From an optimization exercise on the open Yosys and OpenROAD flow, aimed at small area, a short achievable clock period and few clock cycles; shortcuts taken in it are not production practice.
Where RTL was checked, it was by simulation tests only, not by an equivalence proof against the original.
Some runs may be left out. An edit can pass the tests and still lose a function that they never use.
The RTL of runs 1 and 9 to 12 was laid out without a check of its function.
Power figures rest on the tool's default switching activity, not on a simulated workload.

--- flow/design.v: outline only ---
// module modBigNumbers: 2097 lines
// module montInv: 15 lines
// module main: 175 lines
module main(input clk, input rst, input start, input [31:0] n, input [63:0] exponent,
    output ready, output done, output [31:0] prime1
    );
  // ...
==> flow/run.sh <==
#!/bin/bash
# synth_recipe.tcl (not shown) runs the flow's synth.tcl, then flattens the netlist and writes it again
# the make line also repeats each setting of config.mk as NAME=value (left out here)
make -C /OpenROAD-flow-scripts/flow DESIGN_CONFIG=/design/flow/config.mk WORK_HOME=/design/flow/orfs CLKGATE_MAP_FILE= SYNTH_SCRIPT=/design/flow/synth_recipe.tcl finish
==> flow/config.mk <==
export PLATFORM = sky130hd
export DESIGN_NAME = main
export DESIGN_NICKNAME = main
export VERILOG_FILES = /design/flow/design.v
export SDC_FILE = /design/flow/constraint.sdc
export NUM_CORES = 4
export LEC_CHECK = 0
export CAP_MARGIN = 20
export CORE_MARGIN = 2
export CORE_UTILIZATION = 40
export SETUP_SLACK_MARGIN = 4
export SLEW_MARGIN = 20
export SYNTH_MEMORY_MAX_BITS = 65536
==> flow/constraint.sdc <==
create_clock -name core_clock -period 8.0 [get_ports {clk}]
set_input_delay 1.6000 -clock core_clock [delete_from_list [all_inputs] [get_ports {clk}]]
set_output_delay 1.6000 -clock core_clock [all_outputs]
set_load 0.01 [all_outputs]
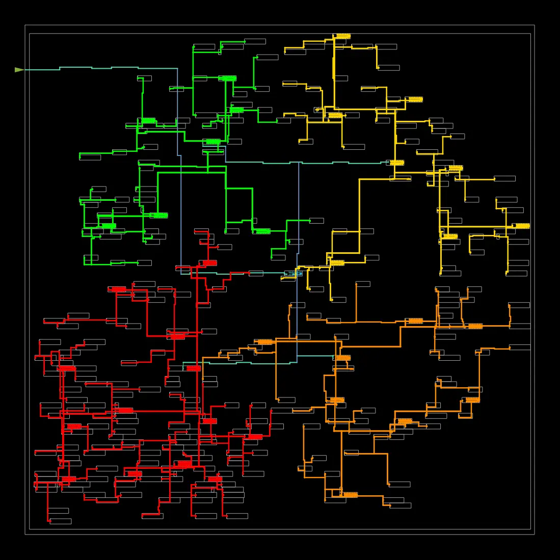
**Above:** run 1 (the clock tree on the layout).
CTS H-tree depth: 2
TritonCTS buffer count: 37
root buffer cell: clkbuf_16

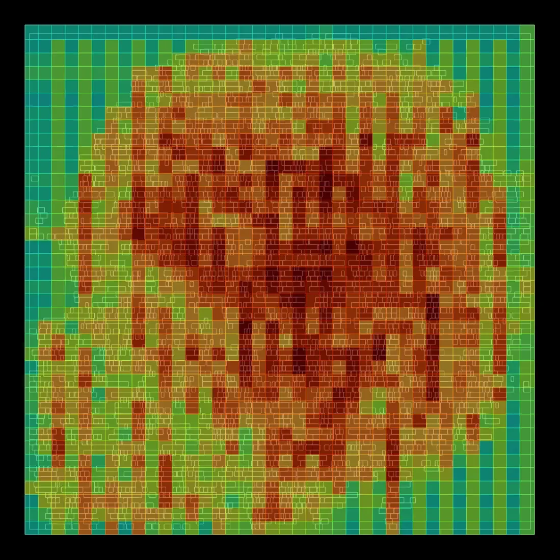
**Above:** run 1 (track usage over the die).
GRT Resource Usage Total: 0.322
GRT Max-Usage Layer: met2
met2 Use GR: 0.494

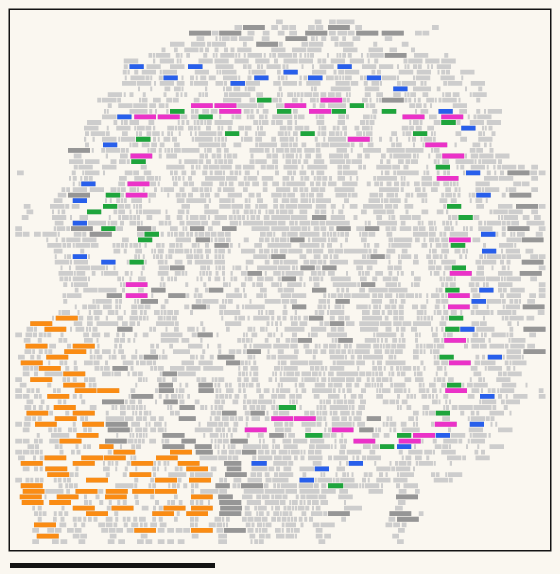
**Above:** run 1 (where the registers sit).
Scale bar: 100 um.
- magenta: `n3` (sequential cells 34)
- orange: `er` (sequential cells 64; where bottom left)
- blue: `C` (sequential cells 35; where spread over the die)
- green: `S` (sequential cells 36)
- not colored: 101
sequential portion of the cell area: 0.199
FF+latch area: 6850 sq um
Util after Layout: 0.520
Seq power: 2.32 mW

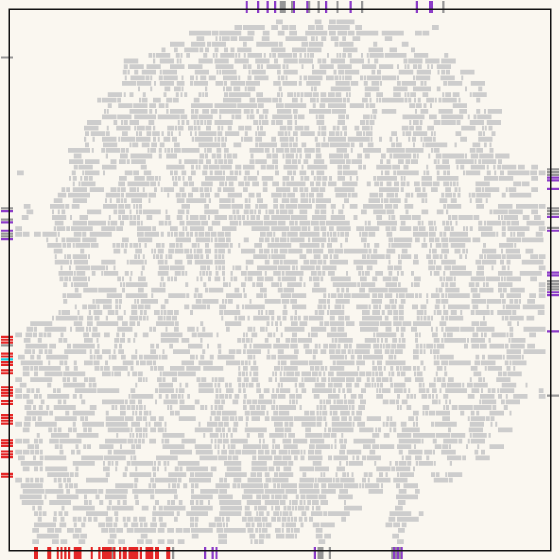
**Above:** run 1 (pin placement).
Pins as bars across the die edge, other pins in gray.
- cyan: `start` (pins 1; direction input; edge left)
- purple: `n` (pins 32; direction input; edge 11 top, 10 right, 7 bottom, 4 left)
- red: `exponent` (pins 64; direction input; edge 37 bottom, 27 left)
- all pins by edge: 53 bottom, 38 left, 22 right, 20 top

==> results by group, run 1 <==
Timing
  • Final setup viols: 0
  • Final period util: 0.592
  • Final Skew: 0.0348 ns
  • Period minus WS final: roughly 4.7 ns
  • Final slew viol count: 0
  • Slew HR: 0.235
  • Final Hold Vio Count: 0
  • Setup TNS: 0 ns
  • Min Hold Slack: ~0.54 ns
  • Worst Max-Slew Pin Slew: 1.14 ns
  • Max Clk Rate: 211 MHz
  • RSZ-0062 raised after global routing: true
  • Worst setup margin: 3.26 ns

Synth
  • Post-synthesis simple-gate area fraction: 0.144
  • Area leader, netlist: edfxtp_1
  • Synth Area in Compound Gates: 0.231
  • Seq cells post-synth: 270
  • Distinct cell type count after synthesis: 91
  • Async SR Flop Fraction: 0
  • Mapped Cells: approximately 3100
  • Syn Nets: 3480
  • Synth area leaders: edfxtp_1, fa_1, dfxtp_1
  • Synth top area share: 0.156
  • Syn Area/Cell: 8.64 sq um
  • Post-synthesis sequential area ratio: 0.254
  • Synth Area in Adders: 0.189
  • Post-Synth XOR/XNOR Area: 0.0438
  • Largest family of logic cells by synthesized area: compound AO/OA/AOI/OAI gates
  • Main synth FF type: edfxtp_1
  • Post-Syn Area: 26800 sq um
  • Proportion of synthesized area in mux cells: 0.0667
  • Synth cell count leaders: a21oi_1, nand2_1, inv_1
  • Ys Warns: 3
  • Most common cell in the netlist: a21oi_1
  • Post-synth EDFFs: 139

Flow run
  • Maxcap violations: 0

Routing
  • Highest metal used: met5
  • TritonRoute pass-1 iters: 8
  • Routed wire length: about 120 mm
  • M1 wire length: about 46 mm
  • Routed wl met2: 50.3 mm
  • Vias per inst: 6.39
  • Post-DR wirelength/cell: 27.4 um
  • DR DRC count: 0
  • Starting DRT DRC Count: around 3300
  • Via count: 26900
  • Remaining antenna violation count after routing: 0
  • Detail Route met3 WL: roughly 12 mm

Placement
  • Routability cong.: roughly 0.99
  • Port bufs: between 100 and 150
  • Post-DP HPWL: around 70 mm
  • Placed insts: 3899
  • Placed Area: between 20000 and 30000 sq um
  • DP Worst Slack: 1.64 ns

Final layout
  • Non-clock buffer share: 0.133
  • Final instance area: around 34000 sq um
  • Filler instances: 6021
  • Inverters, non-clock: 248
  • Area grow syn2layout: 28.3%
  • Most common cell after layout, fill and taps aside: nand2_1
  • Diode count: 0
  • Final std cells w/o fill: around 4200
  • # nets final: around 3700
  • Multi-input combinational area share: 0.573
  • Largest register FFs: 64
  • #MultiIn Comb: 2336
  • Bufs w/o clock: 422
  • # clk buffers: 52
  • ClkCell Share: 0.0361
  • Share of cells above drive strength 1: 0.207
  • Area used by multi-input combinational logic: slightly below 20000 sq um
  • Commonest cells after routing, fill and taps aside: nand2_1, a21oi_1, inv_1, fa_1, buf_4
  • Area-dominant class: multi-input gates
  • Seq Cell Count: between 200 and 300

Global route
  • Met3 usage: 0.0569
  • Vias in the first global route: about 26000
  • Antenna violations before repair: 2
  • Met1 Track Usage GR: 0.433
  • GR Overflow Total: 0
  • First-pass GRT wire length: 170 mm
  • Pin count of the biggest net entering global routing: 79

Critical path
  • Worst reg-to-reg setup slack: between 3 and 4 ns
  • Crit-path slowest cell: nor4_4
  • CP max FO: 5
  • CP Depth: 26
  • Max stage delay on crit path: 0.43 ns
  • Crit Path Class: reg -> reg
  • Worst path required time: 8.49 ns
  • CP bufs+invs: 9
  • Crit path DAT: 5.23 ns
  • Most frequent CP cell: buf_6
  • Worst setup EP type: flop
  • Worst setup SP type: flop
  • Worst r2r path cells: 26
  • Delay-heaviest family, CP: simple AND/OR/NAND/NOR gates

Floorplanning
  • Core ar.: 66100 sq um
  • Die extent in y: 263 um
  • Die Area: 69100 sq um
  • # IOs: 133
  • Die Wd: 263 um
  • Starting density of the core: 0.405
  • Rows: 94
  • Well tap count: about 860

Pwr
  • Pwr dens: just under 300 nW/um^2
  • Pwr top: combinational logic
  • VDD IR-drop max: 0.207 mV
  • Static Leak: 13.6 nW
  • Total power: 10.1 mW
  • Sequential share of power: 0.231
  • Comb power: around 6 mW
  • Combinational share of power: 0.595
  • Net Sw Frac: 0.468
  • Clk power: around 1.8 mW
  • Internal power: 5.35 mW
  • Switch Pwr: 4.71 mW
  • Clk network pwr share: 0.174

Min path
  • Hold path depth: 2
  • Min-Delay Path Class: reg -> reg

CTS
  • Setup Buffers After CTS: between 150 and 200
  • CTS clk-pin slew, worst paths: approximately 0.060 ns
  • Cts hold-fix bufs: 0
  • CTS resizes: 298
  • TritonCTS clock tree: done
  • Clk sink count: 270
  • Clock Latency Late Sink: 0.60 ns
  • CTS max path bufs: 3

Run status
  • Outcome: complete, no violations
==> run 2: changes to the inputs <==
--- a/flow/design.v
+++ b/flow/design.v
@@ -2118,7 +2118,7 @@
     );
 	localparam ITER = 4;
 	localparam K    = 36 / ITER;      
-	reg st_idle, st_norm, st_dbl, st_mul, st_conv, st_fin, st_gcd;
+	reg st_idle, st_norm, st_dbl, st_n3, st_mul, st_conv, st_fin, st_gcd;
 	reg        done_r;
 	reg [31:0] a;         
 	reg [63:0] er;        
@@ -2141,22 +2141,21 @@
 		.so(s_nx), .co(c_nx), .cout(cin_nx));
 	wire [ITER-1:0] u_nx;
 	montInv minv (.n(n[ITER-1:0]), .u(u_nx));
-	wire        dbl_last = st_dbl & (cnt == 7'd0);
 	wire [36:0] pa = st_conv ? {1'b0, S} :
 	                 (st_fin | first) ? 37'd0 :
 	                 st_gcd  ? {1'b0, S} :
-	                 dbl_last ? {4'd0, a, 1'b0} : {2'b00, v, 1'b0};
+	                 st_n3   ? {4'd0, a, 1'b0} : {2'b00, v, 1'b0};
 	wire [36:0] pb = st_conv ? {1'b0, C} :
 	                 st_fin  ? {1'b1, ~{2'b00, v}} :
-	                 dbl_last ? {5'd0, a} : ~{5'd0, a};
-	wire        pc = st_conv ? cin : !dbl_last;
+	                 st_n3   ? {5'd0, a} : ~{5'd0, a};
+	wire        pc = st_conv ? cin : !st_n3;
 	wire [37:0] sum2 = {pa, 1'b1} + {pb, pc};
 	wire [36:0] sum  = sum2[37:1];
 	wire        neg = sum[36];
 	wire [33:0] v_dbl  = neg ? {v[32:0], 1'b0} : sum[33:0];
 	wire [33:0] v_conv = er[63] ? {sum[32:0], 1'b0} : sum[33:0];
-	wire        normdone = er[63] | (bl == 7'd5);
-	wire [4:0]  P = er[63:59];
+	wire        normdone = er[63] | (bl == 7'd4);
+	wire [3:0]  P = er[63:60];
 	wire [35:0] vpad = {2'b00, v};
 	wire        b_eq_a = (S == {4'd0, a});
 	reg  [31:0] mask;
@@ -2219,9 +2218,9 @@
 				bl <= bl - 7'd1;
 			end
 			else begin
-				er  <= {er[58:0], 5'd0};
-				bl  <= bl - 7'd5;
-				cnt <= cnt_cur - {6'd0, dbl_now} + {2'b00, P};
+				er  <= {er[59:0], 4'd0};
+				bl  <= bl - 7'd4;
+				cnt <= cnt_cur - {6'd0, dbl_now} + {3'b000, P};
 			end
 		end
 		if (st_dbl) begin
@@ -2229,9 +2228,9 @@
 				v   <= v_dbl;
 				cnt <= cnt - 7'd1;
 			end
-			else
-				n3  <= sum[33:0];
 		end
+		if (st_n3)
+			n3  <= sum[33:0];
 		if (st_mul) begin
 			cnt <= cnt + 7'd1;
 		end
@@ -2248,6 +2247,7 @@
 			st_idle <= 1'b1;
 			st_norm <= 1'b0;
 			st_dbl  <= 1'b0;
+			st_n3   <= 1'b0;
 			st_mul  <= 1'b0;
 			st_conv <= 1'b0;
 			st_fin  <= 1'b0;
@@ -2262,8 +2262,12 @@
 				st_norm <= 1'b0;
 				st_dbl  <= 1'b1;
 			end
-			if (st_dbl && cnt == 0) begin
+			if (st_dbl && cnt[6:1] == 6'd0) begin
 				st_dbl <= 1'b0;
+				st_n3  <= 1'b1;
+			end
+			if (st_n3) begin
+				st_n3  <= 1'b0;
 				if (bl == 0) st_fin <= 1'b1;
 				else         st_mul <= 1'b1;
 			end
--- a/flow/config.mk
+++ b/flow/config.mk
@@ -8,6 +8,6 @@
 export CAP_MARGIN = 20
 export CORE_MARGIN = 2
 export CORE_UTILIZATION = 40
-export SETUP_SLACK_MARGIN = 4
+export SETUP_SLACK_MARGIN = 3.5
 export SLEW_MARGIN = 20
 export SYNTH_MEMORY_MAX_BITS = 65536
==> run 2 against run 1 <==
Net effect: largest power group unchanged; wire length is 5.8% lower; critical path type unchanged; critical endpoint is now v[33]$_DFF_P_; sequential power hardly changed; highest routed layer is now met4; worst hold slack better by 0.039 ns; worst setup slack better by 0.17 ns.
==> results by group, run 2 <==
Final layout
  • Area used by multi-input combinational logic: ~19000 sq um
  • Area grow syn2layout: 17.8%
  • # nets final: between 3000 and 4000
  • Inverters, non-clock: 250
  • Share of cells above drive strength 1: 0.122
  • # clk buffers: 51
  • Diode count: 3
  • FF+latch area: 6850 sq um
  • Bufs w/o clock: 285
  • ClkCell Share: 0.0376
  • Area-dominant class: multi-input gates
  • Final std cells w/o fill: 4106
  • Util after Layout: 0.474
  • Largest register FFs: 64
  • Final instance area: 31700 sq um
  • #MultiIn Comb: 2356
  • Non-clock buffer share: 0.0899
  • Seq Cell Count: ~270
  • Sequential portion of the cell area: 0.216
  • Commonest cells after routing, fill and taps aside: inv_1, a21oi_1, nor2_1, nand2_1, fa_1
  • Filler instances: ~6400

Critical path
  • Delay-heaviest family, CP: simple AND/OR/NAND/NOR gates
  • CP bufs+invs: 1
  • Most frequent CP cell: nand2_1
  • Crit path DAT: 5.00 ns
  • Max stage delay on crit path: between 0.7 and 0.8 ns
  • Crit Path Class: reg -> reg
  • Worst reg-to-reg setup slack: 3.43 ns
  • Worst path required time: 8.43 ns
  • CP max FO: 19
  • Worst setup SP type: flop
  • CP Depth: 10
  • CP Cell Sequence: inv_1, ha_1, nand2_1, or2_2, nand2_1, nand2b_1, o21ai_0, and2_1, a2111oi_0, nor3_1
  • Worst r2r path cells: 10
  • Worst setup EP type: flop
  • Crit-path slowest cell: nand2_1

CTS
  • Clk sink count: 271
  • CTS resizes: 68
  • Cts hold-fix bufs: 0
  • CTS H-tree depth: 2
  • TritonCTS clock tree: done
  • Root buffer cell: clkbuf_16
  • Setup Buffers After CTS: 42
  • TritonCTS buffer count: 37
  • CTS clk-pin slew, worst paths: 0.06 ns
  • CTS max path bufs: 3
  • Clock Latency Late Sink: 0.58 ns

Timing
  • Min Hold Slack: between 0.5 and 0.6 ns
  • Final period util: 0.571
  • Setup TNS: 0 ns
  • Slew HR: 0.140
  • Final slew viol count: 0
  • Final Skew: 0.0345 ns
  • Period minus WS final: 4.57 ns
  • RSZ-0062 raised after global routing: true
  • Worst setup margin: 3.43 ns
  • Max Clk Rate: 219 MHz
  • Final setup viols: 0
  • Final Hold Vio Count: 0
  • Worst Max-Slew Pin Slew: 1.28 ns

Min path
  • Hold path depth: 1
  • Min-Delay Path Class: reg -> reg

Synth
  • Ys Warns: 3
  • Synth area leaders: edfxtp_1, fa_1, dfxtp_1
  • Synth top area share: 0.155
  • Post-synth EDFFs: 139
  • Syn Nets: 3507
  • Distinct cell type count after synthesis: 90
  • Largest family of logic cells by synthesized area: compound AO/OA/AOI/OAI gates
  • Post-synthesis simple-gate area fraction: 0.148
  • Main synth FF type: edfxtp_1
  • Seq cells post-synth: 271
  • Most common cell in the netlist: a21oi_1
  • Synth Area in Adders: 0.189
  • Mapped Cells: around 3100
  • Syn Area/Cell: around 8.6 sq um
  • Async SR Flop Fraction: 0
  • Post-Syn Area: about 27000 sq um
  • Area leader, netlist: edfxtp_1
  • Proportion of synthesized area in mux cells: 0.0744
  • Synth cell count leaders: a21oi_1, inv_1, nor2_1
  • Post-synthesis sequential area ratio: 0.253
  • Synth Area in Compound Gates: 0.221
  • Post-Synth XOR/XNOR Area: 0.0430

Routing
  • Post-DR wirelength/cell: 26.4 um
  • M1 wire length: 42.9 mm
  • Routed wire length: roughly 110 mm
  • Starting DRT DRC Count: 3128
  • Vias per inst: roughly 6.3
  • TritonRoute pass-1 iters: 7
  • Detail Route met3 WL: 11.0 mm
  • Remaining antenna violation count after routing: 0
  • DR DRC count: 0
  • Highest metal used: met4
  • Via count: 26000
  • Routed wl met2: around 49 mm

Global route
  • First-pass GRT wire length: 162 mm
  • Vias in the first global route: 25700
  • GRT Resource Usage Total: 0.303
  • Met3 usage: 0.0537
  • Pin count of the biggest net entering global routing: 84
  • Met2 Use GR: 0.480
  • GRT Max-Usage Layer: met2
  • GR Overflow Total: 0
  • Antenna violations before repair: 3
  • Met1 Track Usage GR: 0.401

Pwr
  • Seq power: 2.30 mW
  • Pwr top: combinational logic
  • VDD IR-drop max: roughly 0.15 mV
  • Internal power: 4.95 mW
  • Clk power: 1.69 mW
  • Switch Pwr: approximately 4.5 mW
  • Clk network pwr share: 0.180
  • Static Leak: 12.4 nW
  • Sequential share of power: 0.245
  • Total power: ~9.4 mW
  • Comb power: 5.42 mW
  • Pwr dens: around 300 nW/um^2
  • Net Sw Frac: 0.474
  • Combinational share of power: 0.576

Floorplanning
  • # IOs: between 100 and 150
  • Well tap count: 873
  • Starting density of the core: 0.402
  • Die Wd: 263 um
  • Die extent in y: 263 um
  • Core ar.: 66900 sq um
  • Die Area: 69400 sq um
  • Rows: 95

Placement
  • DP Worst Slack: 2.41 ns
  • Port bufs: 132
  • Placed insts: ~4000
  • Post-DP HPWL: about 70 mm
  • Placed Area: 28800 sq um
  • Routability cong.: 1.03

Flow run
  • Maxcap violations: 0

Run status
  • Outcome: complete, no violations
Testbench counts for the RTL of run 2, summed over its fixed seeds: cycles 98,636.
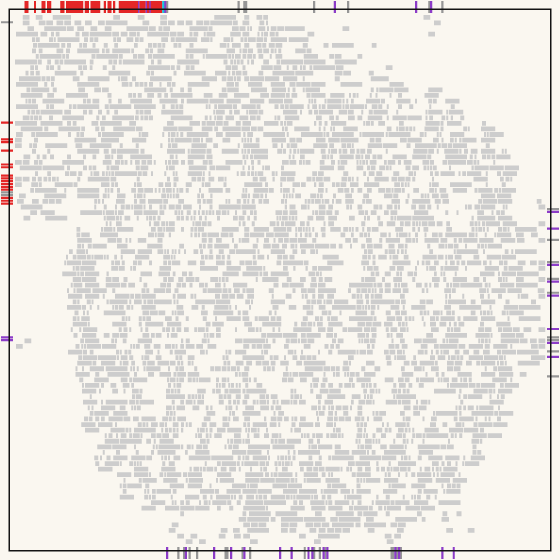
**Above:** run 2 (pin placement).
Pins as bars across the die edge, other pins in gray.
- purple: `n` (pins 32; direction input; edge 15 bottom, 8 right, 7 top, 2 left)
- red: `exponent` (pins 64; direction input; edge 49 top, 15 left)
- cyan: `start` (pins 1; direction input; edge top)
- all pins by edge: 65 top, 31 bottom, 20 left, 17 right

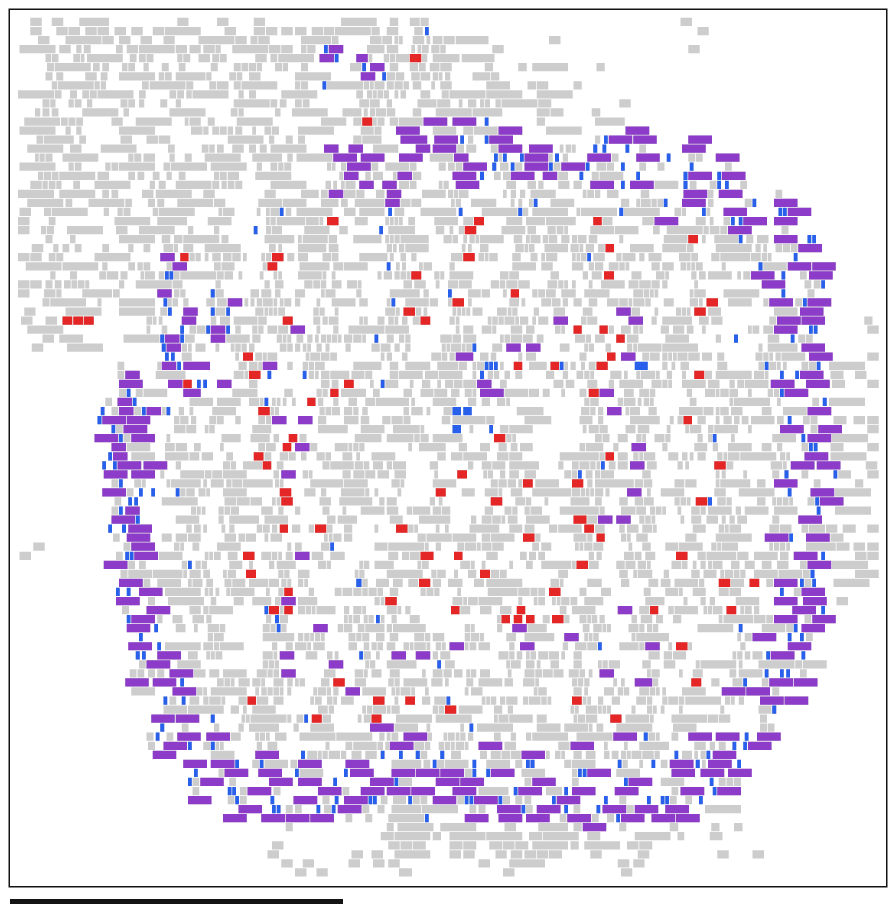
**Above:** run 2 (gate families picked out).
Scale bar: 100 um.
- blue: inv cells (cells 250; where spread over the die)
- red: non-inverting ao/oa cells (cells 97)
- purple: fa/ha/maj cells (cells 282; where spread over the die)
most common cell after layout, fill and taps aside: inv_1
multi-input combinational area share: 0.592

==> run 3: changes to the inputs <==
--- a/flow/config.mk
+++ b/flow/config.mk
@@ -7,7 +7,7 @@
 export LEC_CHECK = 0
 export CAP_MARGIN = 20
 export CORE_MARGIN = 2
-export CORE_UTILIZATION = 40
+export CORE_UTILIZATION = 55
 export SETUP_SLACK_MARGIN = 3.5
 export SLEW_MARGIN = 20
 export SYNTH_MEMORY_MAX_BITS = 65536
==> run 3 against run 2 <==
Net effect: flip-flop and latch count unchanged; still clean on timing, DRC and antenna; register-to-register slack gained 0.17 ns; largest power group unchanged; die area is 27% lower; wire length decreased by 1.5%; sequential share of layout area increased by 0.24 points.
==> results by group, run 3 <==
Pwr
  • Seq power: 2.28 mW
  • Switch Pwr: 4.38 mW
  • Static Leak: 12.4 nW
  • Pwr top: combinational logic
  • Clk power: 1.64 mW
  • Clk network pwr share: 0.177
  • Total power: about 9.3 mW
  • VDD IR-drop max: 0.203 mV
  • Net Sw Frac: 0.471
  • Pwr dens: 297 nW/um^2
  • Sequential share of power: 0.245
  • Comb power: 5.38 mW
  • Internal power: 4.92 mW
  • Combinational share of power: 0.579

Synth
  • Ys Warns: 3
  • Largest family of logic cells by synthesized area: compound AO/OA/AOI/OAI gates
  • Syn Area/Cell: between 8 and 9 sq um
  • Async SR Flop Fraction: 0
  • Seq cells post-synth: ~270
  • Post-Syn Area: 26900 sq um
  • Post-synth EDFFs: 139
  • Synth Area in Compound Gates: 0.221
  • Post-synthesis sequential area ratio: 0.253
  • Synth area leaders: edfxtp_1, fa_1, dfxtp_1
  • Syn Nets: 3507
  • Area leader, netlist: edfxtp_1
  • Mapped Cells: about 3100
  • Main synth FF type: edfxtp_1
  • Post-synthesis simple-gate area fraction: 0.148
  • Synth Area in Adders: 0.189
  • Synth cell count leaders: a21oi_1, inv_1, nor2_1
  • Post-Synth XOR/XNOR Area: 0.0430
  • Proportion of synthesized area in mux cells: 0.0744
  • Distinct cell type count after synthesis: 90
  • Synth top area share: 0.155
  • Most common cell in the netlist: a21oi_1

Routing
  • Via count: 26200
  • Routed wire length: between 100 and 150 mm
  • Vias per inst: 6.79
  • Starting DRT DRC Count: around 3300
  • M1 wire length: 40.9 mm
  • Routed wl met2: 47.0 mm
  • DR DRC count: 0
  • TritonRoute pass-1 iters: 7
  • Remaining antenna violation count after routing: 0
  • Detail Route met3 WL: 12.2 mm
  • Highest metal used: met5

Timing
  • Min Hold Slack: 0.523 ns
  • Slew HR: 0.208
  • Setup TNS: 0 ns
  • Final setup viols: 0
  • Final Hold Vio Count: 0
  • Worst setup margin: roughly 3.6 ns
  • Final period util: 0.550
  • Period minus WS final: roughly 4.4 ns
  • Final Skew: 0.0174 ns
  • Max Clk Rate: 227 MHz
  • Worst Max-Slew Pin Slew: 1.19 ns
  • RSZ-0062 raised after global routing: true
  • Final slew viol count: 0

CTS
  • TritonCTS buffer count: 35
  • CTS clk-pin slew, worst paths: roughly 0.06 ns
  • CTS max path bufs: 3
  • TritonCTS clock tree: done
  • Root buffer cell: clkbuf_16
  • Setup Buffers After CTS: 42
  • CTS resizes: 74
  • Clock Latency Late Sink: 0.57 ns
  • CTS H-tree depth: 2
  • Cts hold-fix bufs: 0
  • Clk sink count: approximately 270

Critical path
  • Worst reg-to-reg setup slack: about 3.6 ns
  • CP max FO: 16
  • Max stage delay on crit path: 0.85 ns
  • Crit-path slowest cell: edfxtp_1
  • Crit Path Class: reg -> reg
  • Worst setup SP type: flop
  • Delay-heaviest family, CP: compound AO/OA/AOI/OAI gates
  • CP Cell Sequence: mux2i_1, a211oi_1, ha_1, a21oi_1, o21bai_1, a21oi_1, o21ai_1, o31ai_1, a21oi_4, xor2_1, buf_6, nand3_4, buf_16, mux2_2
  • CP bufs+invs: 2
  • Worst r2r path cells: 14
  • Worst path required time: 8.31 ns
  • Worst setup EP type: flop
  • Crit path DAT: around 4.7 ns
  • CP Depth: 14
  • Most frequent CP cell: a21oi_1

Min path
  • Hold path depth: 2
  • Min-Delay Path Class: reg -> reg

Placement
  • Post-DP HPWL: 68.1 mm
  • Placed Area: 28500 sq um
  • Placed insts: 3673
  • DP Worst Slack: 2.27 ns
  • Routability cong.: around 1
  • Port bufs: 132

Run status
  • Outcome: complete, no violations

Final layout
  • Inverters, non-clock: 249
  • Area used by multi-input combinational logic: around 19000 sq um
  • Commonest cells after routing, fill and taps aside: inv_1, a21oi_1, nor2_1, nand2_1, fa_1
  • FF+latch area: between 6000 and 7000 sq um
  • # nets final: 3589
  • ClkCell Share: 0.0365
  • #MultiIn Comb: 2357
  • Area-dominant class: multi-input gates
  • Bufs w/o clock: ~300
  • Largest register FFs: 64
  • Share of cells above drive strength 1: 0.120
  • Non-clock buffer share: 0.0957
  • Seq Cell Count: approximately 270
  • Util after Layout: 0.645
  • # clk buffers: 55
  • Final instance area: about 31000 sq um
  • Filler instances: 4165
  • Area grow syn2layout: 16.5%
  • Final std cells w/o fill: between 3000 and 4000
  • Most common cell after layout, fill and taps aside: inv_1
  • Diode count: 0
  • Multi-input combinational area share: 0.594
  • Sequential portion of the cell area: 0.218

Floorplanning
  • Die extent in y: 225 um
  • Core ar.: about 49000 sq um
  • Well tap count: 622
  • Rows: 81
  • Starting density of the core: 0.553
  • Die Wd: 225 um
  • Die Area: 50700 sq um
  • # IOs: 133

Global route
  • Pin count of the biggest net entering global routing: 84
  • GR Overflow Total: 0
  • Vias in the first global route: 24900
  • GRT Max-Usage Layer: met2
  • Antenna violations before repair: 3
  • First-pass GRT wire length: 154 mm

Flow run
  • Maxcap violations: 0
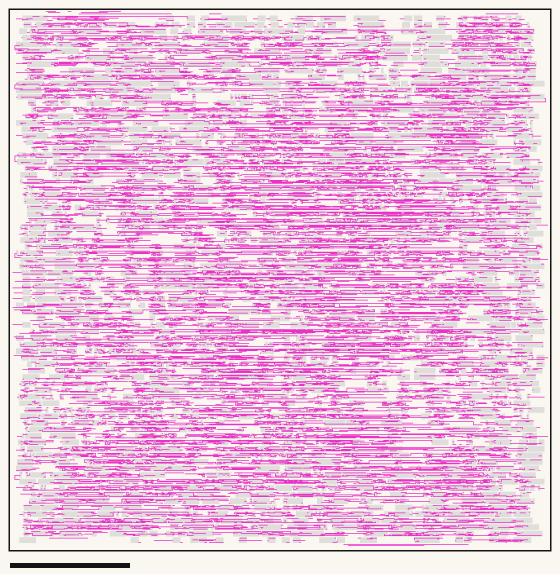
**Above:** run 3 (met1 routing).
Scale bar: 50 um.
- longest straight run: 61.6 um
- nets with wire on the layer: 3375
- main direction: horizontal

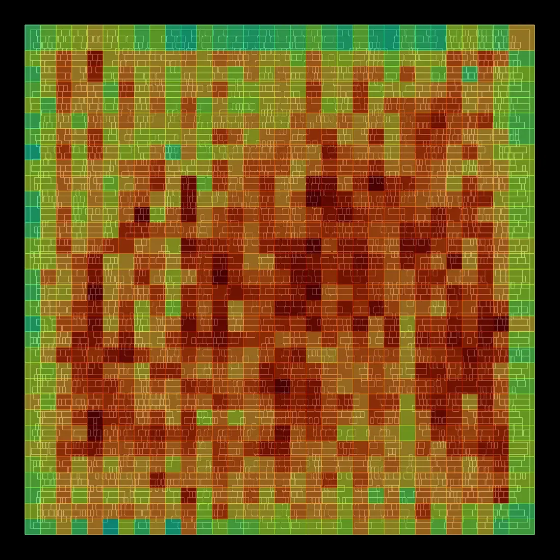
**Above:** run 3 (track usage over the die).
post-DR wirelength/cell: 27.7 um
met2 Use GR: 0.625
met1 Track Usage GR: 0.542
GRT Resource Usage Total: 0.402
met3 usage: 0.0808

==> run 4: changes to the inputs <==
==> flow/flow/run.sh (new file) <==
#!/bin/bash
set -euo pipefail
export BUFFER_PORTS_ARGS="-buffer_cell sky130_fd_sc_hd__buf_1"
bash standard.sh > standard.log 2>&1
==> flow/standard.sh (new file) <==
#!/bin/bash
# synth_recipe.tcl (not shown) runs the flow's synth.tcl, then flattens the netlist and writes it again
# the make line also repeats each setting of config.mk as NAME=value (left out here)
make -C /OpenROAD-flow-scripts/flow DESIGN_CONFIG=/design/flow/config.mk WORK_HOME=/design/flow/orfs CLKGATE_MAP_FILE= SYNTH_SCRIPT=/design/flow/synth_recipe.tcl "${@:-finish}"
removed: flow/run.sh
==> run 4 against run 3 <==
Net effect: largest cell class unchanged; die area unchanged; critical path type unchanged; wire length decreased by 4.9%; utilization decreased by 2.2 points; synthesized cell count unchanged.
==> results by group, run 4 <==
Run status
  • Outcome: complete, no violations

Pwr
  • Clk power: approximately 1.7 mW
  • Switch Pwr: between 4 and 5 mW
  • Combinational share of power: 0.572
  • Sequential share of power: 0.247
  • Internal power: 4.87 mW
  • Static Leak: 11.9 nW
  • Total power: 9.22 mW
  • Seq power: 2.28 mW
  • Pwr dens: 305 nW/um^2

Global route
  • Met3 usage: 0.0648
  • First-pass GRT wire length: 151 mm
  • Met1 Track Usage GR: 0.528
  • GRT Max-Usage Layer: met2
  • Pin count of the biggest net entering global routing: 72
  • GR Overflow Total: 0
  • Antenna violations before repair: 0
  • Vias in the first global route: 24700

Final layout
  • # clk buffers: 46
  • # nets final: around 3600
  • #MultiIn Comb: 2357
  • Sequential portion of the cell area: 0.226
  • Commonest cells after routing, fill and taps aside: inv_1, nor2_1, a21oi_1, nand2_1, fa_1
  • Area grow syn2layout: 12.5%
  • Util after Layout: 0.622
  • Diode count: 1
  • FF+latch area: 6850 sq um
  • Inverters, non-clock: approximately 250
  • Multi-input combinational area share: 0.617
  • Non-clock buffer share: 0.0610
  • ClkCell Share: 0.0387
  • Share of cells above drive strength 1: 0.116

Timing
  • Setup TNS: 0 ns
  • RSZ-0062 raised after global routing: true
  • Period minus WS final: 4.50 ns
  • Max Clk Rate: 222 MHz
  • Final Hold Vio Count: 0
  • Final setup viols: 0
  • Worst Max-Slew Pin Slew: 1.19 ns
  • Min Hold Slack: 0.578 ns
  • Final Skew: ~0.027 ns
  • Final period util: 0.562

Synth
  • Area leader, netlist: edfxtp_1
  • Synth area leaders: edfxtp_1, fa_1, dfxtp_1
  • Proportion of synthesized area in mux cells: 0.0744
  • Async SR Flop Fraction: 0
  • Syn Nets: 3507
  • Synth cell count leaders: a21oi_1, inv_1, nor2_1
  • Synth top area share: 0.155
  • Distinct cell type count after synthesis: 90
  • Post-Syn Area: 26900 sq um
  • Most common cell in the netlist: a21oi_1
  • Mapped Cells: 3127
  • Post-synth EDFFs: 139

Floorplanning
  • Core ar.: 48600 sq um
  • Die Area: 50700 sq um
  • Rows: 81
  • Well tap count: 622
  • Die extent in y: around 230 um
  • # IOs: 133

Min path
  • Min-Delay Path Class: reg -> reg

Critical path
  • Worst setup EP type: flop
  • Delay-heaviest family, CP: simple AND/OR/NAND/NOR gates
  • CP Cell Sequence: buf_16, xnor2_1, o21ai_0, a21oi_1, ha_2, and3_4, nor2b_1, a221o_1, or3_4, o22ai_4, a21oi_4, xor2_1, buf_4, nand3_4, buf_6, nand2_8
  • Crit path DAT: approximately 4.7 ns
  • Worst r2r path cells: 16
  • CP bufs+invs: 3
  • Worst setup SP type: flop
  • Crit Path Class: reg -> reg
  • Crit-path slowest cell: dfxtp_4

Routing
  • Starting DRT DRC Count: 3121
  • Via count: 25600
  • DR DRC count: 0
  • Routed wl met2: 46.1 mm
  • Vias per inst: ~6.7

CTS
  • Setup Buffers After CTS: 35
  • TritonCTS clock tree: done
  • CTS max path bufs: 3
  • CTS clk-pin slew, worst paths: 0.06 ns
  • Clk sink count: 271
  • Clock Latency Late Sink: 0.57 ns
  • CTS resizes: 62
  • Cts hold-fix bufs: 0

Flow run
  • Maxcap violations: 0

Placement
  • Placed Area: around 28000 sq um
  • Port bufs: roughly 130
  • Placed insts: ~3700
  • DP Worst Slack: between 2 and 2.5 ns
  • Routability cong.: ~0.97
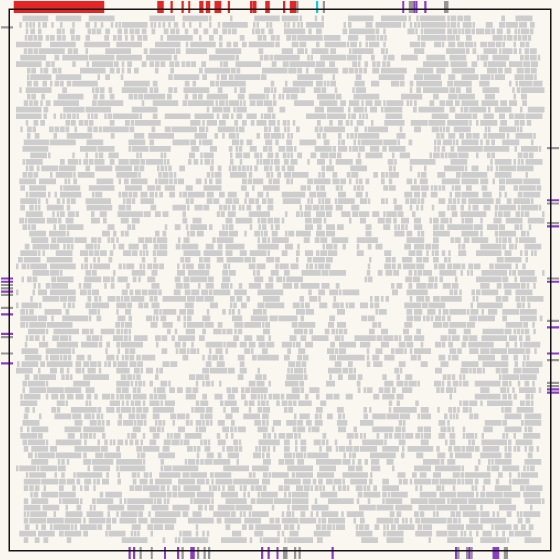
**Above:** run 4 (pin placement).
Pins as bars across the die edge, other pins in gray.
- red: `exponent` (pins 64; direction input; edge top)
- purple: `n` (pins 32; direction input; edge 15 bottom, 7 right, 6 left, 4 top)
- cyan: `start` (pins 1; direction input; edge top)

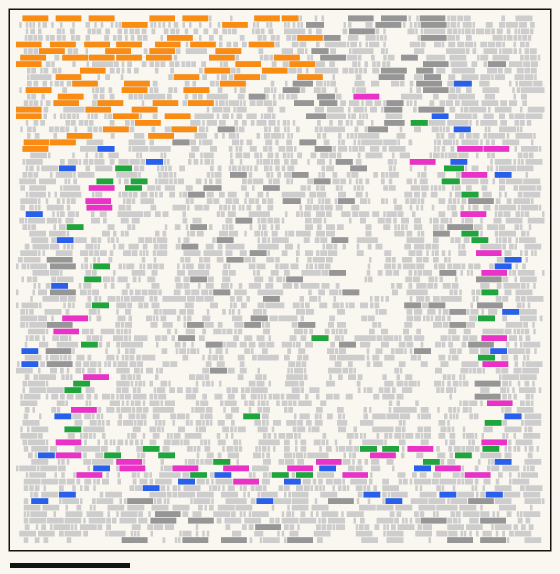
**Above:** run 4 (where the registers sit).
Scale bar: 50 um.
- blue: `C` (sequential cells 35; where spread over the die)
- magenta: `n3` (sequential cells 34)
- orange: `er` (sequential cells 64)
- green: `S` (sequential cells 36)
- not colored: 102

==> run 5: changes to the inputs <==
--- a/flow/config.mk
+++ b/flow/config.mk
@@ -8,6 +8,6 @@
 export CAP_MARGIN = 20
 export CORE_MARGIN = 2
 export CORE_UTILIZATION = 55
-export SETUP_SLACK_MARGIN = 3.5
+export SETUP_SLACK_MARGIN = 4
 export SLEW_MARGIN = 20
 export SYNTH_MEMORY_MAX_BITS = 65536
==> run 5 against run 4 <==
Net effect: still clean on timing, DRC and antenna; global-route usage is 5.3 points higher; first-iteration DRC count is 25% higher; cell count is 5.1% higher; critical path type unchanged; critical endpoint is now v[16]$_DFF_P_; largest cell class unchanged; largest power group unchanged.
==> results by group, run 5 <==
Final layout
  • Non-clock buffer share: 0.128
  • # nets final: approximately 3800
  • Area grow syn2layout: 27.4%
  • FF+latch area: 6870 sq um
  • Bufs w/o clock: 462
  • Diode count: 1
  • Final std cells w/o fill: ~4000
  • ClkCell Share: 0.0351
  • # clk buffers: 48
  • Share of cells above drive strength 1: 0.220
  • Inverters, non-clock: 249
  • Largest register FFs: 64
  • Filler instances: 3799
  • Sequential portion of the cell area: 0.200
  • Seq Cell Count: 271
  • Most common cell after layout, fill and taps aside: inv_1
  • Final instance area: 34300 sq um
  • Area-dominant class: multi-input gates
  • #MultiIn Comb: 2358
  • Commonest cells after routing, fill and taps aside: inv_1, nor2_1, nand2_1, a21oi_1, buf_4
  • Multi-input combinational area share: 0.586
  • Area used by multi-input combinational logic: 20100 sq um

CTS
  • Clk sink count: between 200 and 300
  • TritonCTS clock tree: done
  • TritonCTS buffer count: 36
  • Setup Buffers After CTS: 176
  • Root buffer cell: clkbuf_16
  • CTS resizes: 291
  • CTS max path bufs: 3
  • Clock Latency Late Sink: around 0.58 ns
  • CTS H-tree depth: 2
  • CTS clk-pin slew, worst paths: 0.06 ns
  • Cts hold-fix bufs: 0

Floorplanning
  • Starting density of the core: 0.553
  • # IOs: 133
  • Die Wd: 225 um
  • Core ar.: 48600 sq um
  • Die extent in y: 225 um
  • Rows: roughly 80
  • Die Area: 50700 sq um
  • Well tap count: 622

Synth
  • Post-Synth XOR/XNOR Area: 0.0430
  • Seq cells post-synth: 271
  • Distinct cell type count after synthesis: 90
  • Synth cell count leaders: a21oi_1, inv_1, nor2_1
  • Syn Area/Cell: 8.61 sq um
  • Synth top area share: 0.155
  • Mapped Cells: 3127
  • Synth Area in Adders: 0.189
  • Async SR Flop Fraction: 0
  • Most common cell in the netlist: a21oi_1
  • Ys Warns: 3
  • Main synth FF type: edfxtp_1
  • Synth area leaders: edfxtp_1, fa_1, dfxtp_1
  • Synth Area in Compound Gates: 0.221
  • Post-Syn Area: 26900 sq um
  • Syn Nets: 3507
  • Post-synthesis sequential area ratio: 0.253
  • Post-synth EDFFs: 139
  • Post-synthesis simple-gate area fraction: 0.148
  • Largest family of logic cells by synthesized area: compound AO/OA/AOI/OAI gates
  • Area leader, netlist: edfxtp_1
  • Proportion of synthesized area in mux cells: 0.0744

Min path
  • Min-Delay Path Class: reg -> reg
  • Hold path depth: 2

Routing
  • Starting DRT DRC Count: ~3900
  • DR DRC count: 0
  • Remaining antenna violation count after routing: 0
  • Routed wl met2: 49.9 mm
  • M1 wire length: 42.3 mm
  • Highest metal used: met5
  • Via count: 27700
  • Vias per inst: 6.88
  • Routed wire length: 117 mm
  • Detail Route met3 WL: about 16 mm
  • TritonRoute pass-1 iters: 6

Pwr
  • Combinational share of power: 0.622
  • Internal power: 5.56 mW
  • Clk power: around 1.7 mW
  • Seq power: 2.25 mW
  • Switch Pwr: 4.97 mW
  • Pwr top: combinational logic
  • Sequential share of power: 0.213
  • Net Sw Frac: 0.472
  • VDD IR-drop max: about 0.23 mV
  • Pwr dens: 307 nW/um^2
  • Total power: ~11 mW
  • Comb power: 6.55 mW
  • Clk network pwr share: 0.165
  • Static Leak: 13.6 nW

Critical path
  • CP max FO: 9
  • Worst setup EP type: flop
  • CP bufs+invs: 5
  • Crit Path Class: reg -> reg
  • Worst setup SP type: flop
  • CP Depth: 18
  • Worst path required time: about 8.5 ns
  • CP Cell Sequence: mux2i_1, a211oi_2, ha_2, a21oi_2, o21ai_2, or2_4, or3_4, o22ai_4, a21oi_4, buf_12, xnor2_4, buf_12, buf_8, buf_12, buf_16, mux2_2, a221oi_2, a21oi_1
  • Crit path DAT: between 4 and 5 ns
  • Delay-heaviest family, CP: compound AO/OA/AOI/OAI gates
  • Crit-path slowest cell: dfxtp_1
  • Worst reg-to-reg setup slack: 3.59 ns
  • Worst r2r path cells: 18
  • Max stage delay on crit path: 0.65 ns
  • Most frequent CP cell: buf_12

Global route
  • Pin count of the biggest net entering global routing: 73
  • Antenna violations before repair: 5
  • GRT Resource Usage Total: 0.444
  • GR Overflow Total: 0
  • GRT Max-Usage Layer: met2
  • First-pass GRT wire length: roughly 170 mm
  • Vias in the first global route: around 26000

Placement
  • Placed Area: 27700 sq um
  • DP Worst Slack: 2.33 ns
  • Post-DP HPWL: 67.0 mm
  • Port bufs: 132
  • Placed insts: 3668
  • Routability cong.: 0.998

Timing
  • Min Hold Slack: approximately 0.53 ns
  • Final Skew: 0.0213 ns
  • Final Hold Vio Count: 0
  • Max Clk Rate: 227 MHz
  • Worst Max-Slew Pin Slew: 1.25 ns
  • Worst setup margin: 3.59 ns
  • Final period util: 0.551
  • Period minus WS final: between 4 and 5 ns
  • Final slew viol count: 0
  • Setup TNS: 0 ns
  • RSZ-0062 raised after global routing: true
  • Slew HR: 0.167
  • Final setup viols: 0

Run status
  • Outcome: complete, no violations

Flow run
  • Maxcap violations: 0
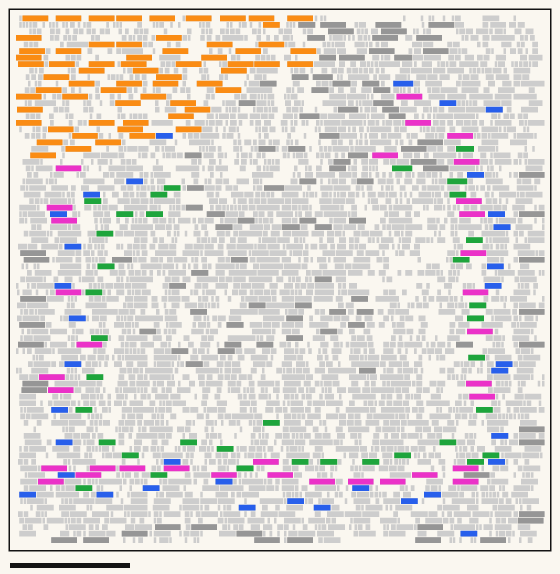
**Above:** run 5 (where the registers sit).
Scale bar: 50 um.
- magenta: `n3` (sequential cells 34)
- green: `S` (sequential cells 36)
- blue: `C` (sequential cells 35; where spread over the die)
- orange: `er` (sequential cells 64)
- not colored: 102

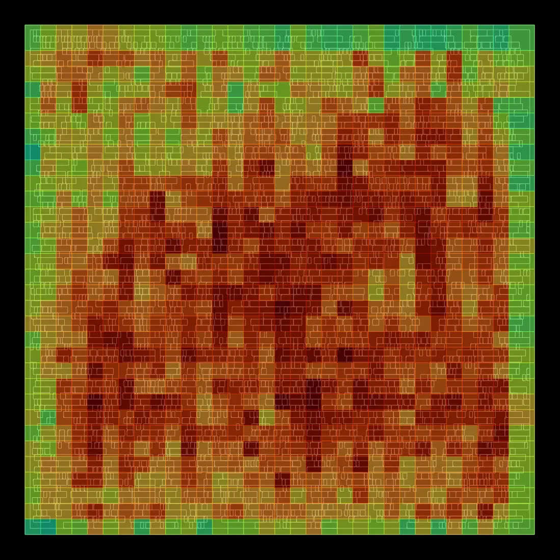
**Above:** run 5 (track usage over the die).
post-DR wirelength/cell: 29.1 um
met1 Track Usage GR: 0.574
met2 Use GR: 0.659
Util after Layout: 0.705
met3 usage: 0.131

==> run 6: changes to the inputs <==
--- a/flow/design.v
+++ b/flow/design.v
@@ -2153,7 +2153,7 @@
 	wire [36:0] sum  = sum2[37:1];
 	wire        neg = sum[36];
 	wire [33:0] v_dbl  = neg ? {v[32:0], 1'b0} : sum[33:0];
-	wire [33:0] v_conv = er[63] ? {sum[32:0], 1'b0} : sum[33:0];
+	wire [33:0] v_conv = er[59] ? {sum[32:0], 1'b0} : sum[33:0];
 	wire        normdone = er[63] | (bl == 7'd4);
 	wire [3:0]  P = er[63:60];
 	wire [35:0] vpad = {2'b00, v};
@@ -2218,7 +2218,6 @@
 				bl <= bl - 7'd1;
 			end
 			else begin
-				er  <= {er[59:0], 4'd0};
 				bl  <= bl - 7'd4;
 				cnt <= cnt_cur - {6'd0, dbl_now} + {3'b000, P};
 			end
--- a/flow/config.mk
+++ b/flow/config.mk
@@ -8,6 +8,6 @@
 export CAP_MARGIN = 20
 export CORE_MARGIN = 2
 export CORE_UTILIZATION = 55
-export SETUP_SLACK_MARGIN = 4
+export SETUP_SLACK_MARGIN = 3.0
 export SLEW_MARGIN = 20
 export SYNTH_MEMORY_MAX_BITS = 65536
==> run 6 against run 5 <==
Net effect: cell count is 6.0% lower; flip-flop and latch count stayed put; wire length is 16% lower; worst setup slack worse by 0.52 ns; combinational power is 33% higher; total power is 21% higher; clock-buffer cell count stayed put; global-route usage is 5.1 points lower; non-clock buffer count is 249 lower; sequential share of layout area is 1.5 points higher; cell area is 16% lower; critical endpoint is now S[29]$_DFF_P_; largest cell class unchanged; highest routed layer unchanged.
==> results by group, run 6 <==
Floorplanning
  • Die Area: ~50000 sq um
  • Starting density of the core: 0.554
  • Die extent in y: 223 um
  • Well tap count: 615

Critical path
  • Crit-path slowest cell: xnor2_1
  • Max stage delay on crit path: 0.81 ns
  • CP Depth: 14
  • Crit Path Class: reg -> reg
  • CP Cell Sequence: buf_4, nand2_1, o21ai_0, a21oi_1, ha_1, nand4_1, nor4_1, nand3_1, a21oi_1, nor3_1, xnor2_1, nand2_1, a311o_1, a2bb2oi_1
  • Crit path DAT: 5.43 ns
  • Delay-heaviest family, CP: simple AND/OR/NAND/NOR gates
  • CP max FO: roughly 40

Final layout
  • Non-clock buffer share: 0.0433
  • Filler instances: 4284
  • Inverters, non-clock: 250
  • FF+latch area: 6210 sq um
  • Most common cell after layout, fill and taps aside: nor2_1
  • Seq Cell Count: between 200 and 300
  • Diode count: 0
  • Area-dominant class: multi-input gates
  • #MultiIn Comb: 2379
  • ClkCell Share: 0.0403
  • Share of cells above drive strength 1: 0.0778
  • Largest register FFs: 64
  • # nets final: about 3500
  • Multi-input combinational area share: 0.641
  • # clk buffers: 48
  • Final std cells w/o fill: about 3800

Placement
  • Placed Area: 27000 sq um
  • Port bufs: around 130
  • DP Worst Slack: 1.86 ns
  • Post-DP HPWL: 66.9 mm
  • Routability cong.: 1.00

Synth
  • Synth top area share: 0.157
  • Synth cell count leaders: nor2_1, nand2_1, inv_1
  • Post-Synth XOR/XNOR Area: 0.0430
  • Ys Warns: 3
  • Post-synthesis simple-gate area fraction: 0.165
  • Post-Syn Area: 26300 sq um
  • Synth Area in Compound Gates: 0.188
  • Area leader, netlist: fa_1
  • Distinct cell type count after synthesis: 83
  • Mapped Cells: between 3000 and 4000
  • Synth Area in Adders: 0.193
  • Most common cell in the netlist: nor2_1
  • Post-synth EDFFs: 76
  • Largest family of logic cells by synthesized area: adder cells
  • Syn Area/Cell: 8.37 sq um
  • Post-synthesis sequential area ratio: 0.235

Routing
  • Remaining antenna violation count after routing: 0
  • Routed wire length: 98.3 mm
  • Via count: 24500
  • M1 wire length: 39.3 mm
  • TritonRoute pass-1 iters: 6
  • Vias per inst: 6.47

Timing
  • Period minus WS final: 4.93 ns
  • Final slew viol count: 0
  • Final Skew: about 0.022 ns
  • Max Clk Rate: 203 MHz
  • Slew HR: 0.170
  • Final Hold Vio Count: 0

Global route
  • GR Overflow Total: 0
  • Met3 usage: 0.0792
  • First-pass GRT wire length: 148 mm
  • Antenna violations before repair: 2
  • GRT Max-Usage Layer: met2
  • Vias in the first global route: ~24000

Run status
  • Outcome: complete, no violations

Pwr
  • Combinational share of power: 0.685
  • Total power: 12.7 mW
  • Clk power: 1.66 mW
  • Pwr top: combinational logic
  • Seq power: 2.34 mW
  • Net Sw Frac: 0.511
  • Clk network pwr share: 0.131
  • Sequential share of power: 0.184
  • Switch Pwr: 6.49 mW
  • Internal power: 6.21 mW

CTS
  • TritonCTS clock tree: done
  • Root buffer cell: clkbuf_16
  • TritonCTS buffer count: 34

Min path
  • Min-Delay Path Class: reg -> reg
  • Hold path depth: 2
Testbench counts for the RTL of run 6, summed over its fixed seeds: cycles 98,636.
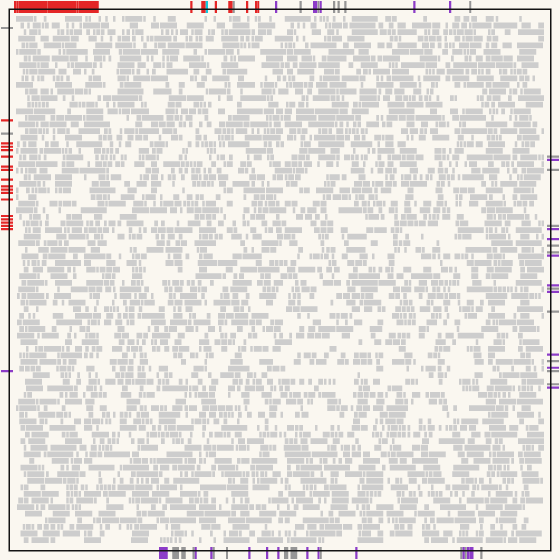
**Above:** run 6 (pin placement).
Pins as bars across the die edge, other pins in gray.
- cyan: `start` (pins 1; direction input; edge top)
- purple: `n` (pins 32; direction input; edge 16 bottom, 9 right, 6 top, 1 left)
- red: `exponent` (pins 64; direction input; edge 47 top, 17 left)
- all pins by edge: 61 top, 33 bottom, 20 left, 19 right

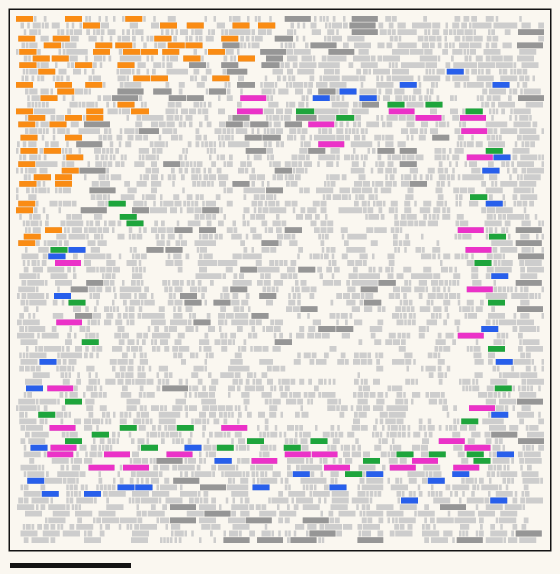
**Above:** run 6 (where the registers sit).
Scale bar: 50 um.
- blue: `C` (sequential cells 35; where spread over the die)
- orange: `er` (sequential cells 64; where top left)
- green: `S` (sequential cells 36; where spread over the die)
- magenta: `n3` (sequential cells 34; where spread over the die)
- not colored: 102

==> run 7: changes to the inputs <==
--- a/flow/config.mk
+++ b/flow/config.mk
@@ -8,6 +8,6 @@
 export CAP_MARGIN = 20
 export CORE_MARGIN = 2
 export CORE_UTILIZATION = 55
-export SETUP_SLACK_MARGIN = 3.0
+export SETUP_SLACK_MARGIN = 3.5
 export SLEW_MARGIN = 20
 export SYNTH_MEMORY_MAX_BITS = 65536
==> run 7 against run 6 <==
Net effect: clock-buffer cell count decreased by 4; cell count increased by 1.1%; global-route usage increased by 0.16 points; critical path type unchanged; total power increased by 3.5%; via count increased by 1.7%; register-to-register slack improved by 0.47 ns; still clean on timing, DRC and antenna; maximum frequency increased by 11%; combinational power increased by 6.3%.
==> results by group, run 7 <==
Synth
  • Main synth FF type: dfxtp_1
  • Distinct cell type count after synthesis: 83
  • Largest family of logic cells by synthesized area: adder cells
  • Synth Area in Compound Gates: 0.188
  • Most common cell in the netlist: nor2_1
  • Post-synth EDFFs: 76
  • Post-Synth XOR/XNOR Area: 0.0430
  • Syn Area/Cell: 8.37 sq um
  • Syn Nets: approximately 3500
  • Proportion of synthesized area in mux cells: 0.101
  • Post-synthesis simple-gate area fraction: 0.165
  • Async SR Flop Fraction: 0
  • Seq cells post-synth: 271
  • Post-synthesis sequential area ratio: 0.235
  • Synth Area in Adders: 0.193
  • Synth area leaders: fa_1, dfxtp_1, edfxtp_1
  • Synth cell count leaders: nor2_1, nand2_1, inv_1
  • Ys Warns: 3
  • Area leader, netlist: fa_1
  • Synth top area share: 0.157
  • Mapped Cells: 3140
  • Post-Syn Area: 26300 sq um

Final layout
  • Area used by multi-input combinational logic: 18700 sq um
  • Inverters, non-clock: 250
  • Sequential portion of the cell area: 0.211
  • #MultiIn Comb: ~2400
  • Seq Cell Count: 271
  • Non-clock buffer share: 0.0615
  • Util after Layout: 0.622
  • Final instance area: 29500 sq um
  • Area-dominant class: multi-input gates
  • Bufs w/o clock: about 260
  • Multi-input combinational area share: 0.632
  • ClkCell Share: 0.0371
  • Area grow syn2layout: 12.3%
  • FF+latch area: 6230 sq um
  • Final std cells w/o fill: 3831
  • Share of cells above drive strength 1: 0.102
  • # nets final: between 3000 and 4000
  • Largest register FFs: between 60 and 70
  • Most common cell after layout, fill and taps aside: nor2_1
  • Filler instances: 4250
  • # clk buffers: 44
  • Diode count: 0
  • Commonest cells after routing, fill and taps aside: nor2_1, nand2_1, inv_1, a21oi_1, o21ai_0

Placement
  • Routability cong.: between 0.9 and 1
  • Post-DP HPWL: 66.4 mm
  • DP Worst Slack: around 1.8 ns
  • Placed Area: 27000 sq um
  • Placed insts: 3689

CTS
  • Cts hold-fix bufs: 0
  • TritonCTS buffer count: 34
  • Clock Latency Late Sink: 0.59 ns
  • CTS H-tree depth: 2
  • CTS clk-pin slew, worst paths: 0.07 ns
  • CTS max path bufs: 3
  • Clk sink count: 271
  • Root buffer cell: clkbuf_16
  • CTS resizes: 62
  • Setup Buffers After CTS: a little under 50
  • TritonCTS clock tree: done

Timing
  • Final slew viol count: 0
  • Min Hold Slack: 0.485 ns
  • Period minus WS final: 4.46 ns
  • Slew HR: 0.241
  • Worst setup margin: 3.54 ns
  • Final Skew: 0.0263 ns
  • Final setup viols: 0
  • RSZ-0062 raised after global routing: true
  • Final period util: 0.558
  • Worst Max-Slew Pin Slew: 1.14 ns
  • Max Clk Rate: 224 MHz
  • Setup TNS: 0 ns
  • Final Hold Vio Count: 0

Routing
  • Detail Route met3 WL: 10.2 mm
  • M1 wire length: 39.6 mm
  • TritonRoute pass-1 iters: 5
  • Routed wl met2: roughly 45 mm
  • DR DRC count: 0
  • Via count: 24900
  • Remaining antenna violation count after routing: 0
  • Starting DRT DRC Count: 2745
  • Routed wire length: 99.9 mm
  • Vias per inst: 6.51
  • Highest metal used: met5

Run status
  • Outcome: complete, no violations

Critical path
  • Delay-heaviest family, CP: compound AO/OA/AOI/OAI gates
  • Crit path DAT: 4.94 ns
  • CP bufs+invs: 3
  • Crit-path slowest cell: xor2_1
  • Max stage delay on crit path: 0.51 ns
  • Worst reg-to-reg setup slack: 3.54 ns
  • CP Depth: 16
  • CP Cell Sequence: buf_12, buf_8, xnor2_1, o21ai_0, a21oi_1, ha_1, and3_2, and4_1, a32oi_1, a31oi_1, o41ai_1, xor2_1, inv_1, mux2i_1, o22ai_1, o21a_1
  • Worst setup EP type: flop
  • CP max FO: 19
  • Worst setup SP type: flop
  • Crit Path Class: reg -> reg
  • Worst path required time: 8.48 ns
  • Worst r2r path cells: 16

Global route
  • Vias in the first global route: between 20000 and 25000
  • First-pass GRT wire length: 149 mm
  • Pin count of the biggest net entering global routing: 131
  • GRT Max-Usage Layer: met2
  • GR Overflow Total: 0
  • Antenna violations before repair: 2

Pwr
  • Pwr top: combinational logic
  • Combinational share of power: 0.703
  • Net Sw Frac: 0.509
  • Switch Pwr: 6.69 mW
  • Total power: 13.1 mW
  • Static Leak: 12.1 nW
  • Sequential share of power: 0.177
  • Internal power: 6.45 mW
  • Clk power: 1.58 mW
  • Clk network pwr share: 0.120
  • Seq power: about 2.3 mW
  • VDD IR-drop max: between 0.4 and 0.5 mV
  • Comb power: 9.24 mW
  • Pwr dens: 445 nW/um^2

Floorplanning
  • # IOs: ~130
  • Starting density of the core: 0.554
  • Well tap count: 615
  • Core ar.: between 40000 and 50000 sq um
  • Rows: 80
  • Die Area: approximately 50000 sq um

Min path
  • Hold path depth: 2
  • Min-Delay Path Class: reg -> reg

Flow run
  • Maxcap violations: 0
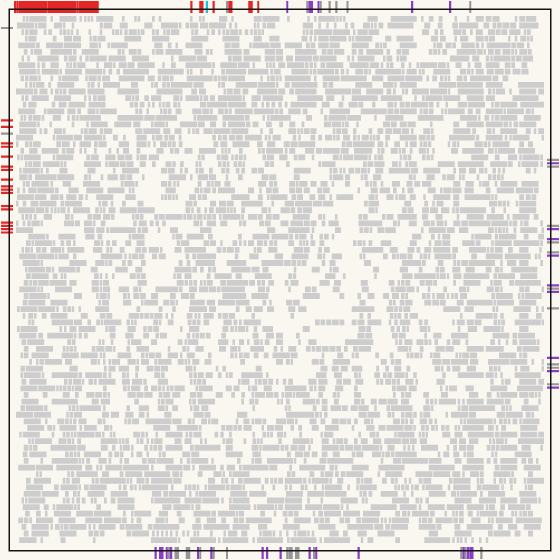
**Above:** run 7 (pin placement).
Pins as bars across the die edge, other pins in gray.
- red: `exponent` (pins 64; direction input; edge 47 top, 17 left)
- cyan: `start` (pins 1; direction input; edge top)
- purple: `n` (pins 32; direction input; edge 17 bottom, 9 right, 6 top)
- all pins by edge: 61 top, 34 bottom, 19 left, 19 right
port bufs: 132
die extent in y: 223 um
Die Wd: 223 um

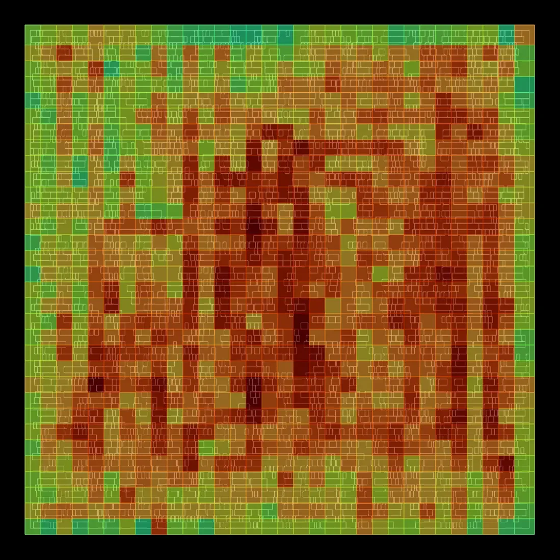
**Above:** run 7 (track usage over the die).
met2 Use GR: 0.628
GRT Resource Usage Total: 0.394
post-DR wirelength/cell: 26.1 um
met3 usage: 0.0715
met1 Track Usage GR: 0.529

==> run 8: changes to the inputs <==
--- a/flow/config.mk
+++ b/flow/config.mk
@@ -5,9 +5,10 @@
 export SDC_FILE = /design/flow/constraint.sdc
 export NUM_CORES = 4
 export LEC_CHECK = 0
-export CAP_MARGIN = 20
+export CAP_MARGIN = 10
 export CORE_MARGIN = 2
 export CORE_UTILIZATION = 55
+export CTS_BUF_LIST = sky130_fd_sc_hd__clkbuf_4 sky130_fd_sc_hd__clkbuf_8
 export SETUP_SLACK_MARGIN = 3.5
-export SLEW_MARGIN = 20
+export SLEW_MARGIN = 10
 export SYNTH_MEMORY_MAX_BITS = 65536
==> run 8 against run 7 <==
Net effect: worst hold slack worse by 0.0022 ns; die area did not move; non-clock buffer count shrank 2; maximum frequency fell by 0.23%; combinational power decreased by 0.4%; register-to-register slack is essentially flat; clock-buffer cell count rose by 34; area after synthesis unchanged; cell area is 0.42% higher; largest cell class unchanged; highest routed layer unchanged.
==> results by group, run 8 <==
Synth
  • Syn Nets: between 3000 and 4000
  • Ys Warns: 3
  • Synth Area in Compound Gates: 0.188
  • Largest family of logic cells by synthesized area: adder cells
  • Mapped Cells: 3140
  • Seq cells post-synth: around 270
  • Distinct cell type count after synthesis: between 80 and 90
  • Synth Area in Adders: 0.193
  • Post-synth EDFFs: 76
  • Syn Area/Cell: 8.37 sq um
  • Post-synthesis sequential area ratio: 0.235
  • Area leader, netlist: fa_1
  • Post-Synth XOR/XNOR Area: 0.0430
  • Post-Syn Area: around 26000 sq um
  • Synth cell count leaders: nor2_1, nand2_1, inv_1
  • Most common cell in the netlist: nor2_1
  • Post-synthesis simple-gate area fraction: 0.165
  • Main synth FF type: dfxtp_1
  • Synth area leaders: fa_1, dfxtp_1, edfxtp_1
  • Async SR Flop Fraction: 0
  • Synth top area share: 0.157
  • Proportion of synthesized area in mux cells: 0.101

Critical path
  • CP Cell Sequence: nor2_2, o31ai_1, a211oi_2, o31ai_2, a211oi_2, o31ai_2, a211oi_2, o22ai_2, a21oi_1, ha_1, inv_1, ha_1, a21o_1, a21o_1, a21o_1, a21oi_1, xnor2_1, o221a_2, nor3_1, a211oi_1
  • CP max FO: 3
  • Crit Path Class: reg -> reg
  • Delay-heaviest family, CP: compound AO/OA/AOI/OAI gates
  • CP Depth: 20
  • Worst setup EP type: flop
  • Worst r2r path cells: 20
  • Crit-path slowest cell: edfxtp_1
  • Worst path required time: between 8 and 9 ns
  • Worst reg-to-reg setup slack: about 3.5 ns
  • Worst setup SP type: flop
  • CP bufs+invs: 1
  • Crit path DAT: around 5.0 ns
  • Max stage delay on crit path: 0.48 ns

Final layout
  • Util after Layout: 0.625
  • Filler instances: 4241
  • Area grow syn2layout: 12.7%
  • Seq Cell Count: 271
  • # nets final: around 3600
  • # clk buffers: approximately 80
  • Non-clock buffer share: 0.0608
  • Inverters, non-clock: 250
  • Sequential portion of the cell area: 0.210
  • Share of cells above drive strength 1: 0.113
  • Commonest cells after routing, fill and taps aside: nor2_1, nand2_1, inv_1, a21oi_1, o21ai_0
  • FF+latch area: 6230 sq um
  • Bufs w/o clock: around 250
  • Diode count: 1
  • Largest register FFs: 64
  • Final instance area: 29600 sq um
  • ClkCell Share: 0.0413
  • Area used by multi-input combinational logic: about 19000 sq um
  • Area-dominant class: multi-input gates
  • #MultiIn Comb: ~2400

Timing
  • Final slew viol count: 0
  • Final setup viols: 0
  • Final Hold Vio Count: 0
  • Final Skew: 0.0531 ns
  • Slew HR: 0.218
  • Worst setup margin: 3.53 ns
  • Setup TNS: 0 ns
  • Max Clk Rate: 224 MHz
  • Period minus WS final: 4.47 ns
  • RSZ-0062 raised after global routing: true
  • Final period util: 0.559
  • Min Hold Slack: 0.482 ns
  • Worst Max-Slew Pin Slew: ~1.2 ns

Floorplanning
  • Die extent in y: 223 um
  • # IOs: 133
  • Well tap count: approximately 600
  • Die Wd: 223 um
  • Starting density of the core: 0.554
  • Core ar.: 47400 sq um
  • Die Area: 49600 sq um
  • Rows: 80

Routing
  • Detail Route met3 WL: 10.1 mm
  • Routed wl met2: 45.2 mm
  • TritonRoute pass-1 iters: 6
  • Via count: 24800
  • Post-DR wirelength/cell: 25.8 um
  • Highest metal used: met5
  • Remaining antenna violation count after routing: 0
  • Vias per inst: around 6.4
  • DR DRC count: 0
  • Routed wire length: 99.8 mm
  • M1 wire length: ~40 mm
  • Starting DRT DRC Count: around 2800

Global route
  • Met1 Track Usage GR: 0.520
  • Met3 usage: 0.0819
  • GRT Max-Usage Layer: met2
  • GR Overflow Total: 0
  • Met2 Use GR: 0.630
  • Antenna violations before repair: 3
  • First-pass GRT wire length: 149 mm
  • Vias in the first global route: 24400
  • GRT Resource Usage Total: 0.395
  • Pin count of the biggest net entering global routing: between 100 and 150

Placement
  • Placed insts: 3689
  • Routability cong.: 0.987
  • Post-DP HPWL: around 67 mm
  • Placed Area: 27000 sq um
  • Port bufs: 132
  • DP Worst Slack: 1.77 ns

Flow run
  • Maxcap violations: 0

Min path
  • Hold path depth: 2
  • Min-Delay Path Class: reg -> reg

Pwr
  • Pwr top: combinational logic
  • Sequential share of power: 0.177
  • VDD IR-drop max: approximately 0.38 mV
  • Switch Pwr: 6.67 mW
  • Comb power: around 9 mW
  • Clk network pwr share: 0.124
  • Seq power: 2.33 mW
  • Clk power: 1.64 mW
  • Internal power: roughly 6.5 mW
  • Pwr dens: ~440 nW/um^2
  • Net Sw Frac: 0.507
  • Combinational share of power: 0.699
  • Total power: between 10 and 15 mW
  • Static Leak: 12.2 nW

CTS
  • Clk sink count: about 270
  • Root buffer cell: clkbuf_8
  • TritonCTS clock tree: done
  • Cts hold-fix bufs: 0
  • Clock Latency Late Sink: 0.69 ns
  • CTS max path bufs: 3
  • TritonCTS buffer count: 53
  • CTS clk-pin slew, worst paths: 0.06 ns
  • CTS resizes: 64
  • Setup Buffers After CTS: 47
  • CTS H-tree depth: 2

Run status
  • Outcome: complete, no violations
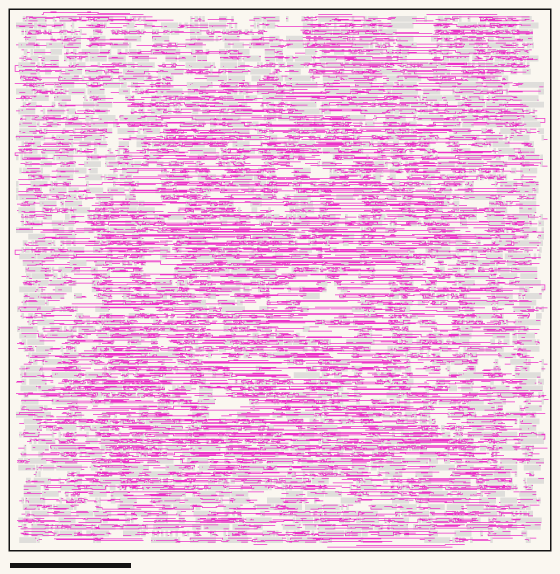
**Above:** run 8 (met1 routing).
Scale bar: 50 um.
- nets with wire on the layer: 3361
- wire length on this layer: 39.7 mm
- longest straight run: 63.5 um

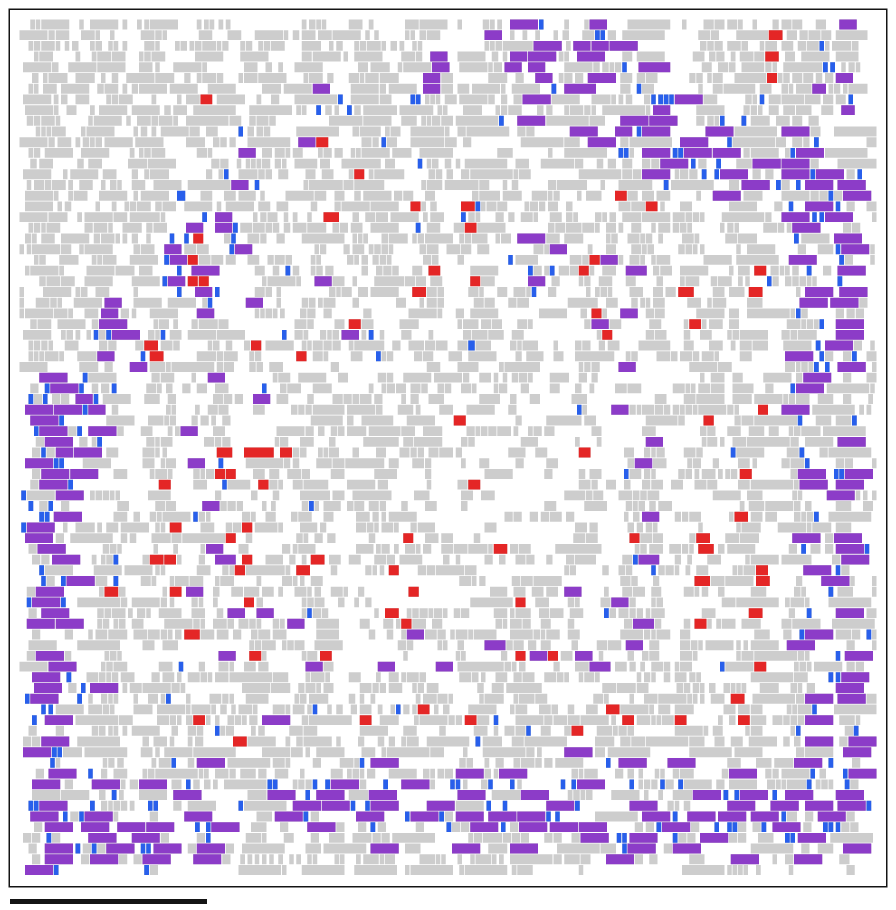
**Above:** run 8 (gate families picked out).
Scale bar: 50 um.
- red: non-inverting ao/oa cells (cells 90)
- blue: inv cells (cells 250; where spread over the die)
- purple: fa/ha/maj cells (cells 283; where spread over the die)
multi-input combinational area share: 0.630
most common cell after layout, fill and taps aside: nor2_1
final std cells w/o fill: 3868

==> run 9: changes to the inputs <==
--- a/flow/design.v
+++ b/flow/design.v
@@ -2142,7 +2142,7 @@
 	wire [ITER-1:0] u_nx;
 	montInv minv (.n(n[ITER-1:0]), .u(u_nx));
 	wire [36:0] pa = st_conv ? {1'b0, S} :
-	                 (st_fin | first) ? 37'd0 :
+	                 st_fin  ? 37'd0 :
 	                 st_gcd  ? {1'b0, S} :
 	                 st_n3   ? {4'd0, a, 1'b0} : {2'b00, v, 1'b0};
 	wire [36:0] pb = st_conv ? {1'b0, C} :
@@ -2170,7 +2170,7 @@
 				cnt0 = 7'd35 - bi[6:0];
 			end
 	end
-	wire [33:0] v_init = {2'b00, sum[31:0] & mask};
+	wire [33:0] v_init = {2'b00, (~a & mask) | 32'd1};
 	wire        dbl_now = !first && cnt != 0;
 	wire [6:0]  cnt_cur = first ? cnt0 : cnt;
 	wire [ITER-1:0] xb_nx = st_conv ? v_conv[ITER-1:0] : st_mul ? vpad[ITER*(cnt+1) +: ITER] : v[ITER-1:0];
==> flow/config.mk (replaced) <==
export PLATFORM = sky130hd
export DESIGN_NAME = main
export DESIGN_NICKNAME = main
export VERILOG_FILES = /design/flow/design.v
export SDC_FILE = /design/flow/constraint.sdc
export NUM_CORES = 4
export LEC_CHECK = 0
export CAP_MARGIN = 20
export CORE_MARGIN = 2
export CORE_UTILIZATION = 55
export SETUP_SLACK_MARGIN = 3.5
export SLEW_MARGIN = 20
export SYNTH_MEMORY_MAX_BITS = 65536
==> run 9 against run 8 <==
Net effect: synthesized cell count down 0.41%; critical endpoint is now cnt[6]$_SDFF_PP0_; non-clock buffer count down 12; still clean on timing, DRC and antenna; largest power group unchanged; register-to-register slack better by 0.03 ns.
==> results by group, run 9 <==
Run status
  • Outcome: complete, no violations

Global route
  • GRT Resource Usage Total: 0.384
  • Met3 usage: 0.0676
  • Met2 Use GR: 0.614
  • GR Overflow Total: 0
  • Pin count of the biggest net entering global routing: between 100 and 150
  • First-pass GRT wire length: 146 mm
  • Antenna violations before repair: 0
  • Met1 Track Usage GR: 0.509
  • Vias in the first global route: 23900
  • GRT Max-Usage Layer: met2

Timing
  • Slew HR: 0.259
  • Max Clk Rate: roughly 230 MHz
  • Final Skew: 0.0198 ns
  • Final slew viol count: 0
  • Final Hold Vio Count: 0
  • Setup TNS: 0 ns
  • RSZ-0062 raised after global routing: true
  • Final setup viols: 0
  • Period minus WS final: 4.44 ns
  • Min Hold Slack: 0.482 ns

CTS
  • Setup Buffers After CTS: 24
  • CTS H-tree depth: 2
  • TritonCTS clock tree: done
  • CTS max path bufs: 3
  • Clock Latency Late Sink: about 0.57 ns
  • Cts hold-fix bufs: 0
  • CTS resizes: 55
  • Root buffer cell: clkbuf_16
  • TritonCTS buffer count: 35

Synth
  • Ys Warns: 3
  • Async SR Flop Fraction: 0
  • Area leader, netlist: fa_1
  • Distinct cell type count after synthesis: 96
  • Post-synthesis simple-gate area fraction: 0.160
  • Synth Area in Adders: 0.192
  • Most common cell in the netlist: nor2_1
  • Post-Synth XOR/XNOR Area: 0.0441
  • Synth top area share: 0.156
  • Synth area leaders: fa_1, dfxtp_1, edfxtp_1
  • Syn Area/Cell: 8.45 sq um
  • Synth cell count leaders: nor2_1, a21oi_1, inv_1
  • Mapped Cells: 3127
  • Post-Syn Area: about 26000 sq um
  • Seq cells post-synth: approximately 270
  • Syn Nets: 3507
  • Largest family of logic cells by synthesized area: compound AO/OA/AOI/OAI gates
  • Synth Area in Compound Gates: 0.196

Routing
  • Detail Route met3 WL: 9.41 mm
  • Via count: 24600
  • Routed wire length: 98.4 mm
  • Vias per inst: around 6.5
  • M1 wire length: 39.2 mm
  • Highest metal used: met4
  • Starting DRT DRC Count: 3012
  • DR DRC count: 0

Placement
  • DP Worst Slack: around 2.2 ns
  • Placed insts: 3663
  • Routability cong.: 1.01
  • Placed Area: 27100 sq um
  • Port bufs: between 100 and 150

Pwr
  • Sequential share of power: 0.175
  • Clk network pwr share: 0.115
  • Pwr top: combinational logic
  • Clk power: 1.54 mW
  • Switch Pwr: 7.02 mW
  • Net Sw Frac: 0.522
  • Pwr dens: 458 nW/um^2
  • Combinational share of power: 0.710
  • Comb power: 9.55 mW
  • VDD IR-drop max: 0.356 mV
  • Total power: 13.4 mW
  • Static Leak: 12.0 nW

Critical path
  • Worst r2r path cells: 19
  • CP Cell Sequence: nor4_2, o21ai_0, a21boi_0, o21ai_0, nand2_1, nand2_1, a21boi_0, ha_1, inv_1, ha_1, a21oi_1, nor2_1, nor2_2, o21bai_1, a21oi_2, xor2_1, o221ai_1, o211ai_1, a221oi_2
  • Crit Path Class: reg -> reg
  • CP bufs+invs: 1
  • CP max FO: 13
  • Crit-path slowest cell: edfxtp_1
  • Worst reg-to-reg setup slack: 3.56 ns
  • CP Depth: 19
  • Crit path DAT: 4.91 ns
  • Worst setup SP type: flop
  • Delay-heaviest family, CP: compound AO/OA/AOI/OAI gates
  • Worst setup EP type: flop
  • Worst path required time: ~8.5 ns
  • Max stage delay on crit path: 0.66 ns

Final layout
  • Area grow syn2layout: 11.1%
  • Share of cells above drive strength 1: 0.110
  • ClkCell Share: 0.0364
  • Commonest cells after routing, fill and taps aside: nor2_1, inv_1, a21oi_1, nand2_1, fa_1
  • Area-dominant class: multi-input gates
  • Non-clock buffer share: 0.0568
  • Sequential portion of the cell area: 0.212
  • Filler instances: roughly 4200
  • # clk buffers: between 40 and 50
  • Bufs w/o clock: between 200 and 250
  • FF+latch area: 6230 sq um
  • Diode count: 1
  • Seq Cell Count: 271
  • Final instance area: 29400 sq um
  • Inverters, non-clock: 250
  • # nets final: 3540

Flow run
  • Maxcap violations: 0

Floorplanning
  • Die extent in y: 223 um
  • Rows: 80
  • # IOs: approximately 130
  • Die Wd: 223 um
  • Starting density of the core: 0.556
  • Die Area: 49800 sq um
  • Well tap count: 615

Min path
  • Hold path depth: 2
  • Min-Delay Path Class: reg -> reg
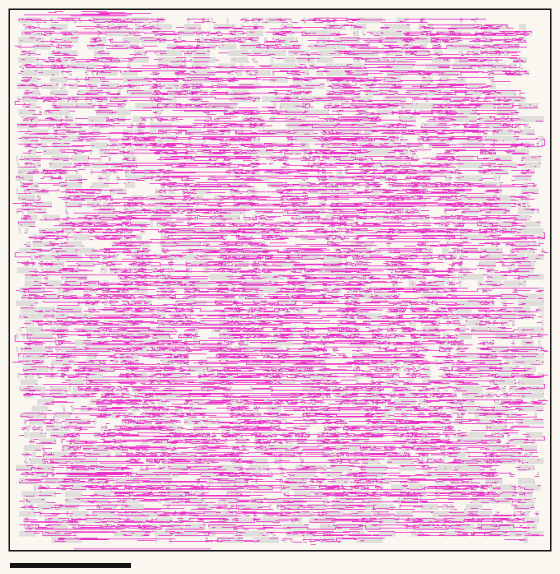
**Above:** run 9 (met1 routing).
Scale bar: 50 um.
- share of all routed wire: 40%
- longest straight run: 70.4 um
- main direction: horizontal
- nets with wire on the layer: 3320
- wire length on this layer: 39.2 mm

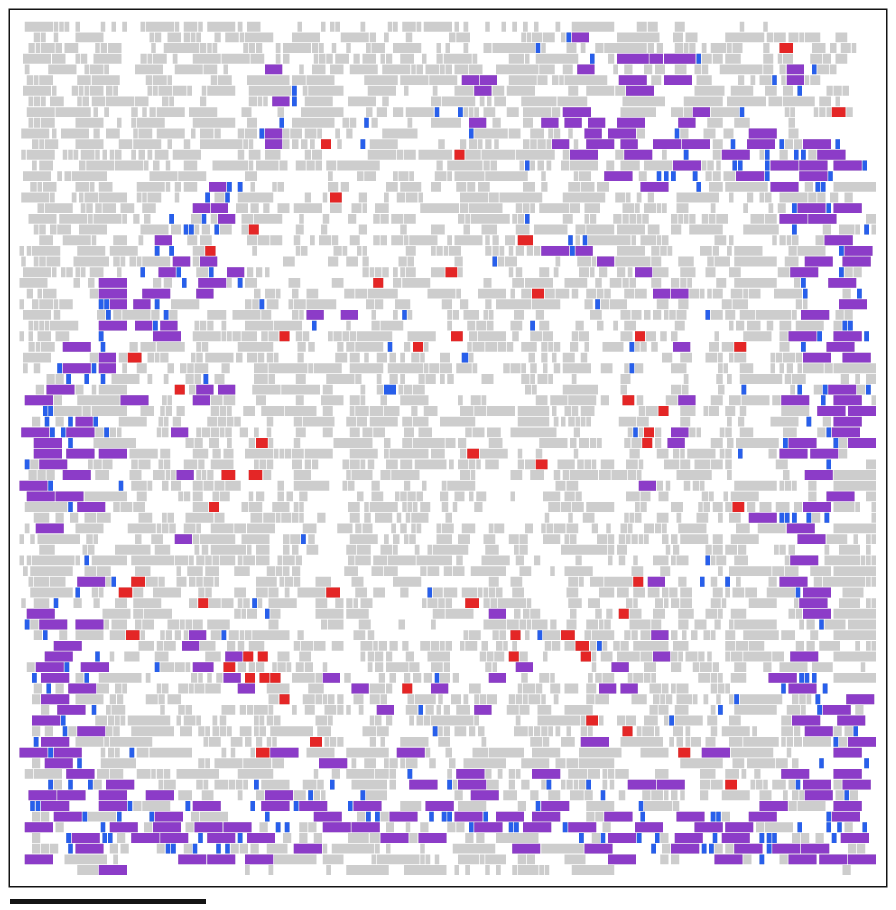
**Above:** run 9 (gate families picked out).
Scale bar: 50 um.
- red: non-inverting ao/oa cells (cells 56)
- purple: fa/ha/maj cells (cells 282; where spread over the die)
- blue: inv cells (cells 250; where spread over the die)
final std cells w/o fill: 3803
multi-input combinational area share: 0.636

==> run 10: changes to the inputs <==
--- a/flow/config.mk
+++ b/flow/config.mk
@@ -8,6 +8,6 @@
 export CAP_MARGIN = 20
 export CORE_MARGIN = 2
 export CORE_UTILIZATION = 55
-export SETUP_SLACK_MARGIN = 3.5
+export SETUP_SLACK_MARGIN = 3.7
 export SLEW_MARGIN = 20
 export SYNTH_MEMORY_MAX_BITS = 65536
==> run 10 against run 9 <==
Net effect: clock-buffer cell count up 8; clock power up 18%; cell area is 4.8% higher; register-to-register slack improved by 0.04 ns; combinational power rose by 6%; wire length up 6.5%; largest cell class unchanged; utilization up 3.0 points; area after synthesis did not move; worst hold slack better by 0.0010 ns; total power increased by 6.0%; non-clock buffer count increased by 73; largest power group unchanged; still clean; flip-flop and latch count unchanged.
==> results by group, run 10 <==
Synth
  • Mapped Cells: between 3000 and 4000
  • Synth area leaders: fa_1, dfxtp_1, edfxtp_1
  • Seq cells post-synth: about 270
  • Synth top area share: 0.156
  • Async SR Flop Fraction: 0
  • Syn Nets: 3507
  • Post-synthesis simple-gate area fraction: 0.160
  • Largest family of logic cells by synthesized area: compound AO/OA/AOI/OAI gates
  • Synth Area in Adders: 0.192
  • Post-Synth XOR/XNOR Area: 0.0441
  • Synth Area in Compound Gates: 0.196
  • Post-synthesis sequential area ratio: 0.234
  • Ys Warns: 3
  • Post-Syn Area: 26400 sq um
  • Synth cell count leaders: nor2_1, a21oi_1, inv_1
  • Proportion of synthesized area in mux cells: 0.100
  • Syn Area/Cell: 8.45 sq um
  • Main synth FF type: dfxtp_1
  • Post-synth EDFFs: 76
  • Most common cell in the netlist: nor2_1

Timing
  • Final slew viol count: 0
  • RSZ-0062 raised after global routing: true
  • Final Hold Vio Count: 0
  • Slew HR: 0.235
  • Final setup viols: 0
  • Worst Max-Slew Pin Slew: roughly 1.1 ns
  • Max Clk Rate: 227 MHz
  • Final period util: 0.550
  • Final Skew: approximately 0.027 ns
  • Worst setup margin: 3.60 ns
  • Min Hold Slack: 0.483 ns
  • Period minus WS final: 4.40 ns

Pwr
  • Sequential share of power: 0.163
  • Clk network pwr share: 0.128
  • VDD IR-drop max: 0.344 mV
  • Static Leak: 12.6 nW
  • Net Sw Frac: 0.508
  • Comb power: 10.1 mW
  • Total power: about 14 mW
  • Switch Pwr: 7.25 mW
  • Seq power: 2.32 mW
  • Internal power: 7.01 mW
  • Combinational share of power: 0.709
  • Clk power: 1.82 mW
  • Pwr top: combinational logic

Floorplanning
  • Die Area: 49800 sq um
  • Rows: 80
  • Core ar.: 47500 sq um
  • Well tap count: 615
  • Die Wd: 223 um
  • # IOs: between 100 and 150
  • Die extent in y: approximately 220 um
  • Starting density of the core: 0.556

Critical path
  • Most frequent CP cell: buf_6
  • Delay-heaviest family, CP: compound AO/OA/AOI/OAI gates
  • Crit path DAT: 4.73 ns
  • Crit-path slowest cell: dfxtp_4
  • CP Depth: 19
  • CP bufs+invs: 6
  • Worst r2r path cells: 19
  • CP max FO: 7
  • CP Cell Sequence: buf_6, buf_6, clkbuf_16, buf_6, xnor2_2, o21ai_1, a21oi_1, ha_1, a21o_1, a21o_1, a22oi_2, nand3_4, a21oi_4, o21ai_4, xnor2_4, nor3_4, buf_6, buf_16, mux2_2
  • Worst reg-to-reg setup slack: 3.60 ns
  • Max stage delay on crit path: 0.40 ns
  • Crit Path Class: reg -> reg
  • Worst path required time: between 8 and 9 ns
  • Worst setup SP type: flop

Routing
  • Via count: 25700
  • Routed wl met2: between 40 and 50 mm
  • Detail Route met3 WL: roughly 12 mm
  • Remaining antenna violation count after routing: 0
  • Highest metal used: met5
  • TritonRoute pass-1 iters: 8
  • DR DRC count: 0
  • M1 wire length: 40.2 mm
  • Vias per inst: 6.61
  • Routed wire length: roughly 100 mm

Final layout
  • Non-clock buffer share: 0.0818
  • Final std cells w/o fill: 3885
  • Share of cells above drive strength 1: 0.146
  • Multi-input combinational area share: 0.617
  • Most common cell after layout, fill and taps aside: nor2_1
  • ClkCell Share: 0.0428
  • Area-dominant class: multi-input gates
  • FF+latch area: 6230 sq um
  • Seq Cell Count: 271
  • Bufs w/o clock: 315
  • Final instance area: 30800 sq um
  • Commonest cells after routing, fill and taps aside: nor2_1, inv_1, nand2_1, a21oi_1, fa_1
  • Area used by multi-input combinational logic: 19000 sq um
  • Largest register FFs: 64
  • Area grow syn2layout: 16.5%
  • Sequential portion of the cell area: 0.202
  • #MultiIn Comb: 2360
  • Diode count: 7
  • Filler instances: just over 4000
  • Inverters, non-clock: 250
  • # nets final: 3615

Run status
  • Outcome: complete, no violations

CTS
  • Cts hold-fix bufs: 0
  • CTS resizes: 80
  • Root buffer cell: clkbuf_16
  • CTS max path bufs: 3
  • Setup Buffers After CTS: 47
  • TritonCTS clock tree: done
  • Clock Latency Late Sink: 0.59 ns
  • CTS H-tree depth: 2
  • Clk sink count: roughly 270

Global route
  • Met2 Use GR: 0.619
  • GRT Max-Usage Layer: met2
  • Vias in the first global route: approximately 25000
  • Pin count of the biggest net entering global routing: 131
  • Antenna violations before repair: 5
  • GR Overflow Total: 0
  • First-pass GRT wire length: 152 mm
  • Met3 usage: 0.0824

Placement
  • Placed Area: roughly 27000 sq um
  • Port bufs: 132
  • DP Worst Slack: 2.42 ns
  • Post-DP HPWL: 66.8 mm
  • Placed insts: between 3000 and 4000

Min path
  • Hold path depth: 2
  • Min-Delay Path Class: reg -> reg

Flow run
  • Maxcap violations: 0
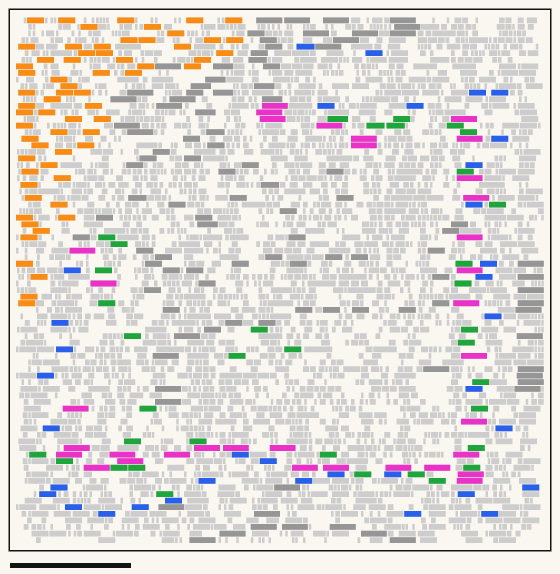
**Above:** run 10 (where the registers sit).
Scale bar: 50 um.
- magenta: `n3` (sequential cells 34; where spread over the die)
- green: `S` (sequential cells 36; where spread over the die)
- orange: `er` (sequential cells 64; where top left)
- blue: `C` (sequential cells 35; where spread over the die)
- not colored: 102

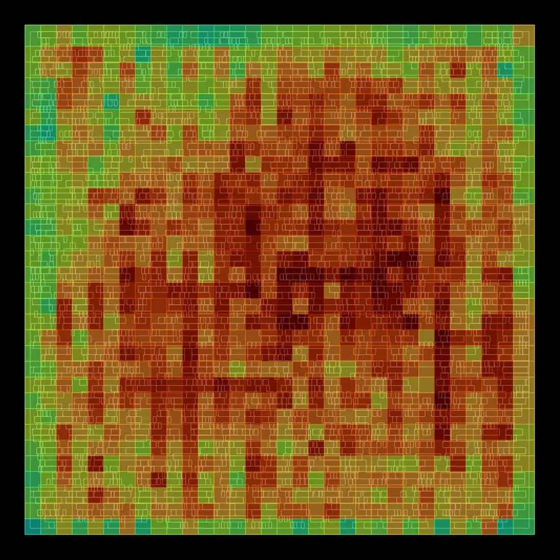
**Above:** run 10 (track usage over the die).
Util after Layout: 0.647
met1 Track Usage GR: 0.530
GRT Resource Usage Total: 0.401
post-DR wirelength/cell: 27.0 um

==> run 11: changes to the inputs <==
--- a/flow/design.v
+++ b/flow/design.v
@@ -2164,15 +2164,13 @@
 	always @(*) begin
 		mask = 32'd0;
 		cnt0 = 7'd36;
-		for (bi = 0; bi < 32; bi = bi + 1)
-			if (a[bi]) begin
-				mask = {32{1'b1}} >> (31 - bi);
-				cnt0 = 7'd35 - bi[6:0];
-			end
+		for (bi = 0; bi < 32; bi = bi + 1) begin
+			if (a[bi]) mask = {32{1'b1}} >> (31 - bi);
+			if (n[bi]) cnt0 = 7'd35 - bi[6:0];
+		end
 	end
 	wire [33:0] v_init = {2'b00, (~a & mask) | 32'd1};
 	wire        dbl_now = !first && cnt != 0;
-	wire [6:0]  cnt_cur = first ? cnt0 : cnt;
 	wire [ITER-1:0] xb_nx = st_conv ? v_conv[ITER-1:0] : st_mul ? vpad[ITER*(cnt+1) +: ITER] : v[ITER-1:0];
 	wire [ITER-1:0] yl_nx = st_conv ? v_conv[ITER-1:0] : v[ITER-1:0];
 	wire [ITER-1:0] xyl_nx = xb_nx * yl_nx;
@@ -2202,13 +2200,12 @@
 			er  <= exponent;
 			bl  <= 7'd64;
 			first <= 1'b1;
+			cnt <= cnt0;
 		end
 		if (st_norm) begin
 			first <= 1'b0;
-			if (first) begin
+			if (first)
 				v   <= v_init;
-				cnt <= cnt0;
-			end
 			else if (cnt != 0) begin
 				v   <= v_dbl;
 				cnt <= cnt - 7'd1;
@@ -2219,7 +2216,7 @@
 			end
 			else begin
 				bl  <= bl - 7'd4;
-				cnt <= cnt_cur - {6'd0, dbl_now} + {3'b000, P};
+				cnt <= cnt - {6'd0, dbl_now} + {3'b000, P};
 			end
 		end
 		if (st_dbl) begin
--- a/flow/config.mk
+++ b/flow/config.mk
@@ -8,6 +8,6 @@
 export CAP_MARGIN = 20
 export CORE_MARGIN = 2
 export CORE_UTILIZATION = 55
-export SETUP_SLACK_MARGIN = 3.7
+export SETUP_SLACK_MARGIN = 3.5
 export SLEW_MARGIN = 20
 export SYNTH_MEMORY_MAX_BITS = 65536
==> run 11 against run 10 <==
Net effect: cell area is 4.8% lower; global-route usage is 0.41 points lower; flip-flop and latch count unchanged; worst setup slack got worse by 0.14 ns; first-iteration DRC count grew 4.9%; critical path depth decreased by 5; utilization down 3.1 points; clock-buffer cell count decreased by 11; wire length decreased by 4.8%.
==> results by group, run 11 <==
Floorplanning
  • Core ar.: 47500 sq um
  • # IOs: 133
  • Die Wd: roughly 220 um
  • Rows: 80
  • Starting density of the core: 0.555
  • Die extent in y: 223 um
  • Well tap count: approximately 620
  • Die Area: 49700 sq um

Pwr
  • Internal power: 6.06 mW
  • Pwr dens: 429 nW/um^2
  • Seq power: 2.27 mW
  • Switch Pwr: 6.51 mW
  • VDD IR-drop max: 0.271 mV
  • Sequential share of power: 0.180
  • Combinational share of power: 0.682
  • Clk power: 1.73 mW
  • Pwr top: combinational logic
  • Static Leak: between 10 and 15 nW
  • Comb power: 8.58 mW
  • Total power: 12.6 mW
  • Net Sw Frac: 0.518
  • Clk network pwr share: 0.137

Synth
  • Syn Nets: 3519
  • Post-synth EDFFs: 76
  • Area leader, netlist: fa_1
  • Synth top area share: 0.156
  • Synth Area in Adders: 0.193
  • Seq cells post-synth: 271
  • Synth area leaders: fa_1, dfxtp_1, edfxtp_1
  • Async SR Flop Fraction: 0
  • Synth Area in Compound Gates: 0.197
  • Post-synthesis sequential area ratio: 0.235
  • Post-synthesis simple-gate area fraction: 0.162
  • Ys Warns: 3
  • Most common cell in the netlist: nor2_1
  • Synth cell count leaders: nor2_1, inv_1, a21oi_1
  • Post-Syn Area: 26400 sq um
  • Main synth FF type: dfxtp_1
  • Proportion of synthesized area in mux cells: 0.0975
  • Mapped Cells: 3136
  • Syn Area/Cell: between 8 and 9 sq um
  • Largest family of logic cells by synthesized area: compound AO/OA/AOI/OAI gates
  • Distinct cell type count after synthesis: 87
  • Post-Synth XOR/XNOR Area: 0.0427

Final layout
  • Most common cell after layout, fill and taps aside: nor2_1
  • Share of cells above drive strength 1: 0.0973
  • Bufs w/o clock: 237
  • Non-clock buffer share: 0.0529
  • Util after Layout: 0.616
  • Final std cells w/o fill: 3821
  • # nets final: 3563
  • ClkCell Share: 0.0416
  • Multi-input combinational area share: 0.634
  • Inverters, non-clock: 256
  • Diode count: 1
  • Filler instances: 4285
  • Area used by multi-input combinational logic: 18600 sq um
  • FF+latch area: 6220 sq um
  • Final instance area: roughly 29000 sq um
  • Area-dominant class: multi-input gates
  • Commonest cells after routing, fill and taps aside: nor2_1, inv_1, a21oi_1, nand2_1, o21ai_0
  • #MultiIn Comb: 2379
  • Sequential portion of the cell area: 0.212
  • Area grow syn2layout: 11.1%
  • Largest register FFs: between 60 and 70
  • # clk buffers: 45

Global route
  • Pin count of the biggest net entering global routing: around 130
  • GRT Resource Usage Total: 0.397
  • First-pass GRT wire length: 150 mm
  • Antenna violations before repair: 1
  • GRT Max-Usage Layer: met2
  • Vias in the first global route: 24300
  • Met2 Use GR: 0.620
  • Met1 Track Usage GR: 0.524
  • GR Overflow Total: 0
  • Met3 usage: 0.0967

Critical path
  • CP max FO: 26
  • CP bufs+invs: 1
  • Worst setup SP type: flop
  • Crit path DAT: 5.00 ns
  • Worst r2r path cells: 14
  • CP Cell Sequence: buf_16, mux2_2, a22oi_1, o21ai_0, ha_1, nand4_1, nor2_1, and2_1, o32a_1, o311ai_2, o41ai_1, xnor2_2, a221oi_1, a2bb2oi_1
  • CP Depth: 14
  • Crit Path Class: reg -> reg
  • Worst reg-to-reg setup slack: 3.46 ns
  • Max stage delay on crit path: 0.69 ns
  • Delay-heaviest family, CP: compound AO/OA/AOI/OAI gates
  • Crit-path slowest cell: o41ai_1
  • Worst setup EP type: flop
  • Worst path required time: 8.47 ns

Routing
  • Routed wire length: 99.7 mm
  • M1 wire length: 39.3 mm
  • Post-DR wirelength/cell: 26.1 um
  • Routed wl met2: 44.3 mm
  • Highest metal used: met5
  • Via count: 24800
  • Remaining antenna violation count after routing: 0
  • TritonRoute pass-1 iters: 6
  • DR DRC count: 0
  • Vias per inst: 6.50
  • Detail Route met3 WL: roughly 11 mm
  • Starting DRT DRC Count: 3173

Timing
  • RSZ-0062 raised after global routing: true
  • Setup TNS: 0 ns
  • Final period util: 0.567
  • Worst setup margin: about 3.5 ns
  • Final setup viols: 0
  • Min Hold Slack: 0.481 ns
  • Max Clk Rate: 220 MHz
  • Slew HR: 0.226
  • Worst Max-Slew Pin Slew: 1.15 ns
  • Final Skew: 0.0211 ns
  • Final slew viol count: 0
  • Final Hold Vio Count: 0
  • Period minus WS final: 4.54 ns

Min path
  • Hold path depth: 2
  • Min-Delay Path Class: reg -> reg

Placement
  • Port bufs: about 130
  • Placed Area: 27100 sq um
  • Post-DP HPWL: 68.0 mm
  • Placed insts: roughly 3700
  • DP Worst Slack: 2.25 ns
  • Routability cong.: 0.998

CTS
  • Cts hold-fix bufs: 0
  • CTS H-tree depth: 2
  • Clock Latency Late Sink: 0.58 ns
  • Root buffer cell: clkbuf_16
  • CTS resizes: 35
  • Setup Buffers After CTS: 19
  • TritonCTS buffer count: 35
  • CTS clk-pin slew, worst paths: 0.07 ns
  • TritonCTS clock tree: done
  • CTS max path bufs: 3

Run status
  • Outcome: complete, no violations

Flow run
  • Maxcap violations: 0
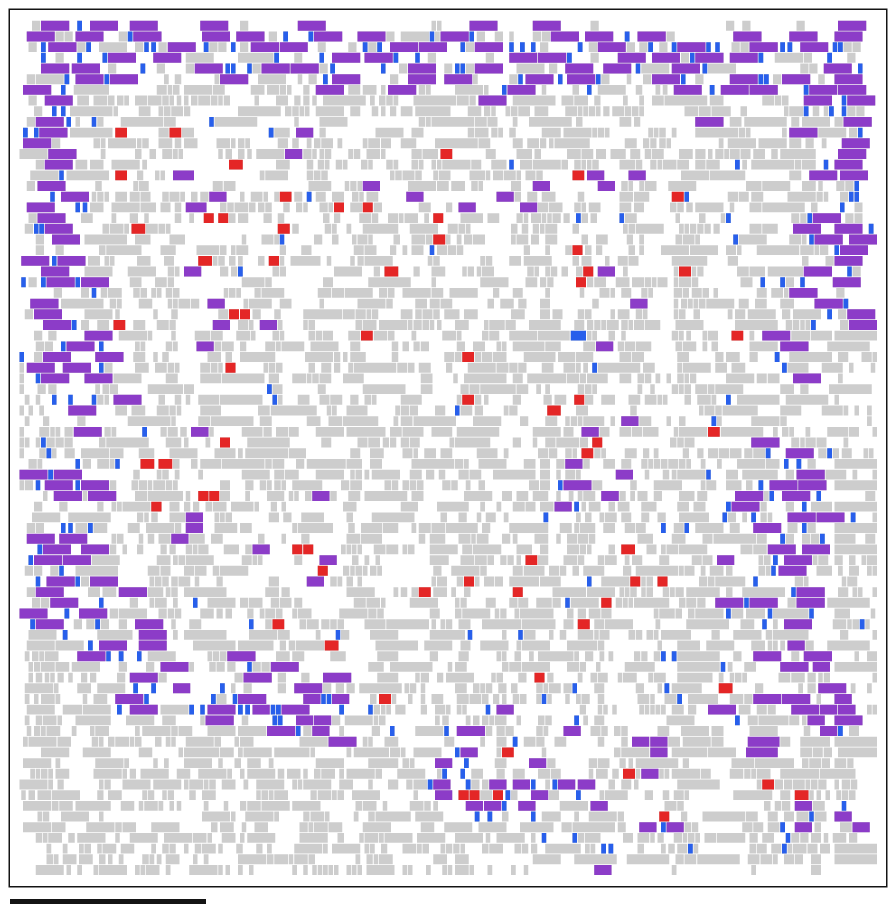
**Above:** run 11 (gate families picked out).
Scale bar: 50 um.
- purple: fa/ha/maj cells (cells 284; where spread over the die)
- red: non-inverting ao/oa cells (cells 67)
- blue: inv cells (cells 256; where spread over the die)

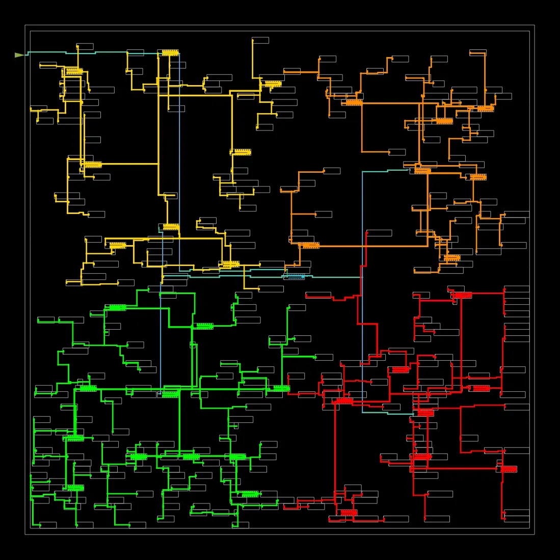
**Above:** run 11 (the clock tree on the layout).
clk sink count: 271
Seq Cell Count: 271

==> run 12: changes to the inputs <==
--- a/flow/config.mk
+++ b/flow/config.mk
@@ -8,6 +8,7 @@
 export CAP_MARGIN = 20
 export CORE_MARGIN = 2
 export CORE_UTILIZATION = 55
+export PLACE_DENSITY = 0.75
 export SETUP_SLACK_MARGIN = 3.5
 export SLEW_MARGIN = 20
 export SYNTH_MEMORY_MAX_BITS = 65536
==> run 12 against run 11 <==
Net effect: still clean on timing, DRC and antenna; wire length shrank 1.7%; worst setup slack gained 0.036 ns; clock-buffer cell count grew 6; global-route usage shrank 1.4 points; largest cell class unchanged; highest routed layer unchanged.
==> results by group, run 12 <==
CTS
  • Cts hold-fix bufs: 0
  • CTS resizes: 30
  • Root buffer cell: clkbuf_16
  • TritonCTS clock tree: done
  • CTS H-tree depth: 2
  • Clock Latency Late Sink: ~0.57 ns
  • CTS clk-pin slew, worst paths: 0.06 ns
  • CTS max path bufs: 3

Synth
  • Seq cells post-synth: roughly 270
  • Proportion of synthesized area in mux cells: 0.0975
  • Distinct cell type count after synthesis: 87
  • Post-Syn Area: 26400 sq um
  • Area leader, netlist: fa_1
  • Post-Synth XOR/XNOR Area: 0.0427
  • Post-synth EDFFs: 76
  • Post-synthesis sequential area ratio: 0.235
  • Synth top area share: 0.156
  • Mapped Cells: 3136
  • Post-synthesis simple-gate area fraction: 0.162
  • Synth area leaders: fa_1, dfxtp_1, edfxtp_1
  • Syn Nets: 3519
  • Main synth FF type: dfxtp_1

Global route
  • Vias in the first global route: 24800
  • First-pass GRT wire length: 146 mm
  • Met3 usage: 0.102

Timing
  • Final Hold Vio Count: 0
  • Setup TNS: 0 ns
  • Slew HR: 0.196
  • Period minus WS final: 4.50 ns
  • Worst setup margin: 3.50 ns
  • Final Skew: 0.0236 ns

Routing
  • Starting DRT DRC Count: 3603
  • Remaining antenna violation count after routing: 0
  • Routed wire length: 98.0 mm
  • M1 wire length: 35.8 mm
  • Routed wl met2: roughly 42 mm
  • Via count: 25400
  • TritonRoute pass-1 iters: 8
  • Detail Route met3 WL: around 13 mm
  • Vias per inst: 6.67

Pwr
  • Sequential share of power: 0.183
  • Pwr dens: 427 nW/um^2
  • Comb power: 8.61 mW
  • Static Leak: 12.0 nW
  • Clk power: 1.52 mW
  • Internal power: 5.93 mW
  • Combinational share of power: 0.695
  • Net Sw Frac: 0.522

Critical path
  • Most frequent CP cell: a2bb2oi_1
  • Max stage delay on crit path: approximately 0.52 ns
  • Worst path required time: roughly 8.4 ns
  • Crit path DAT: 4.93 ns
  • Delay-heaviest family, CP: compound AO/OA/AOI/OAI gates
  • CP Cell Sequence: inv_1, nor2_4, buf_4, a211oi_1, ha_1, nand2_1, a2bb2oi_1, a21oi_1, o32a_1, o311ai_4, o41ai_1, xnor2_2, a221oi_1, a2bb2oi_1
  • Worst setup EP type: flop
  • Worst setup SP type: flop
  • Worst r2r path cells: 14
  • CP max FO: 14

Final layout
  • Inverters, non-clock: 256
  • Area used by multi-input combinational logic: 18600 sq um
  • Area grow syn2layout: 10.2%
  • Most common cell after layout, fill and taps aside: nor2_1
  • Sequential portion of the cell area: 0.214
  • Bufs w/o clock: 217
  • Filler instances: between 4000 and 5000
  • Largest register FFs: 64
  • Seq Cell Count: between 200 and 300
  • Commonest cells after routing, fill and taps aside: nor2_1, inv_1, a21oi_1, nand2_1, o21ai_0

Floorplanning
  • Die Wd: 223 um
  • Rows: 80
  • Well tap count: 615
  • Die Area: 49700 sq um
  • # IOs: about 130

Placement
  • Post-DP HPWL: 64.6 mm
  • Placed Area: between 20000 and 30000 sq um
  • Routability cong.: 1.03

Run status
  • Outcome: complete, no violations

Min path
  • Min-Delay Path Class: reg -> reg
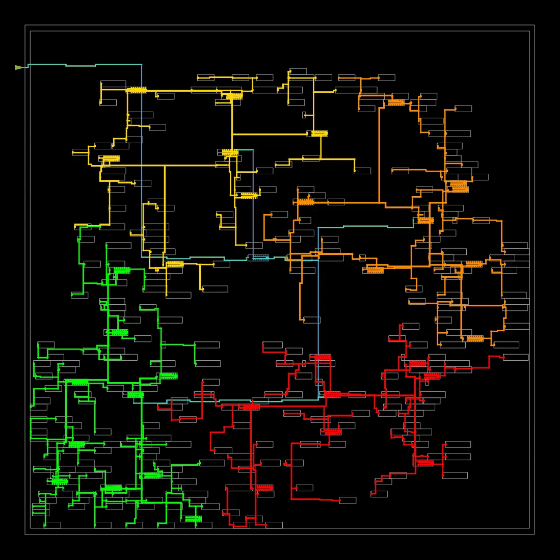
**Above:** run 12 (the clock tree on the layout).
TritonCTS buffer count: 34

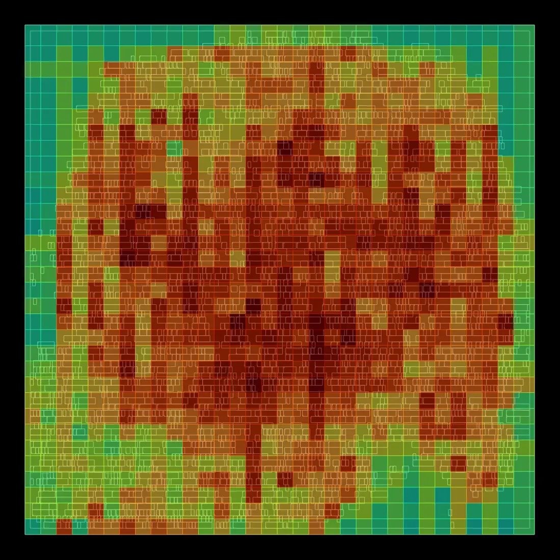
**Above:** run 12 (track usage over the die).
met1 Track Usage GR: 0.488
Util after Layout: 0.611
GRT Resource Usage Total: 0.384
met2 Use GR: 0.592
post-DR wirelength/cell: 25.8 um

==> run 13: changes to the inputs <==
--- a/flow/design.v
+++ b/flow/design.v
@@ -2144,11 +2144,11 @@
 	wire [36:0] pa = st_conv ? {1'b0, S} :
 	                 st_fin  ? 37'd0 :
 	                 st_gcd  ? {1'b0, S} :
-	                 st_n3   ? {4'd0, a, 1'b0} : {2'b00, v, 1'b0};
+	                 st_n3   ? {3'd0, a, 2'b00} : {2'b00, v, 1'b0};
 	wire [36:0] pb = st_conv ? {1'b0, C} :
 	                 st_fin  ? {1'b1, ~{2'b00, v}} :
-	                 st_n3   ? {5'd0, a} : ~{5'd0, a};
-	wire        pc = st_conv ? cin : !st_n3;
+	                 ~{5'd0, a};
+	wire        pc = st_conv ? cin : 1'b1;
 	wire [37:0] sum2 = {pa, 1'b1} + {pb, pc};
 	wire [36:0] sum  = sum2[37:1];
 	wire        neg = sum[36];
==> run 13 against run 12 <==
Net effect: clock skew shrank 0.0028 ns; maximum frequency grew 0.39%; combinational power grew 12%; clock power shrank 3%; sequential share of layout area grew 0.31 points; highest routed layer unchanged; wire length grew 0.48%; global-route usage is essentially flat; flip-flop and latch count is the same; via count shrank 2.2%; cell count shrank 3.3%.
==> results by group, run 13 <==
Global route
  • Pin count of the biggest net entering global routing: 130
  • GRT Resource Usage Total: 0.383
  • First-pass GRT wire length: 145 mm
  • Met3 usage: 0.108
  • Met1 Track Usage GR: 0.508
  • Vias in the first global route: 24100
  • Antenna violations before repair: 1
  • GR Overflow Total: 0
  • GRT Max-Usage Layer: met2
  • Met2 Use GR: 0.566

Final layout
  • Filler instances: 3942
  • Diode count: 1
  • Non-clock buffer share: 0.0519
  • Final instance area: 28700 sq um
  • Seq Cell Count: ~270
  • Sequential portion of the cell area: 0.217
  • Bufs w/o clock: 222
  • Largest register FFs: 64
  • Inverters, non-clock: between 200 and 300
  • # clk buffers: 47
  • Area-dominant class: multi-input gates
  • # nets final: 3431
  • Multi-input combinational area share: 0.636
  • Most common cell after layout, fill and taps aside: nor2_1
  • ClkCell Share: 0.0354
  • Final std cells w/o fill: 3680
  • Commonest cells after routing, fill and taps aside: nor2_1, inv_1, o21ai_0, a21oi_1, fa_1
  • Area grow syn2layout: 11.0%
  • FF+latch area: between 6000 and 7000 sq um
  • Util after Layout: 0.618
  • Area used by multi-input combinational logic: 18300 sq um
  • #MultiIn Comb: 2266
  • Share of cells above drive strength 1: 0.106

Pwr
  • Switch Pwr: 7.15 mW
  • Total power: 13.4 mW
  • Internal power: 6.24 mW
  • Sequential share of power: 0.172
  • Comb power: 9.61 mW
  • VDD IR-drop max: 0.368 mV
  • Clk network pwr share: 0.110
  • Static Leak: 11.8 nW
  • Pwr dens: 466 nW/um^2
  • Pwr top: combinational logic
  • Combinational share of power: 0.718
  • Clk power: 1.48 mW
  • Seq power: ~2.3 mW
  • Net Sw Frac: 0.534

CTS
  • CTS resizes: 50
  • Setup Buffers After CTS: 16
  • CTS clk-pin slew, worst paths: 0.07 ns
  • TritonCTS clock tree: done
  • Root buffer cell: clkbuf_16
  • Cts hold-fix bufs: 0
  • Clk sink count: 271
  • Clock Latency Late Sink: 0.63 ns
  • CTS max path bufs: 3

Run status
  • Outcome: complete, no violations

Floorplanning
  • Die Wd: about 220 um
  • Die Area: 48800 sq um
  • Rows: 79
  • # IOs: around 130
  • Core ar.: 46500 sq um
  • Starting density of the core: 0.557
  • Well tap count: 607
  • Die extent in y: 221 um

Critical path
  • CP bufs+invs: 1
  • Max stage delay on crit path: approximately 0.74 ns
  • Worst path required time: 8.56 ns
  • CP Cell Sequence: buf_12, mux2_2, o21ai_0, ha_1, nand4_1, nor3_1, nand3_1, o21ai_2, a21o_1, a21oi_1, xnor2_1, mux2_2, a221oi_1, a21oi_1
  • Delay-heaviest family, CP: compound AO/OA/AOI/OAI gates
  • Worst setup EP type: flop
  • Worst r2r path cells: 14
  • Worst setup SP type: flop
  • Crit path DAT: between 5 and 6 ns
  • Worst reg-to-reg setup slack: about 3.5 ns
  • CP Depth: 14
  • Crit Path Class: reg -> reg
  • CP max FO: 24
  • Crit-path slowest cell: xnor2_1

Synth
  • Post-synthesis sequential area ratio: 0.239
  • Most common cell in the netlist: nor2_1
  • Async SR Flop Fraction: 0
  • Syn Nets: 3400
  • Synth cell count leaders: nor2_1, inv_1, o21ai_0
  • Largest family of logic cells by synthesized area: adder cells
  • Synth top area share: 0.159
  • Synth Area in Compound Gates: 0.189
  • Mapped Cells: 3018
  • Synth Area in Adders: 0.197
  • Syn Area/Cell: between 8 and 9 sq um
  • Post-synth EDFFs: 76
  • Distinct cell type count after synthesis: 80
  • Area leader, netlist: fa_1
  • Ys Warns: 3
  • Post-Synth XOR/XNOR Area: 0.0339
  • Proportion of synthesized area in mux cells: 0.115
  • Seq cells post-synth: 271
  • Synth area leaders: fa_1, dfxtp_1, edfxtp_1
  • Main synth FF type: dfxtp_1
  • Post-Syn Area: 25900 sq um
  • Post-synthesis simple-gate area fraction: 0.154

Routing
  • DR DRC count: 0
  • Via count: 24800
  • Starting DRT DRC Count: ~3400
  • Remaining antenna violation count after routing: 0
  • Highest metal used: met5
  • Vias per inst: a little under 7
  • Detail Route met3 WL: 13.4 mm
  • Routed wire length: 98.5 mm
  • TritonRoute pass-1 iters: 9
  • Post-DR wirelength/cell: 26.8 um
  • M1 wire length: 36.7 mm
  • Routed wl met2: 41.4 mm

Placement
  • Post-DP HPWL: 65.0 mm
  • Routability cong.: 1.07
  • Port bufs: 132
  • DP Worst Slack: 2.01 ns
  • Placed insts: 3561
  • Placed Area: 26600 sq um

Timing
  • Final slew viol count: 0
  • Final Hold Vio Count: 0
  • Final period util: 0.560
  • Max Clk Rate: 223 MHz
  • Min Hold Slack: 0.482 ns
  • Worst Max-Slew Pin Slew: 1.28 ns
  • Worst setup margin: 3.52 ns
  • RSZ-0062 raised after global routing: true
  • Period minus WS final: 4.48 ns
  • Slew HR: 0.141
  • Final setup viols: 0
  • Setup TNS: 0 ns
  • Final Skew: 0.0208 ns

Flow run
  • Maxcap violations: 0

Min path
  • Min-Delay Path Class: reg -> reg
  • Hold path depth: 2
Testbench counts for the RTL of run 13, summed over its fixed seeds: cycles 98,636.
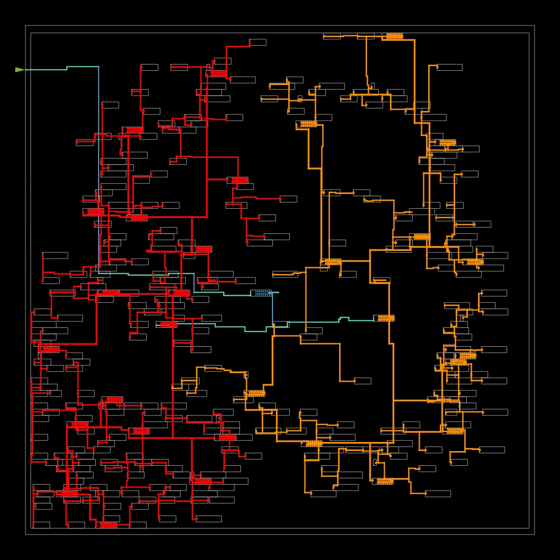
**Above:** run 13 (the clock tree on the layout).
TritonCTS buffer count: 31
CTS H-tree depth: 1

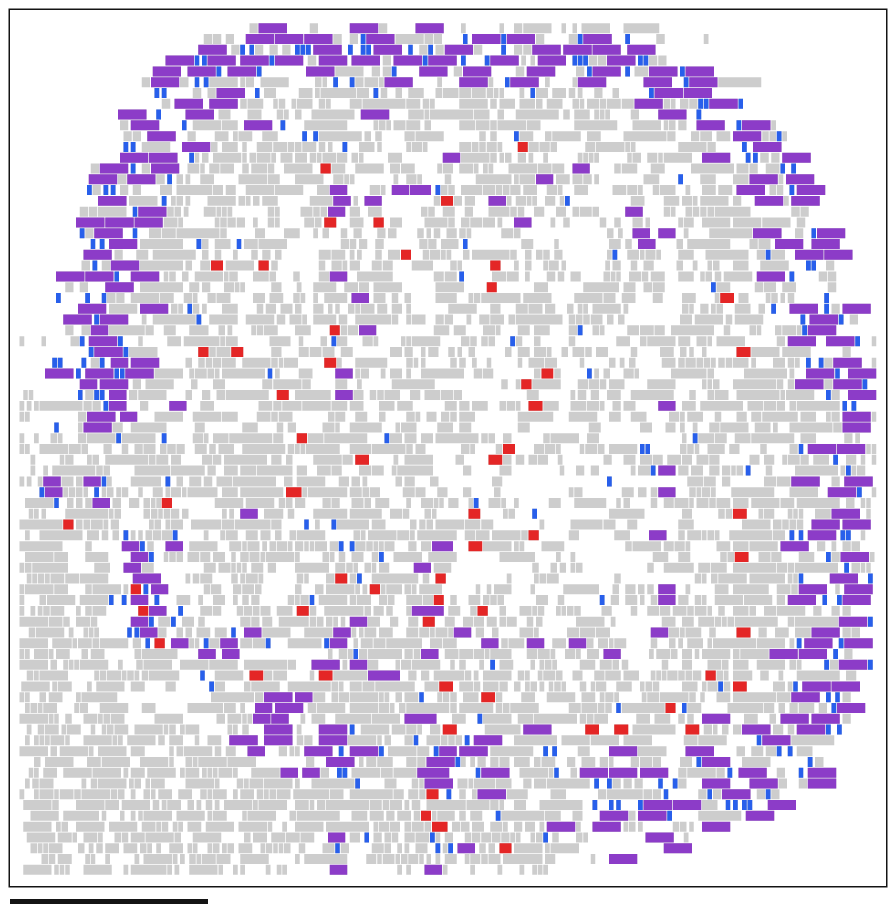
**Above:** run 13 (gate families picked out).
Scale bar: 50 um.
- purple: fa/ha/maj cells (cells 283; where spread over the die)
- blue: inv cells (cells 257; where spread over the die)
- red: non-inverting ao/oa cells (cells 58)

==> run 14: changes to the inputs <==
--- a/flow/config.mk
+++ b/flow/config.mk
@@ -8,7 +8,6 @@
 export CAP_MARGIN = 20
 export CORE_MARGIN = 2
 export CORE_UTILIZATION = 55
-export PLACE_DENSITY = 0.75
 export SETUP_SLACK_MARGIN = 3.5
 export SLEW_MARGIN = 20
 export SYNTH_MEMORY_MAX_BITS = 65536
==> run 14 against run 13 <==
Net effect: still clean; critical endpoint is now v[11]$_DFF_P_; worst setup slack better by 0.059 ns; sequential share of layout area down 0.17 points; cell area up 0.85%; area after synthesis unchanged; utilization up 0.52 points; sequential power about the same; largest power group unchanged; maximum frequency up 1.3%; total power up 1.3%; clock-buffer cell count down 8; combinational power up 2%.
==> results by group, run 14 <==
Synth
  • Synth top area share: 0.159
  • Post-synth EDFFs: 76
  • Area leader, netlist: fa_1
  • Synth cell count leaders: nor2_1, inv_1, o21ai_0
  • Ys Warns: 3
  • Syn Nets: 3400
  • Post-synthesis sequential area ratio: 0.239
  • Post-Syn Area: 25900 sq um
  • Mapped Cells: 3018
  • Post-Synth XOR/XNOR Area: 0.0339
  • Synth Area in Adders: 0.197
  • Distinct cell type count after synthesis: 80
  • Proportion of synthesized area in mux cells: 0.115
  • Syn Area/Cell: 8.57 sq um

Placement
  • Routability cong.: 1.04
  • Placed insts: between 3000 and 4000
  • Placed Area: 26700 sq um
  • DP Worst Slack: 1.59 ns

Min path
  • Hold path depth: 2
  • Min-Delay Path Class: reg -> reg

CTS
  • Clock Latency Late Sink: 0.62 ns
  • CTS H-tree depth: 1
  • CTS resizes: 41
  • CTS clk-pin slew, worst paths: 0.07 ns
  • Cts hold-fix bufs: 0
  • Root buffer cell: clkbuf_16
  • TritonCTS buffer count: 31

Critical path
  • CP bufs+invs: 3
  • CP max FO: 21
  • Worst path required time: 8.48 ns
  • Worst reg-to-reg setup slack: 3.58 ns
  • Worst setup EP type: flop
  • CP Depth: 15
  • Crit path DAT: 4.90 ns
  • Worst setup SP type: flop
  • CP Cell Sequence: buf_12, mux2_2, o21ai_0, ha_1, and2_1, a31oi_2, o211ai_1, a21o_1, o2111ai_1, buf_4, and2_4, buf_4, mux2i_1, mux2_2, a211oi_1
  • Crit-path slowest cell: mux2i_1
  • Max stage delay on crit path: 0.50 ns

Timing
  • Worst setup margin: about 3.6 ns
  • Final Skew: 0.0170 ns
  • Final period util: 0.553
  • Period minus WS final: 4.42 ns
  • Final slew viol count: 0
  • RSZ-0062 raised after global routing: true
  • Worst Max-Slew Pin Slew: between 1 and 1.5 ns
  • Min Hold Slack: 0.485 ns
  • Final Hold Vio Count: 0

Final layout
  • Commonest cells after routing, fill and taps aside: nor2_1, inv_1, o21ai_0, a21oi_1, fa_1
  • Diode count: 1
  • FF+latch area: a little over 6000 sq um
  • Inverters, non-clock: 257
  • Most common cell after layout, fill and taps aside: nor2_1
  • Non-clock buffer share: 0.0608
  • Sequential portion of the cell area: 0.215
  • # clk buffers: 39
  • ClkCell Share: 0.0355
  • #MultiIn Comb: 2266
  • Seq Cell Count: roughly 270
  • Multi-input combinational area share: 0.629
  • Largest register FFs: 64
  • Share of cells above drive strength 1: 0.117

Run status
  • Outcome: complete, no violations

Floorplanning
  • Rows: roughly 80
  • Starting density of the core: 0.557
  • Die extent in y: about 220 um
  • Die Area: 48800 sq um
  • Die Wd: 221 um

Routing
  • TritonRoute pass-1 iters: 8
  • M1 wire length: 39.0 mm
  • Remaining antenna violation count after routing: 0
  • Detail Route met3 WL: 12.6 mm
  • Highest metal used: met4

Pwr
  • Clk network pwr share: 0.110
  • Clk power: 1.49 mW
  • Comb power: 9.77 mW
  • Switch Pwr: 7.24 mW
  • Pwr top: combinational logic

Global route
  • GRT Resource Usage Total: 0.403
  • GRT Max-Usage Layer: met2
  • Antenna violations before repair: 0
  • Met3 usage: 0.0734
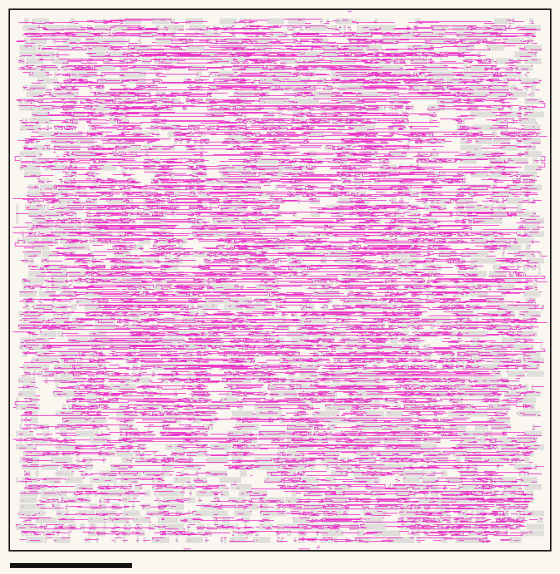
**Above:** run 14 (met1 routing).
Scale bar: 50 um.
- main direction: horizontal
- wire length on this layer: 39.0 mm
- share of all routed wire: 38%

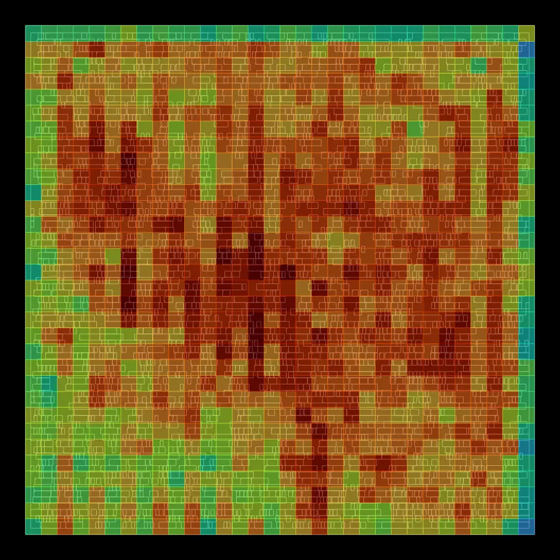
**Above:** run 14 (track usage over the die).
met1 Track Usage GR: 0.556
post-DR wirelength/cell: 27.4 um
met2 Use GR: 0.620


==> notes/layouts.md <==
Pictures saved along the way, in no particular order.

The clock tree on the layout.
shot_01.png
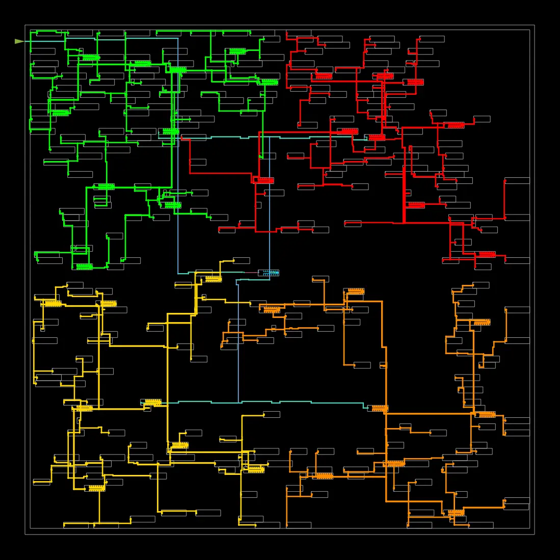
shot_02.png
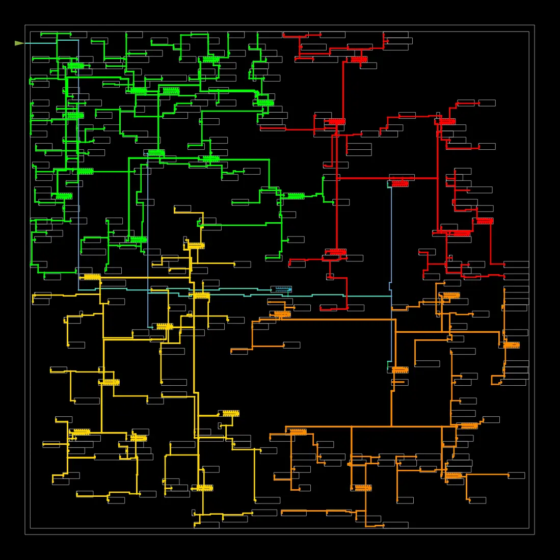
shot_03.png
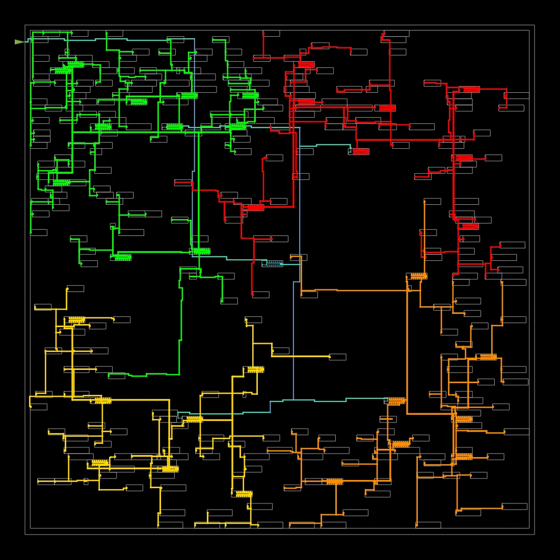
shot_04.png
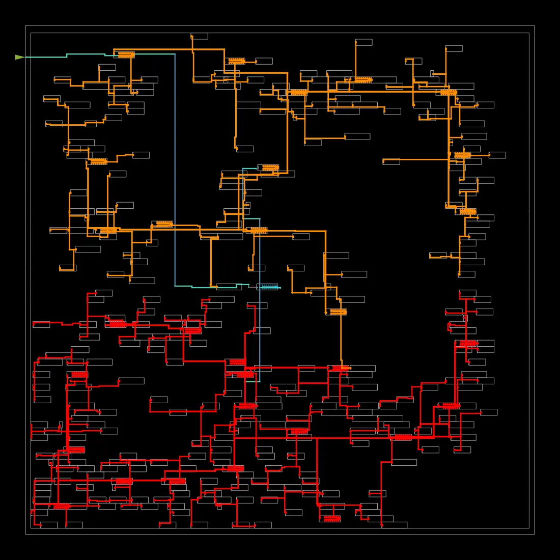
shot_05.png
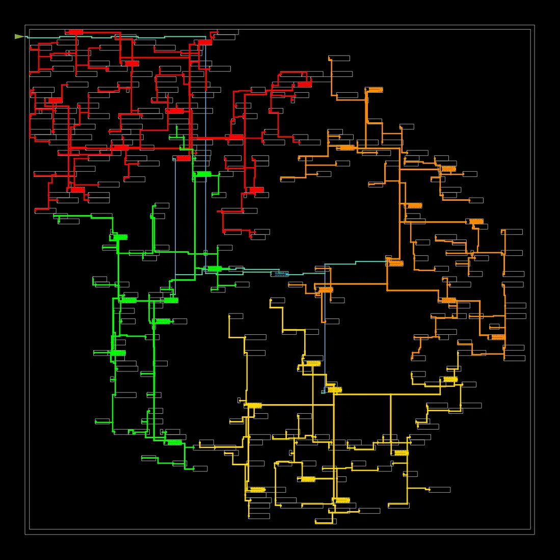
shot_05.png -> run 2
shot_03.png -> run 7
shot_01.png -> run 5
shot_04.png -> run 14
shot_02.png -> run 10

==> what the ideal ports hide <==
The results above use ideal ports. As a check the final layouts listed here were re-extracted and re-timed, cells and wires unchanged. Step 1 sets driving cells, clkbuf_16 on the clock port and buf_2 on the other inputs (assumed; they add their load-dependent delay and slew). Step 2 times the ports against the registers' clock, not the clock port: input delays grow and output delays shrink by t, the midpoint of the rising clock arrivals with the driver on. Slacks: no drivers / after step 1 / after step 2; pairs: no drivers / after step 1.
run	t (ns)	setup WS [ns]	slew at the worst register clock pin (ns)
run 1	0.653	3.262 / 3.262 / 3.262	0.07 / 0.07
run 2	0.634	3.433 / 3.433 / 3.433	0.06 / 0.06
run 3	0.622	3.603 / 3.603 / 3.603	0.07 / 0.07
run 4	0.615	3.505 / 3.505 / 3.505	0.07 / 0.07
run 5	0.633	3.589 / 3.589 / 3.589	0.07 / 0.07
run 6	0.634	3.066 / 3.066 / 3.066	0.07 / 0.07
run 7	0.635	3.540 / 3.540 / 3.540	0.07 / 0.07
run 8	0.724	3.530 / 3.530 / 3.530	0.07 / 0.07
run 9	0.624	3.563 / 3.563 / 3.563	0.06 / 0.06
run 10	0.639	3.601 / 3.601 / 3.601	0.07 / 0.07
run 11	0.635	3.464 / 3.464 / 3.464	0.07 / 0.07
run 12	0.613	3.500 / 3.500 / 3.500	0.07 / 0.07
run 13	0.680	3.517 / 3.517 / 3.018	0.07 / 0.07
run 14	0.671	3.576 / 3.576 / 3.539	0.07 / 0.07
After both steps setup and hold are still met in every run listed. For run 13, which loses most, drivers alone change the setup slack by 0.000 ns; drivers and shift together by -0.499 ns.
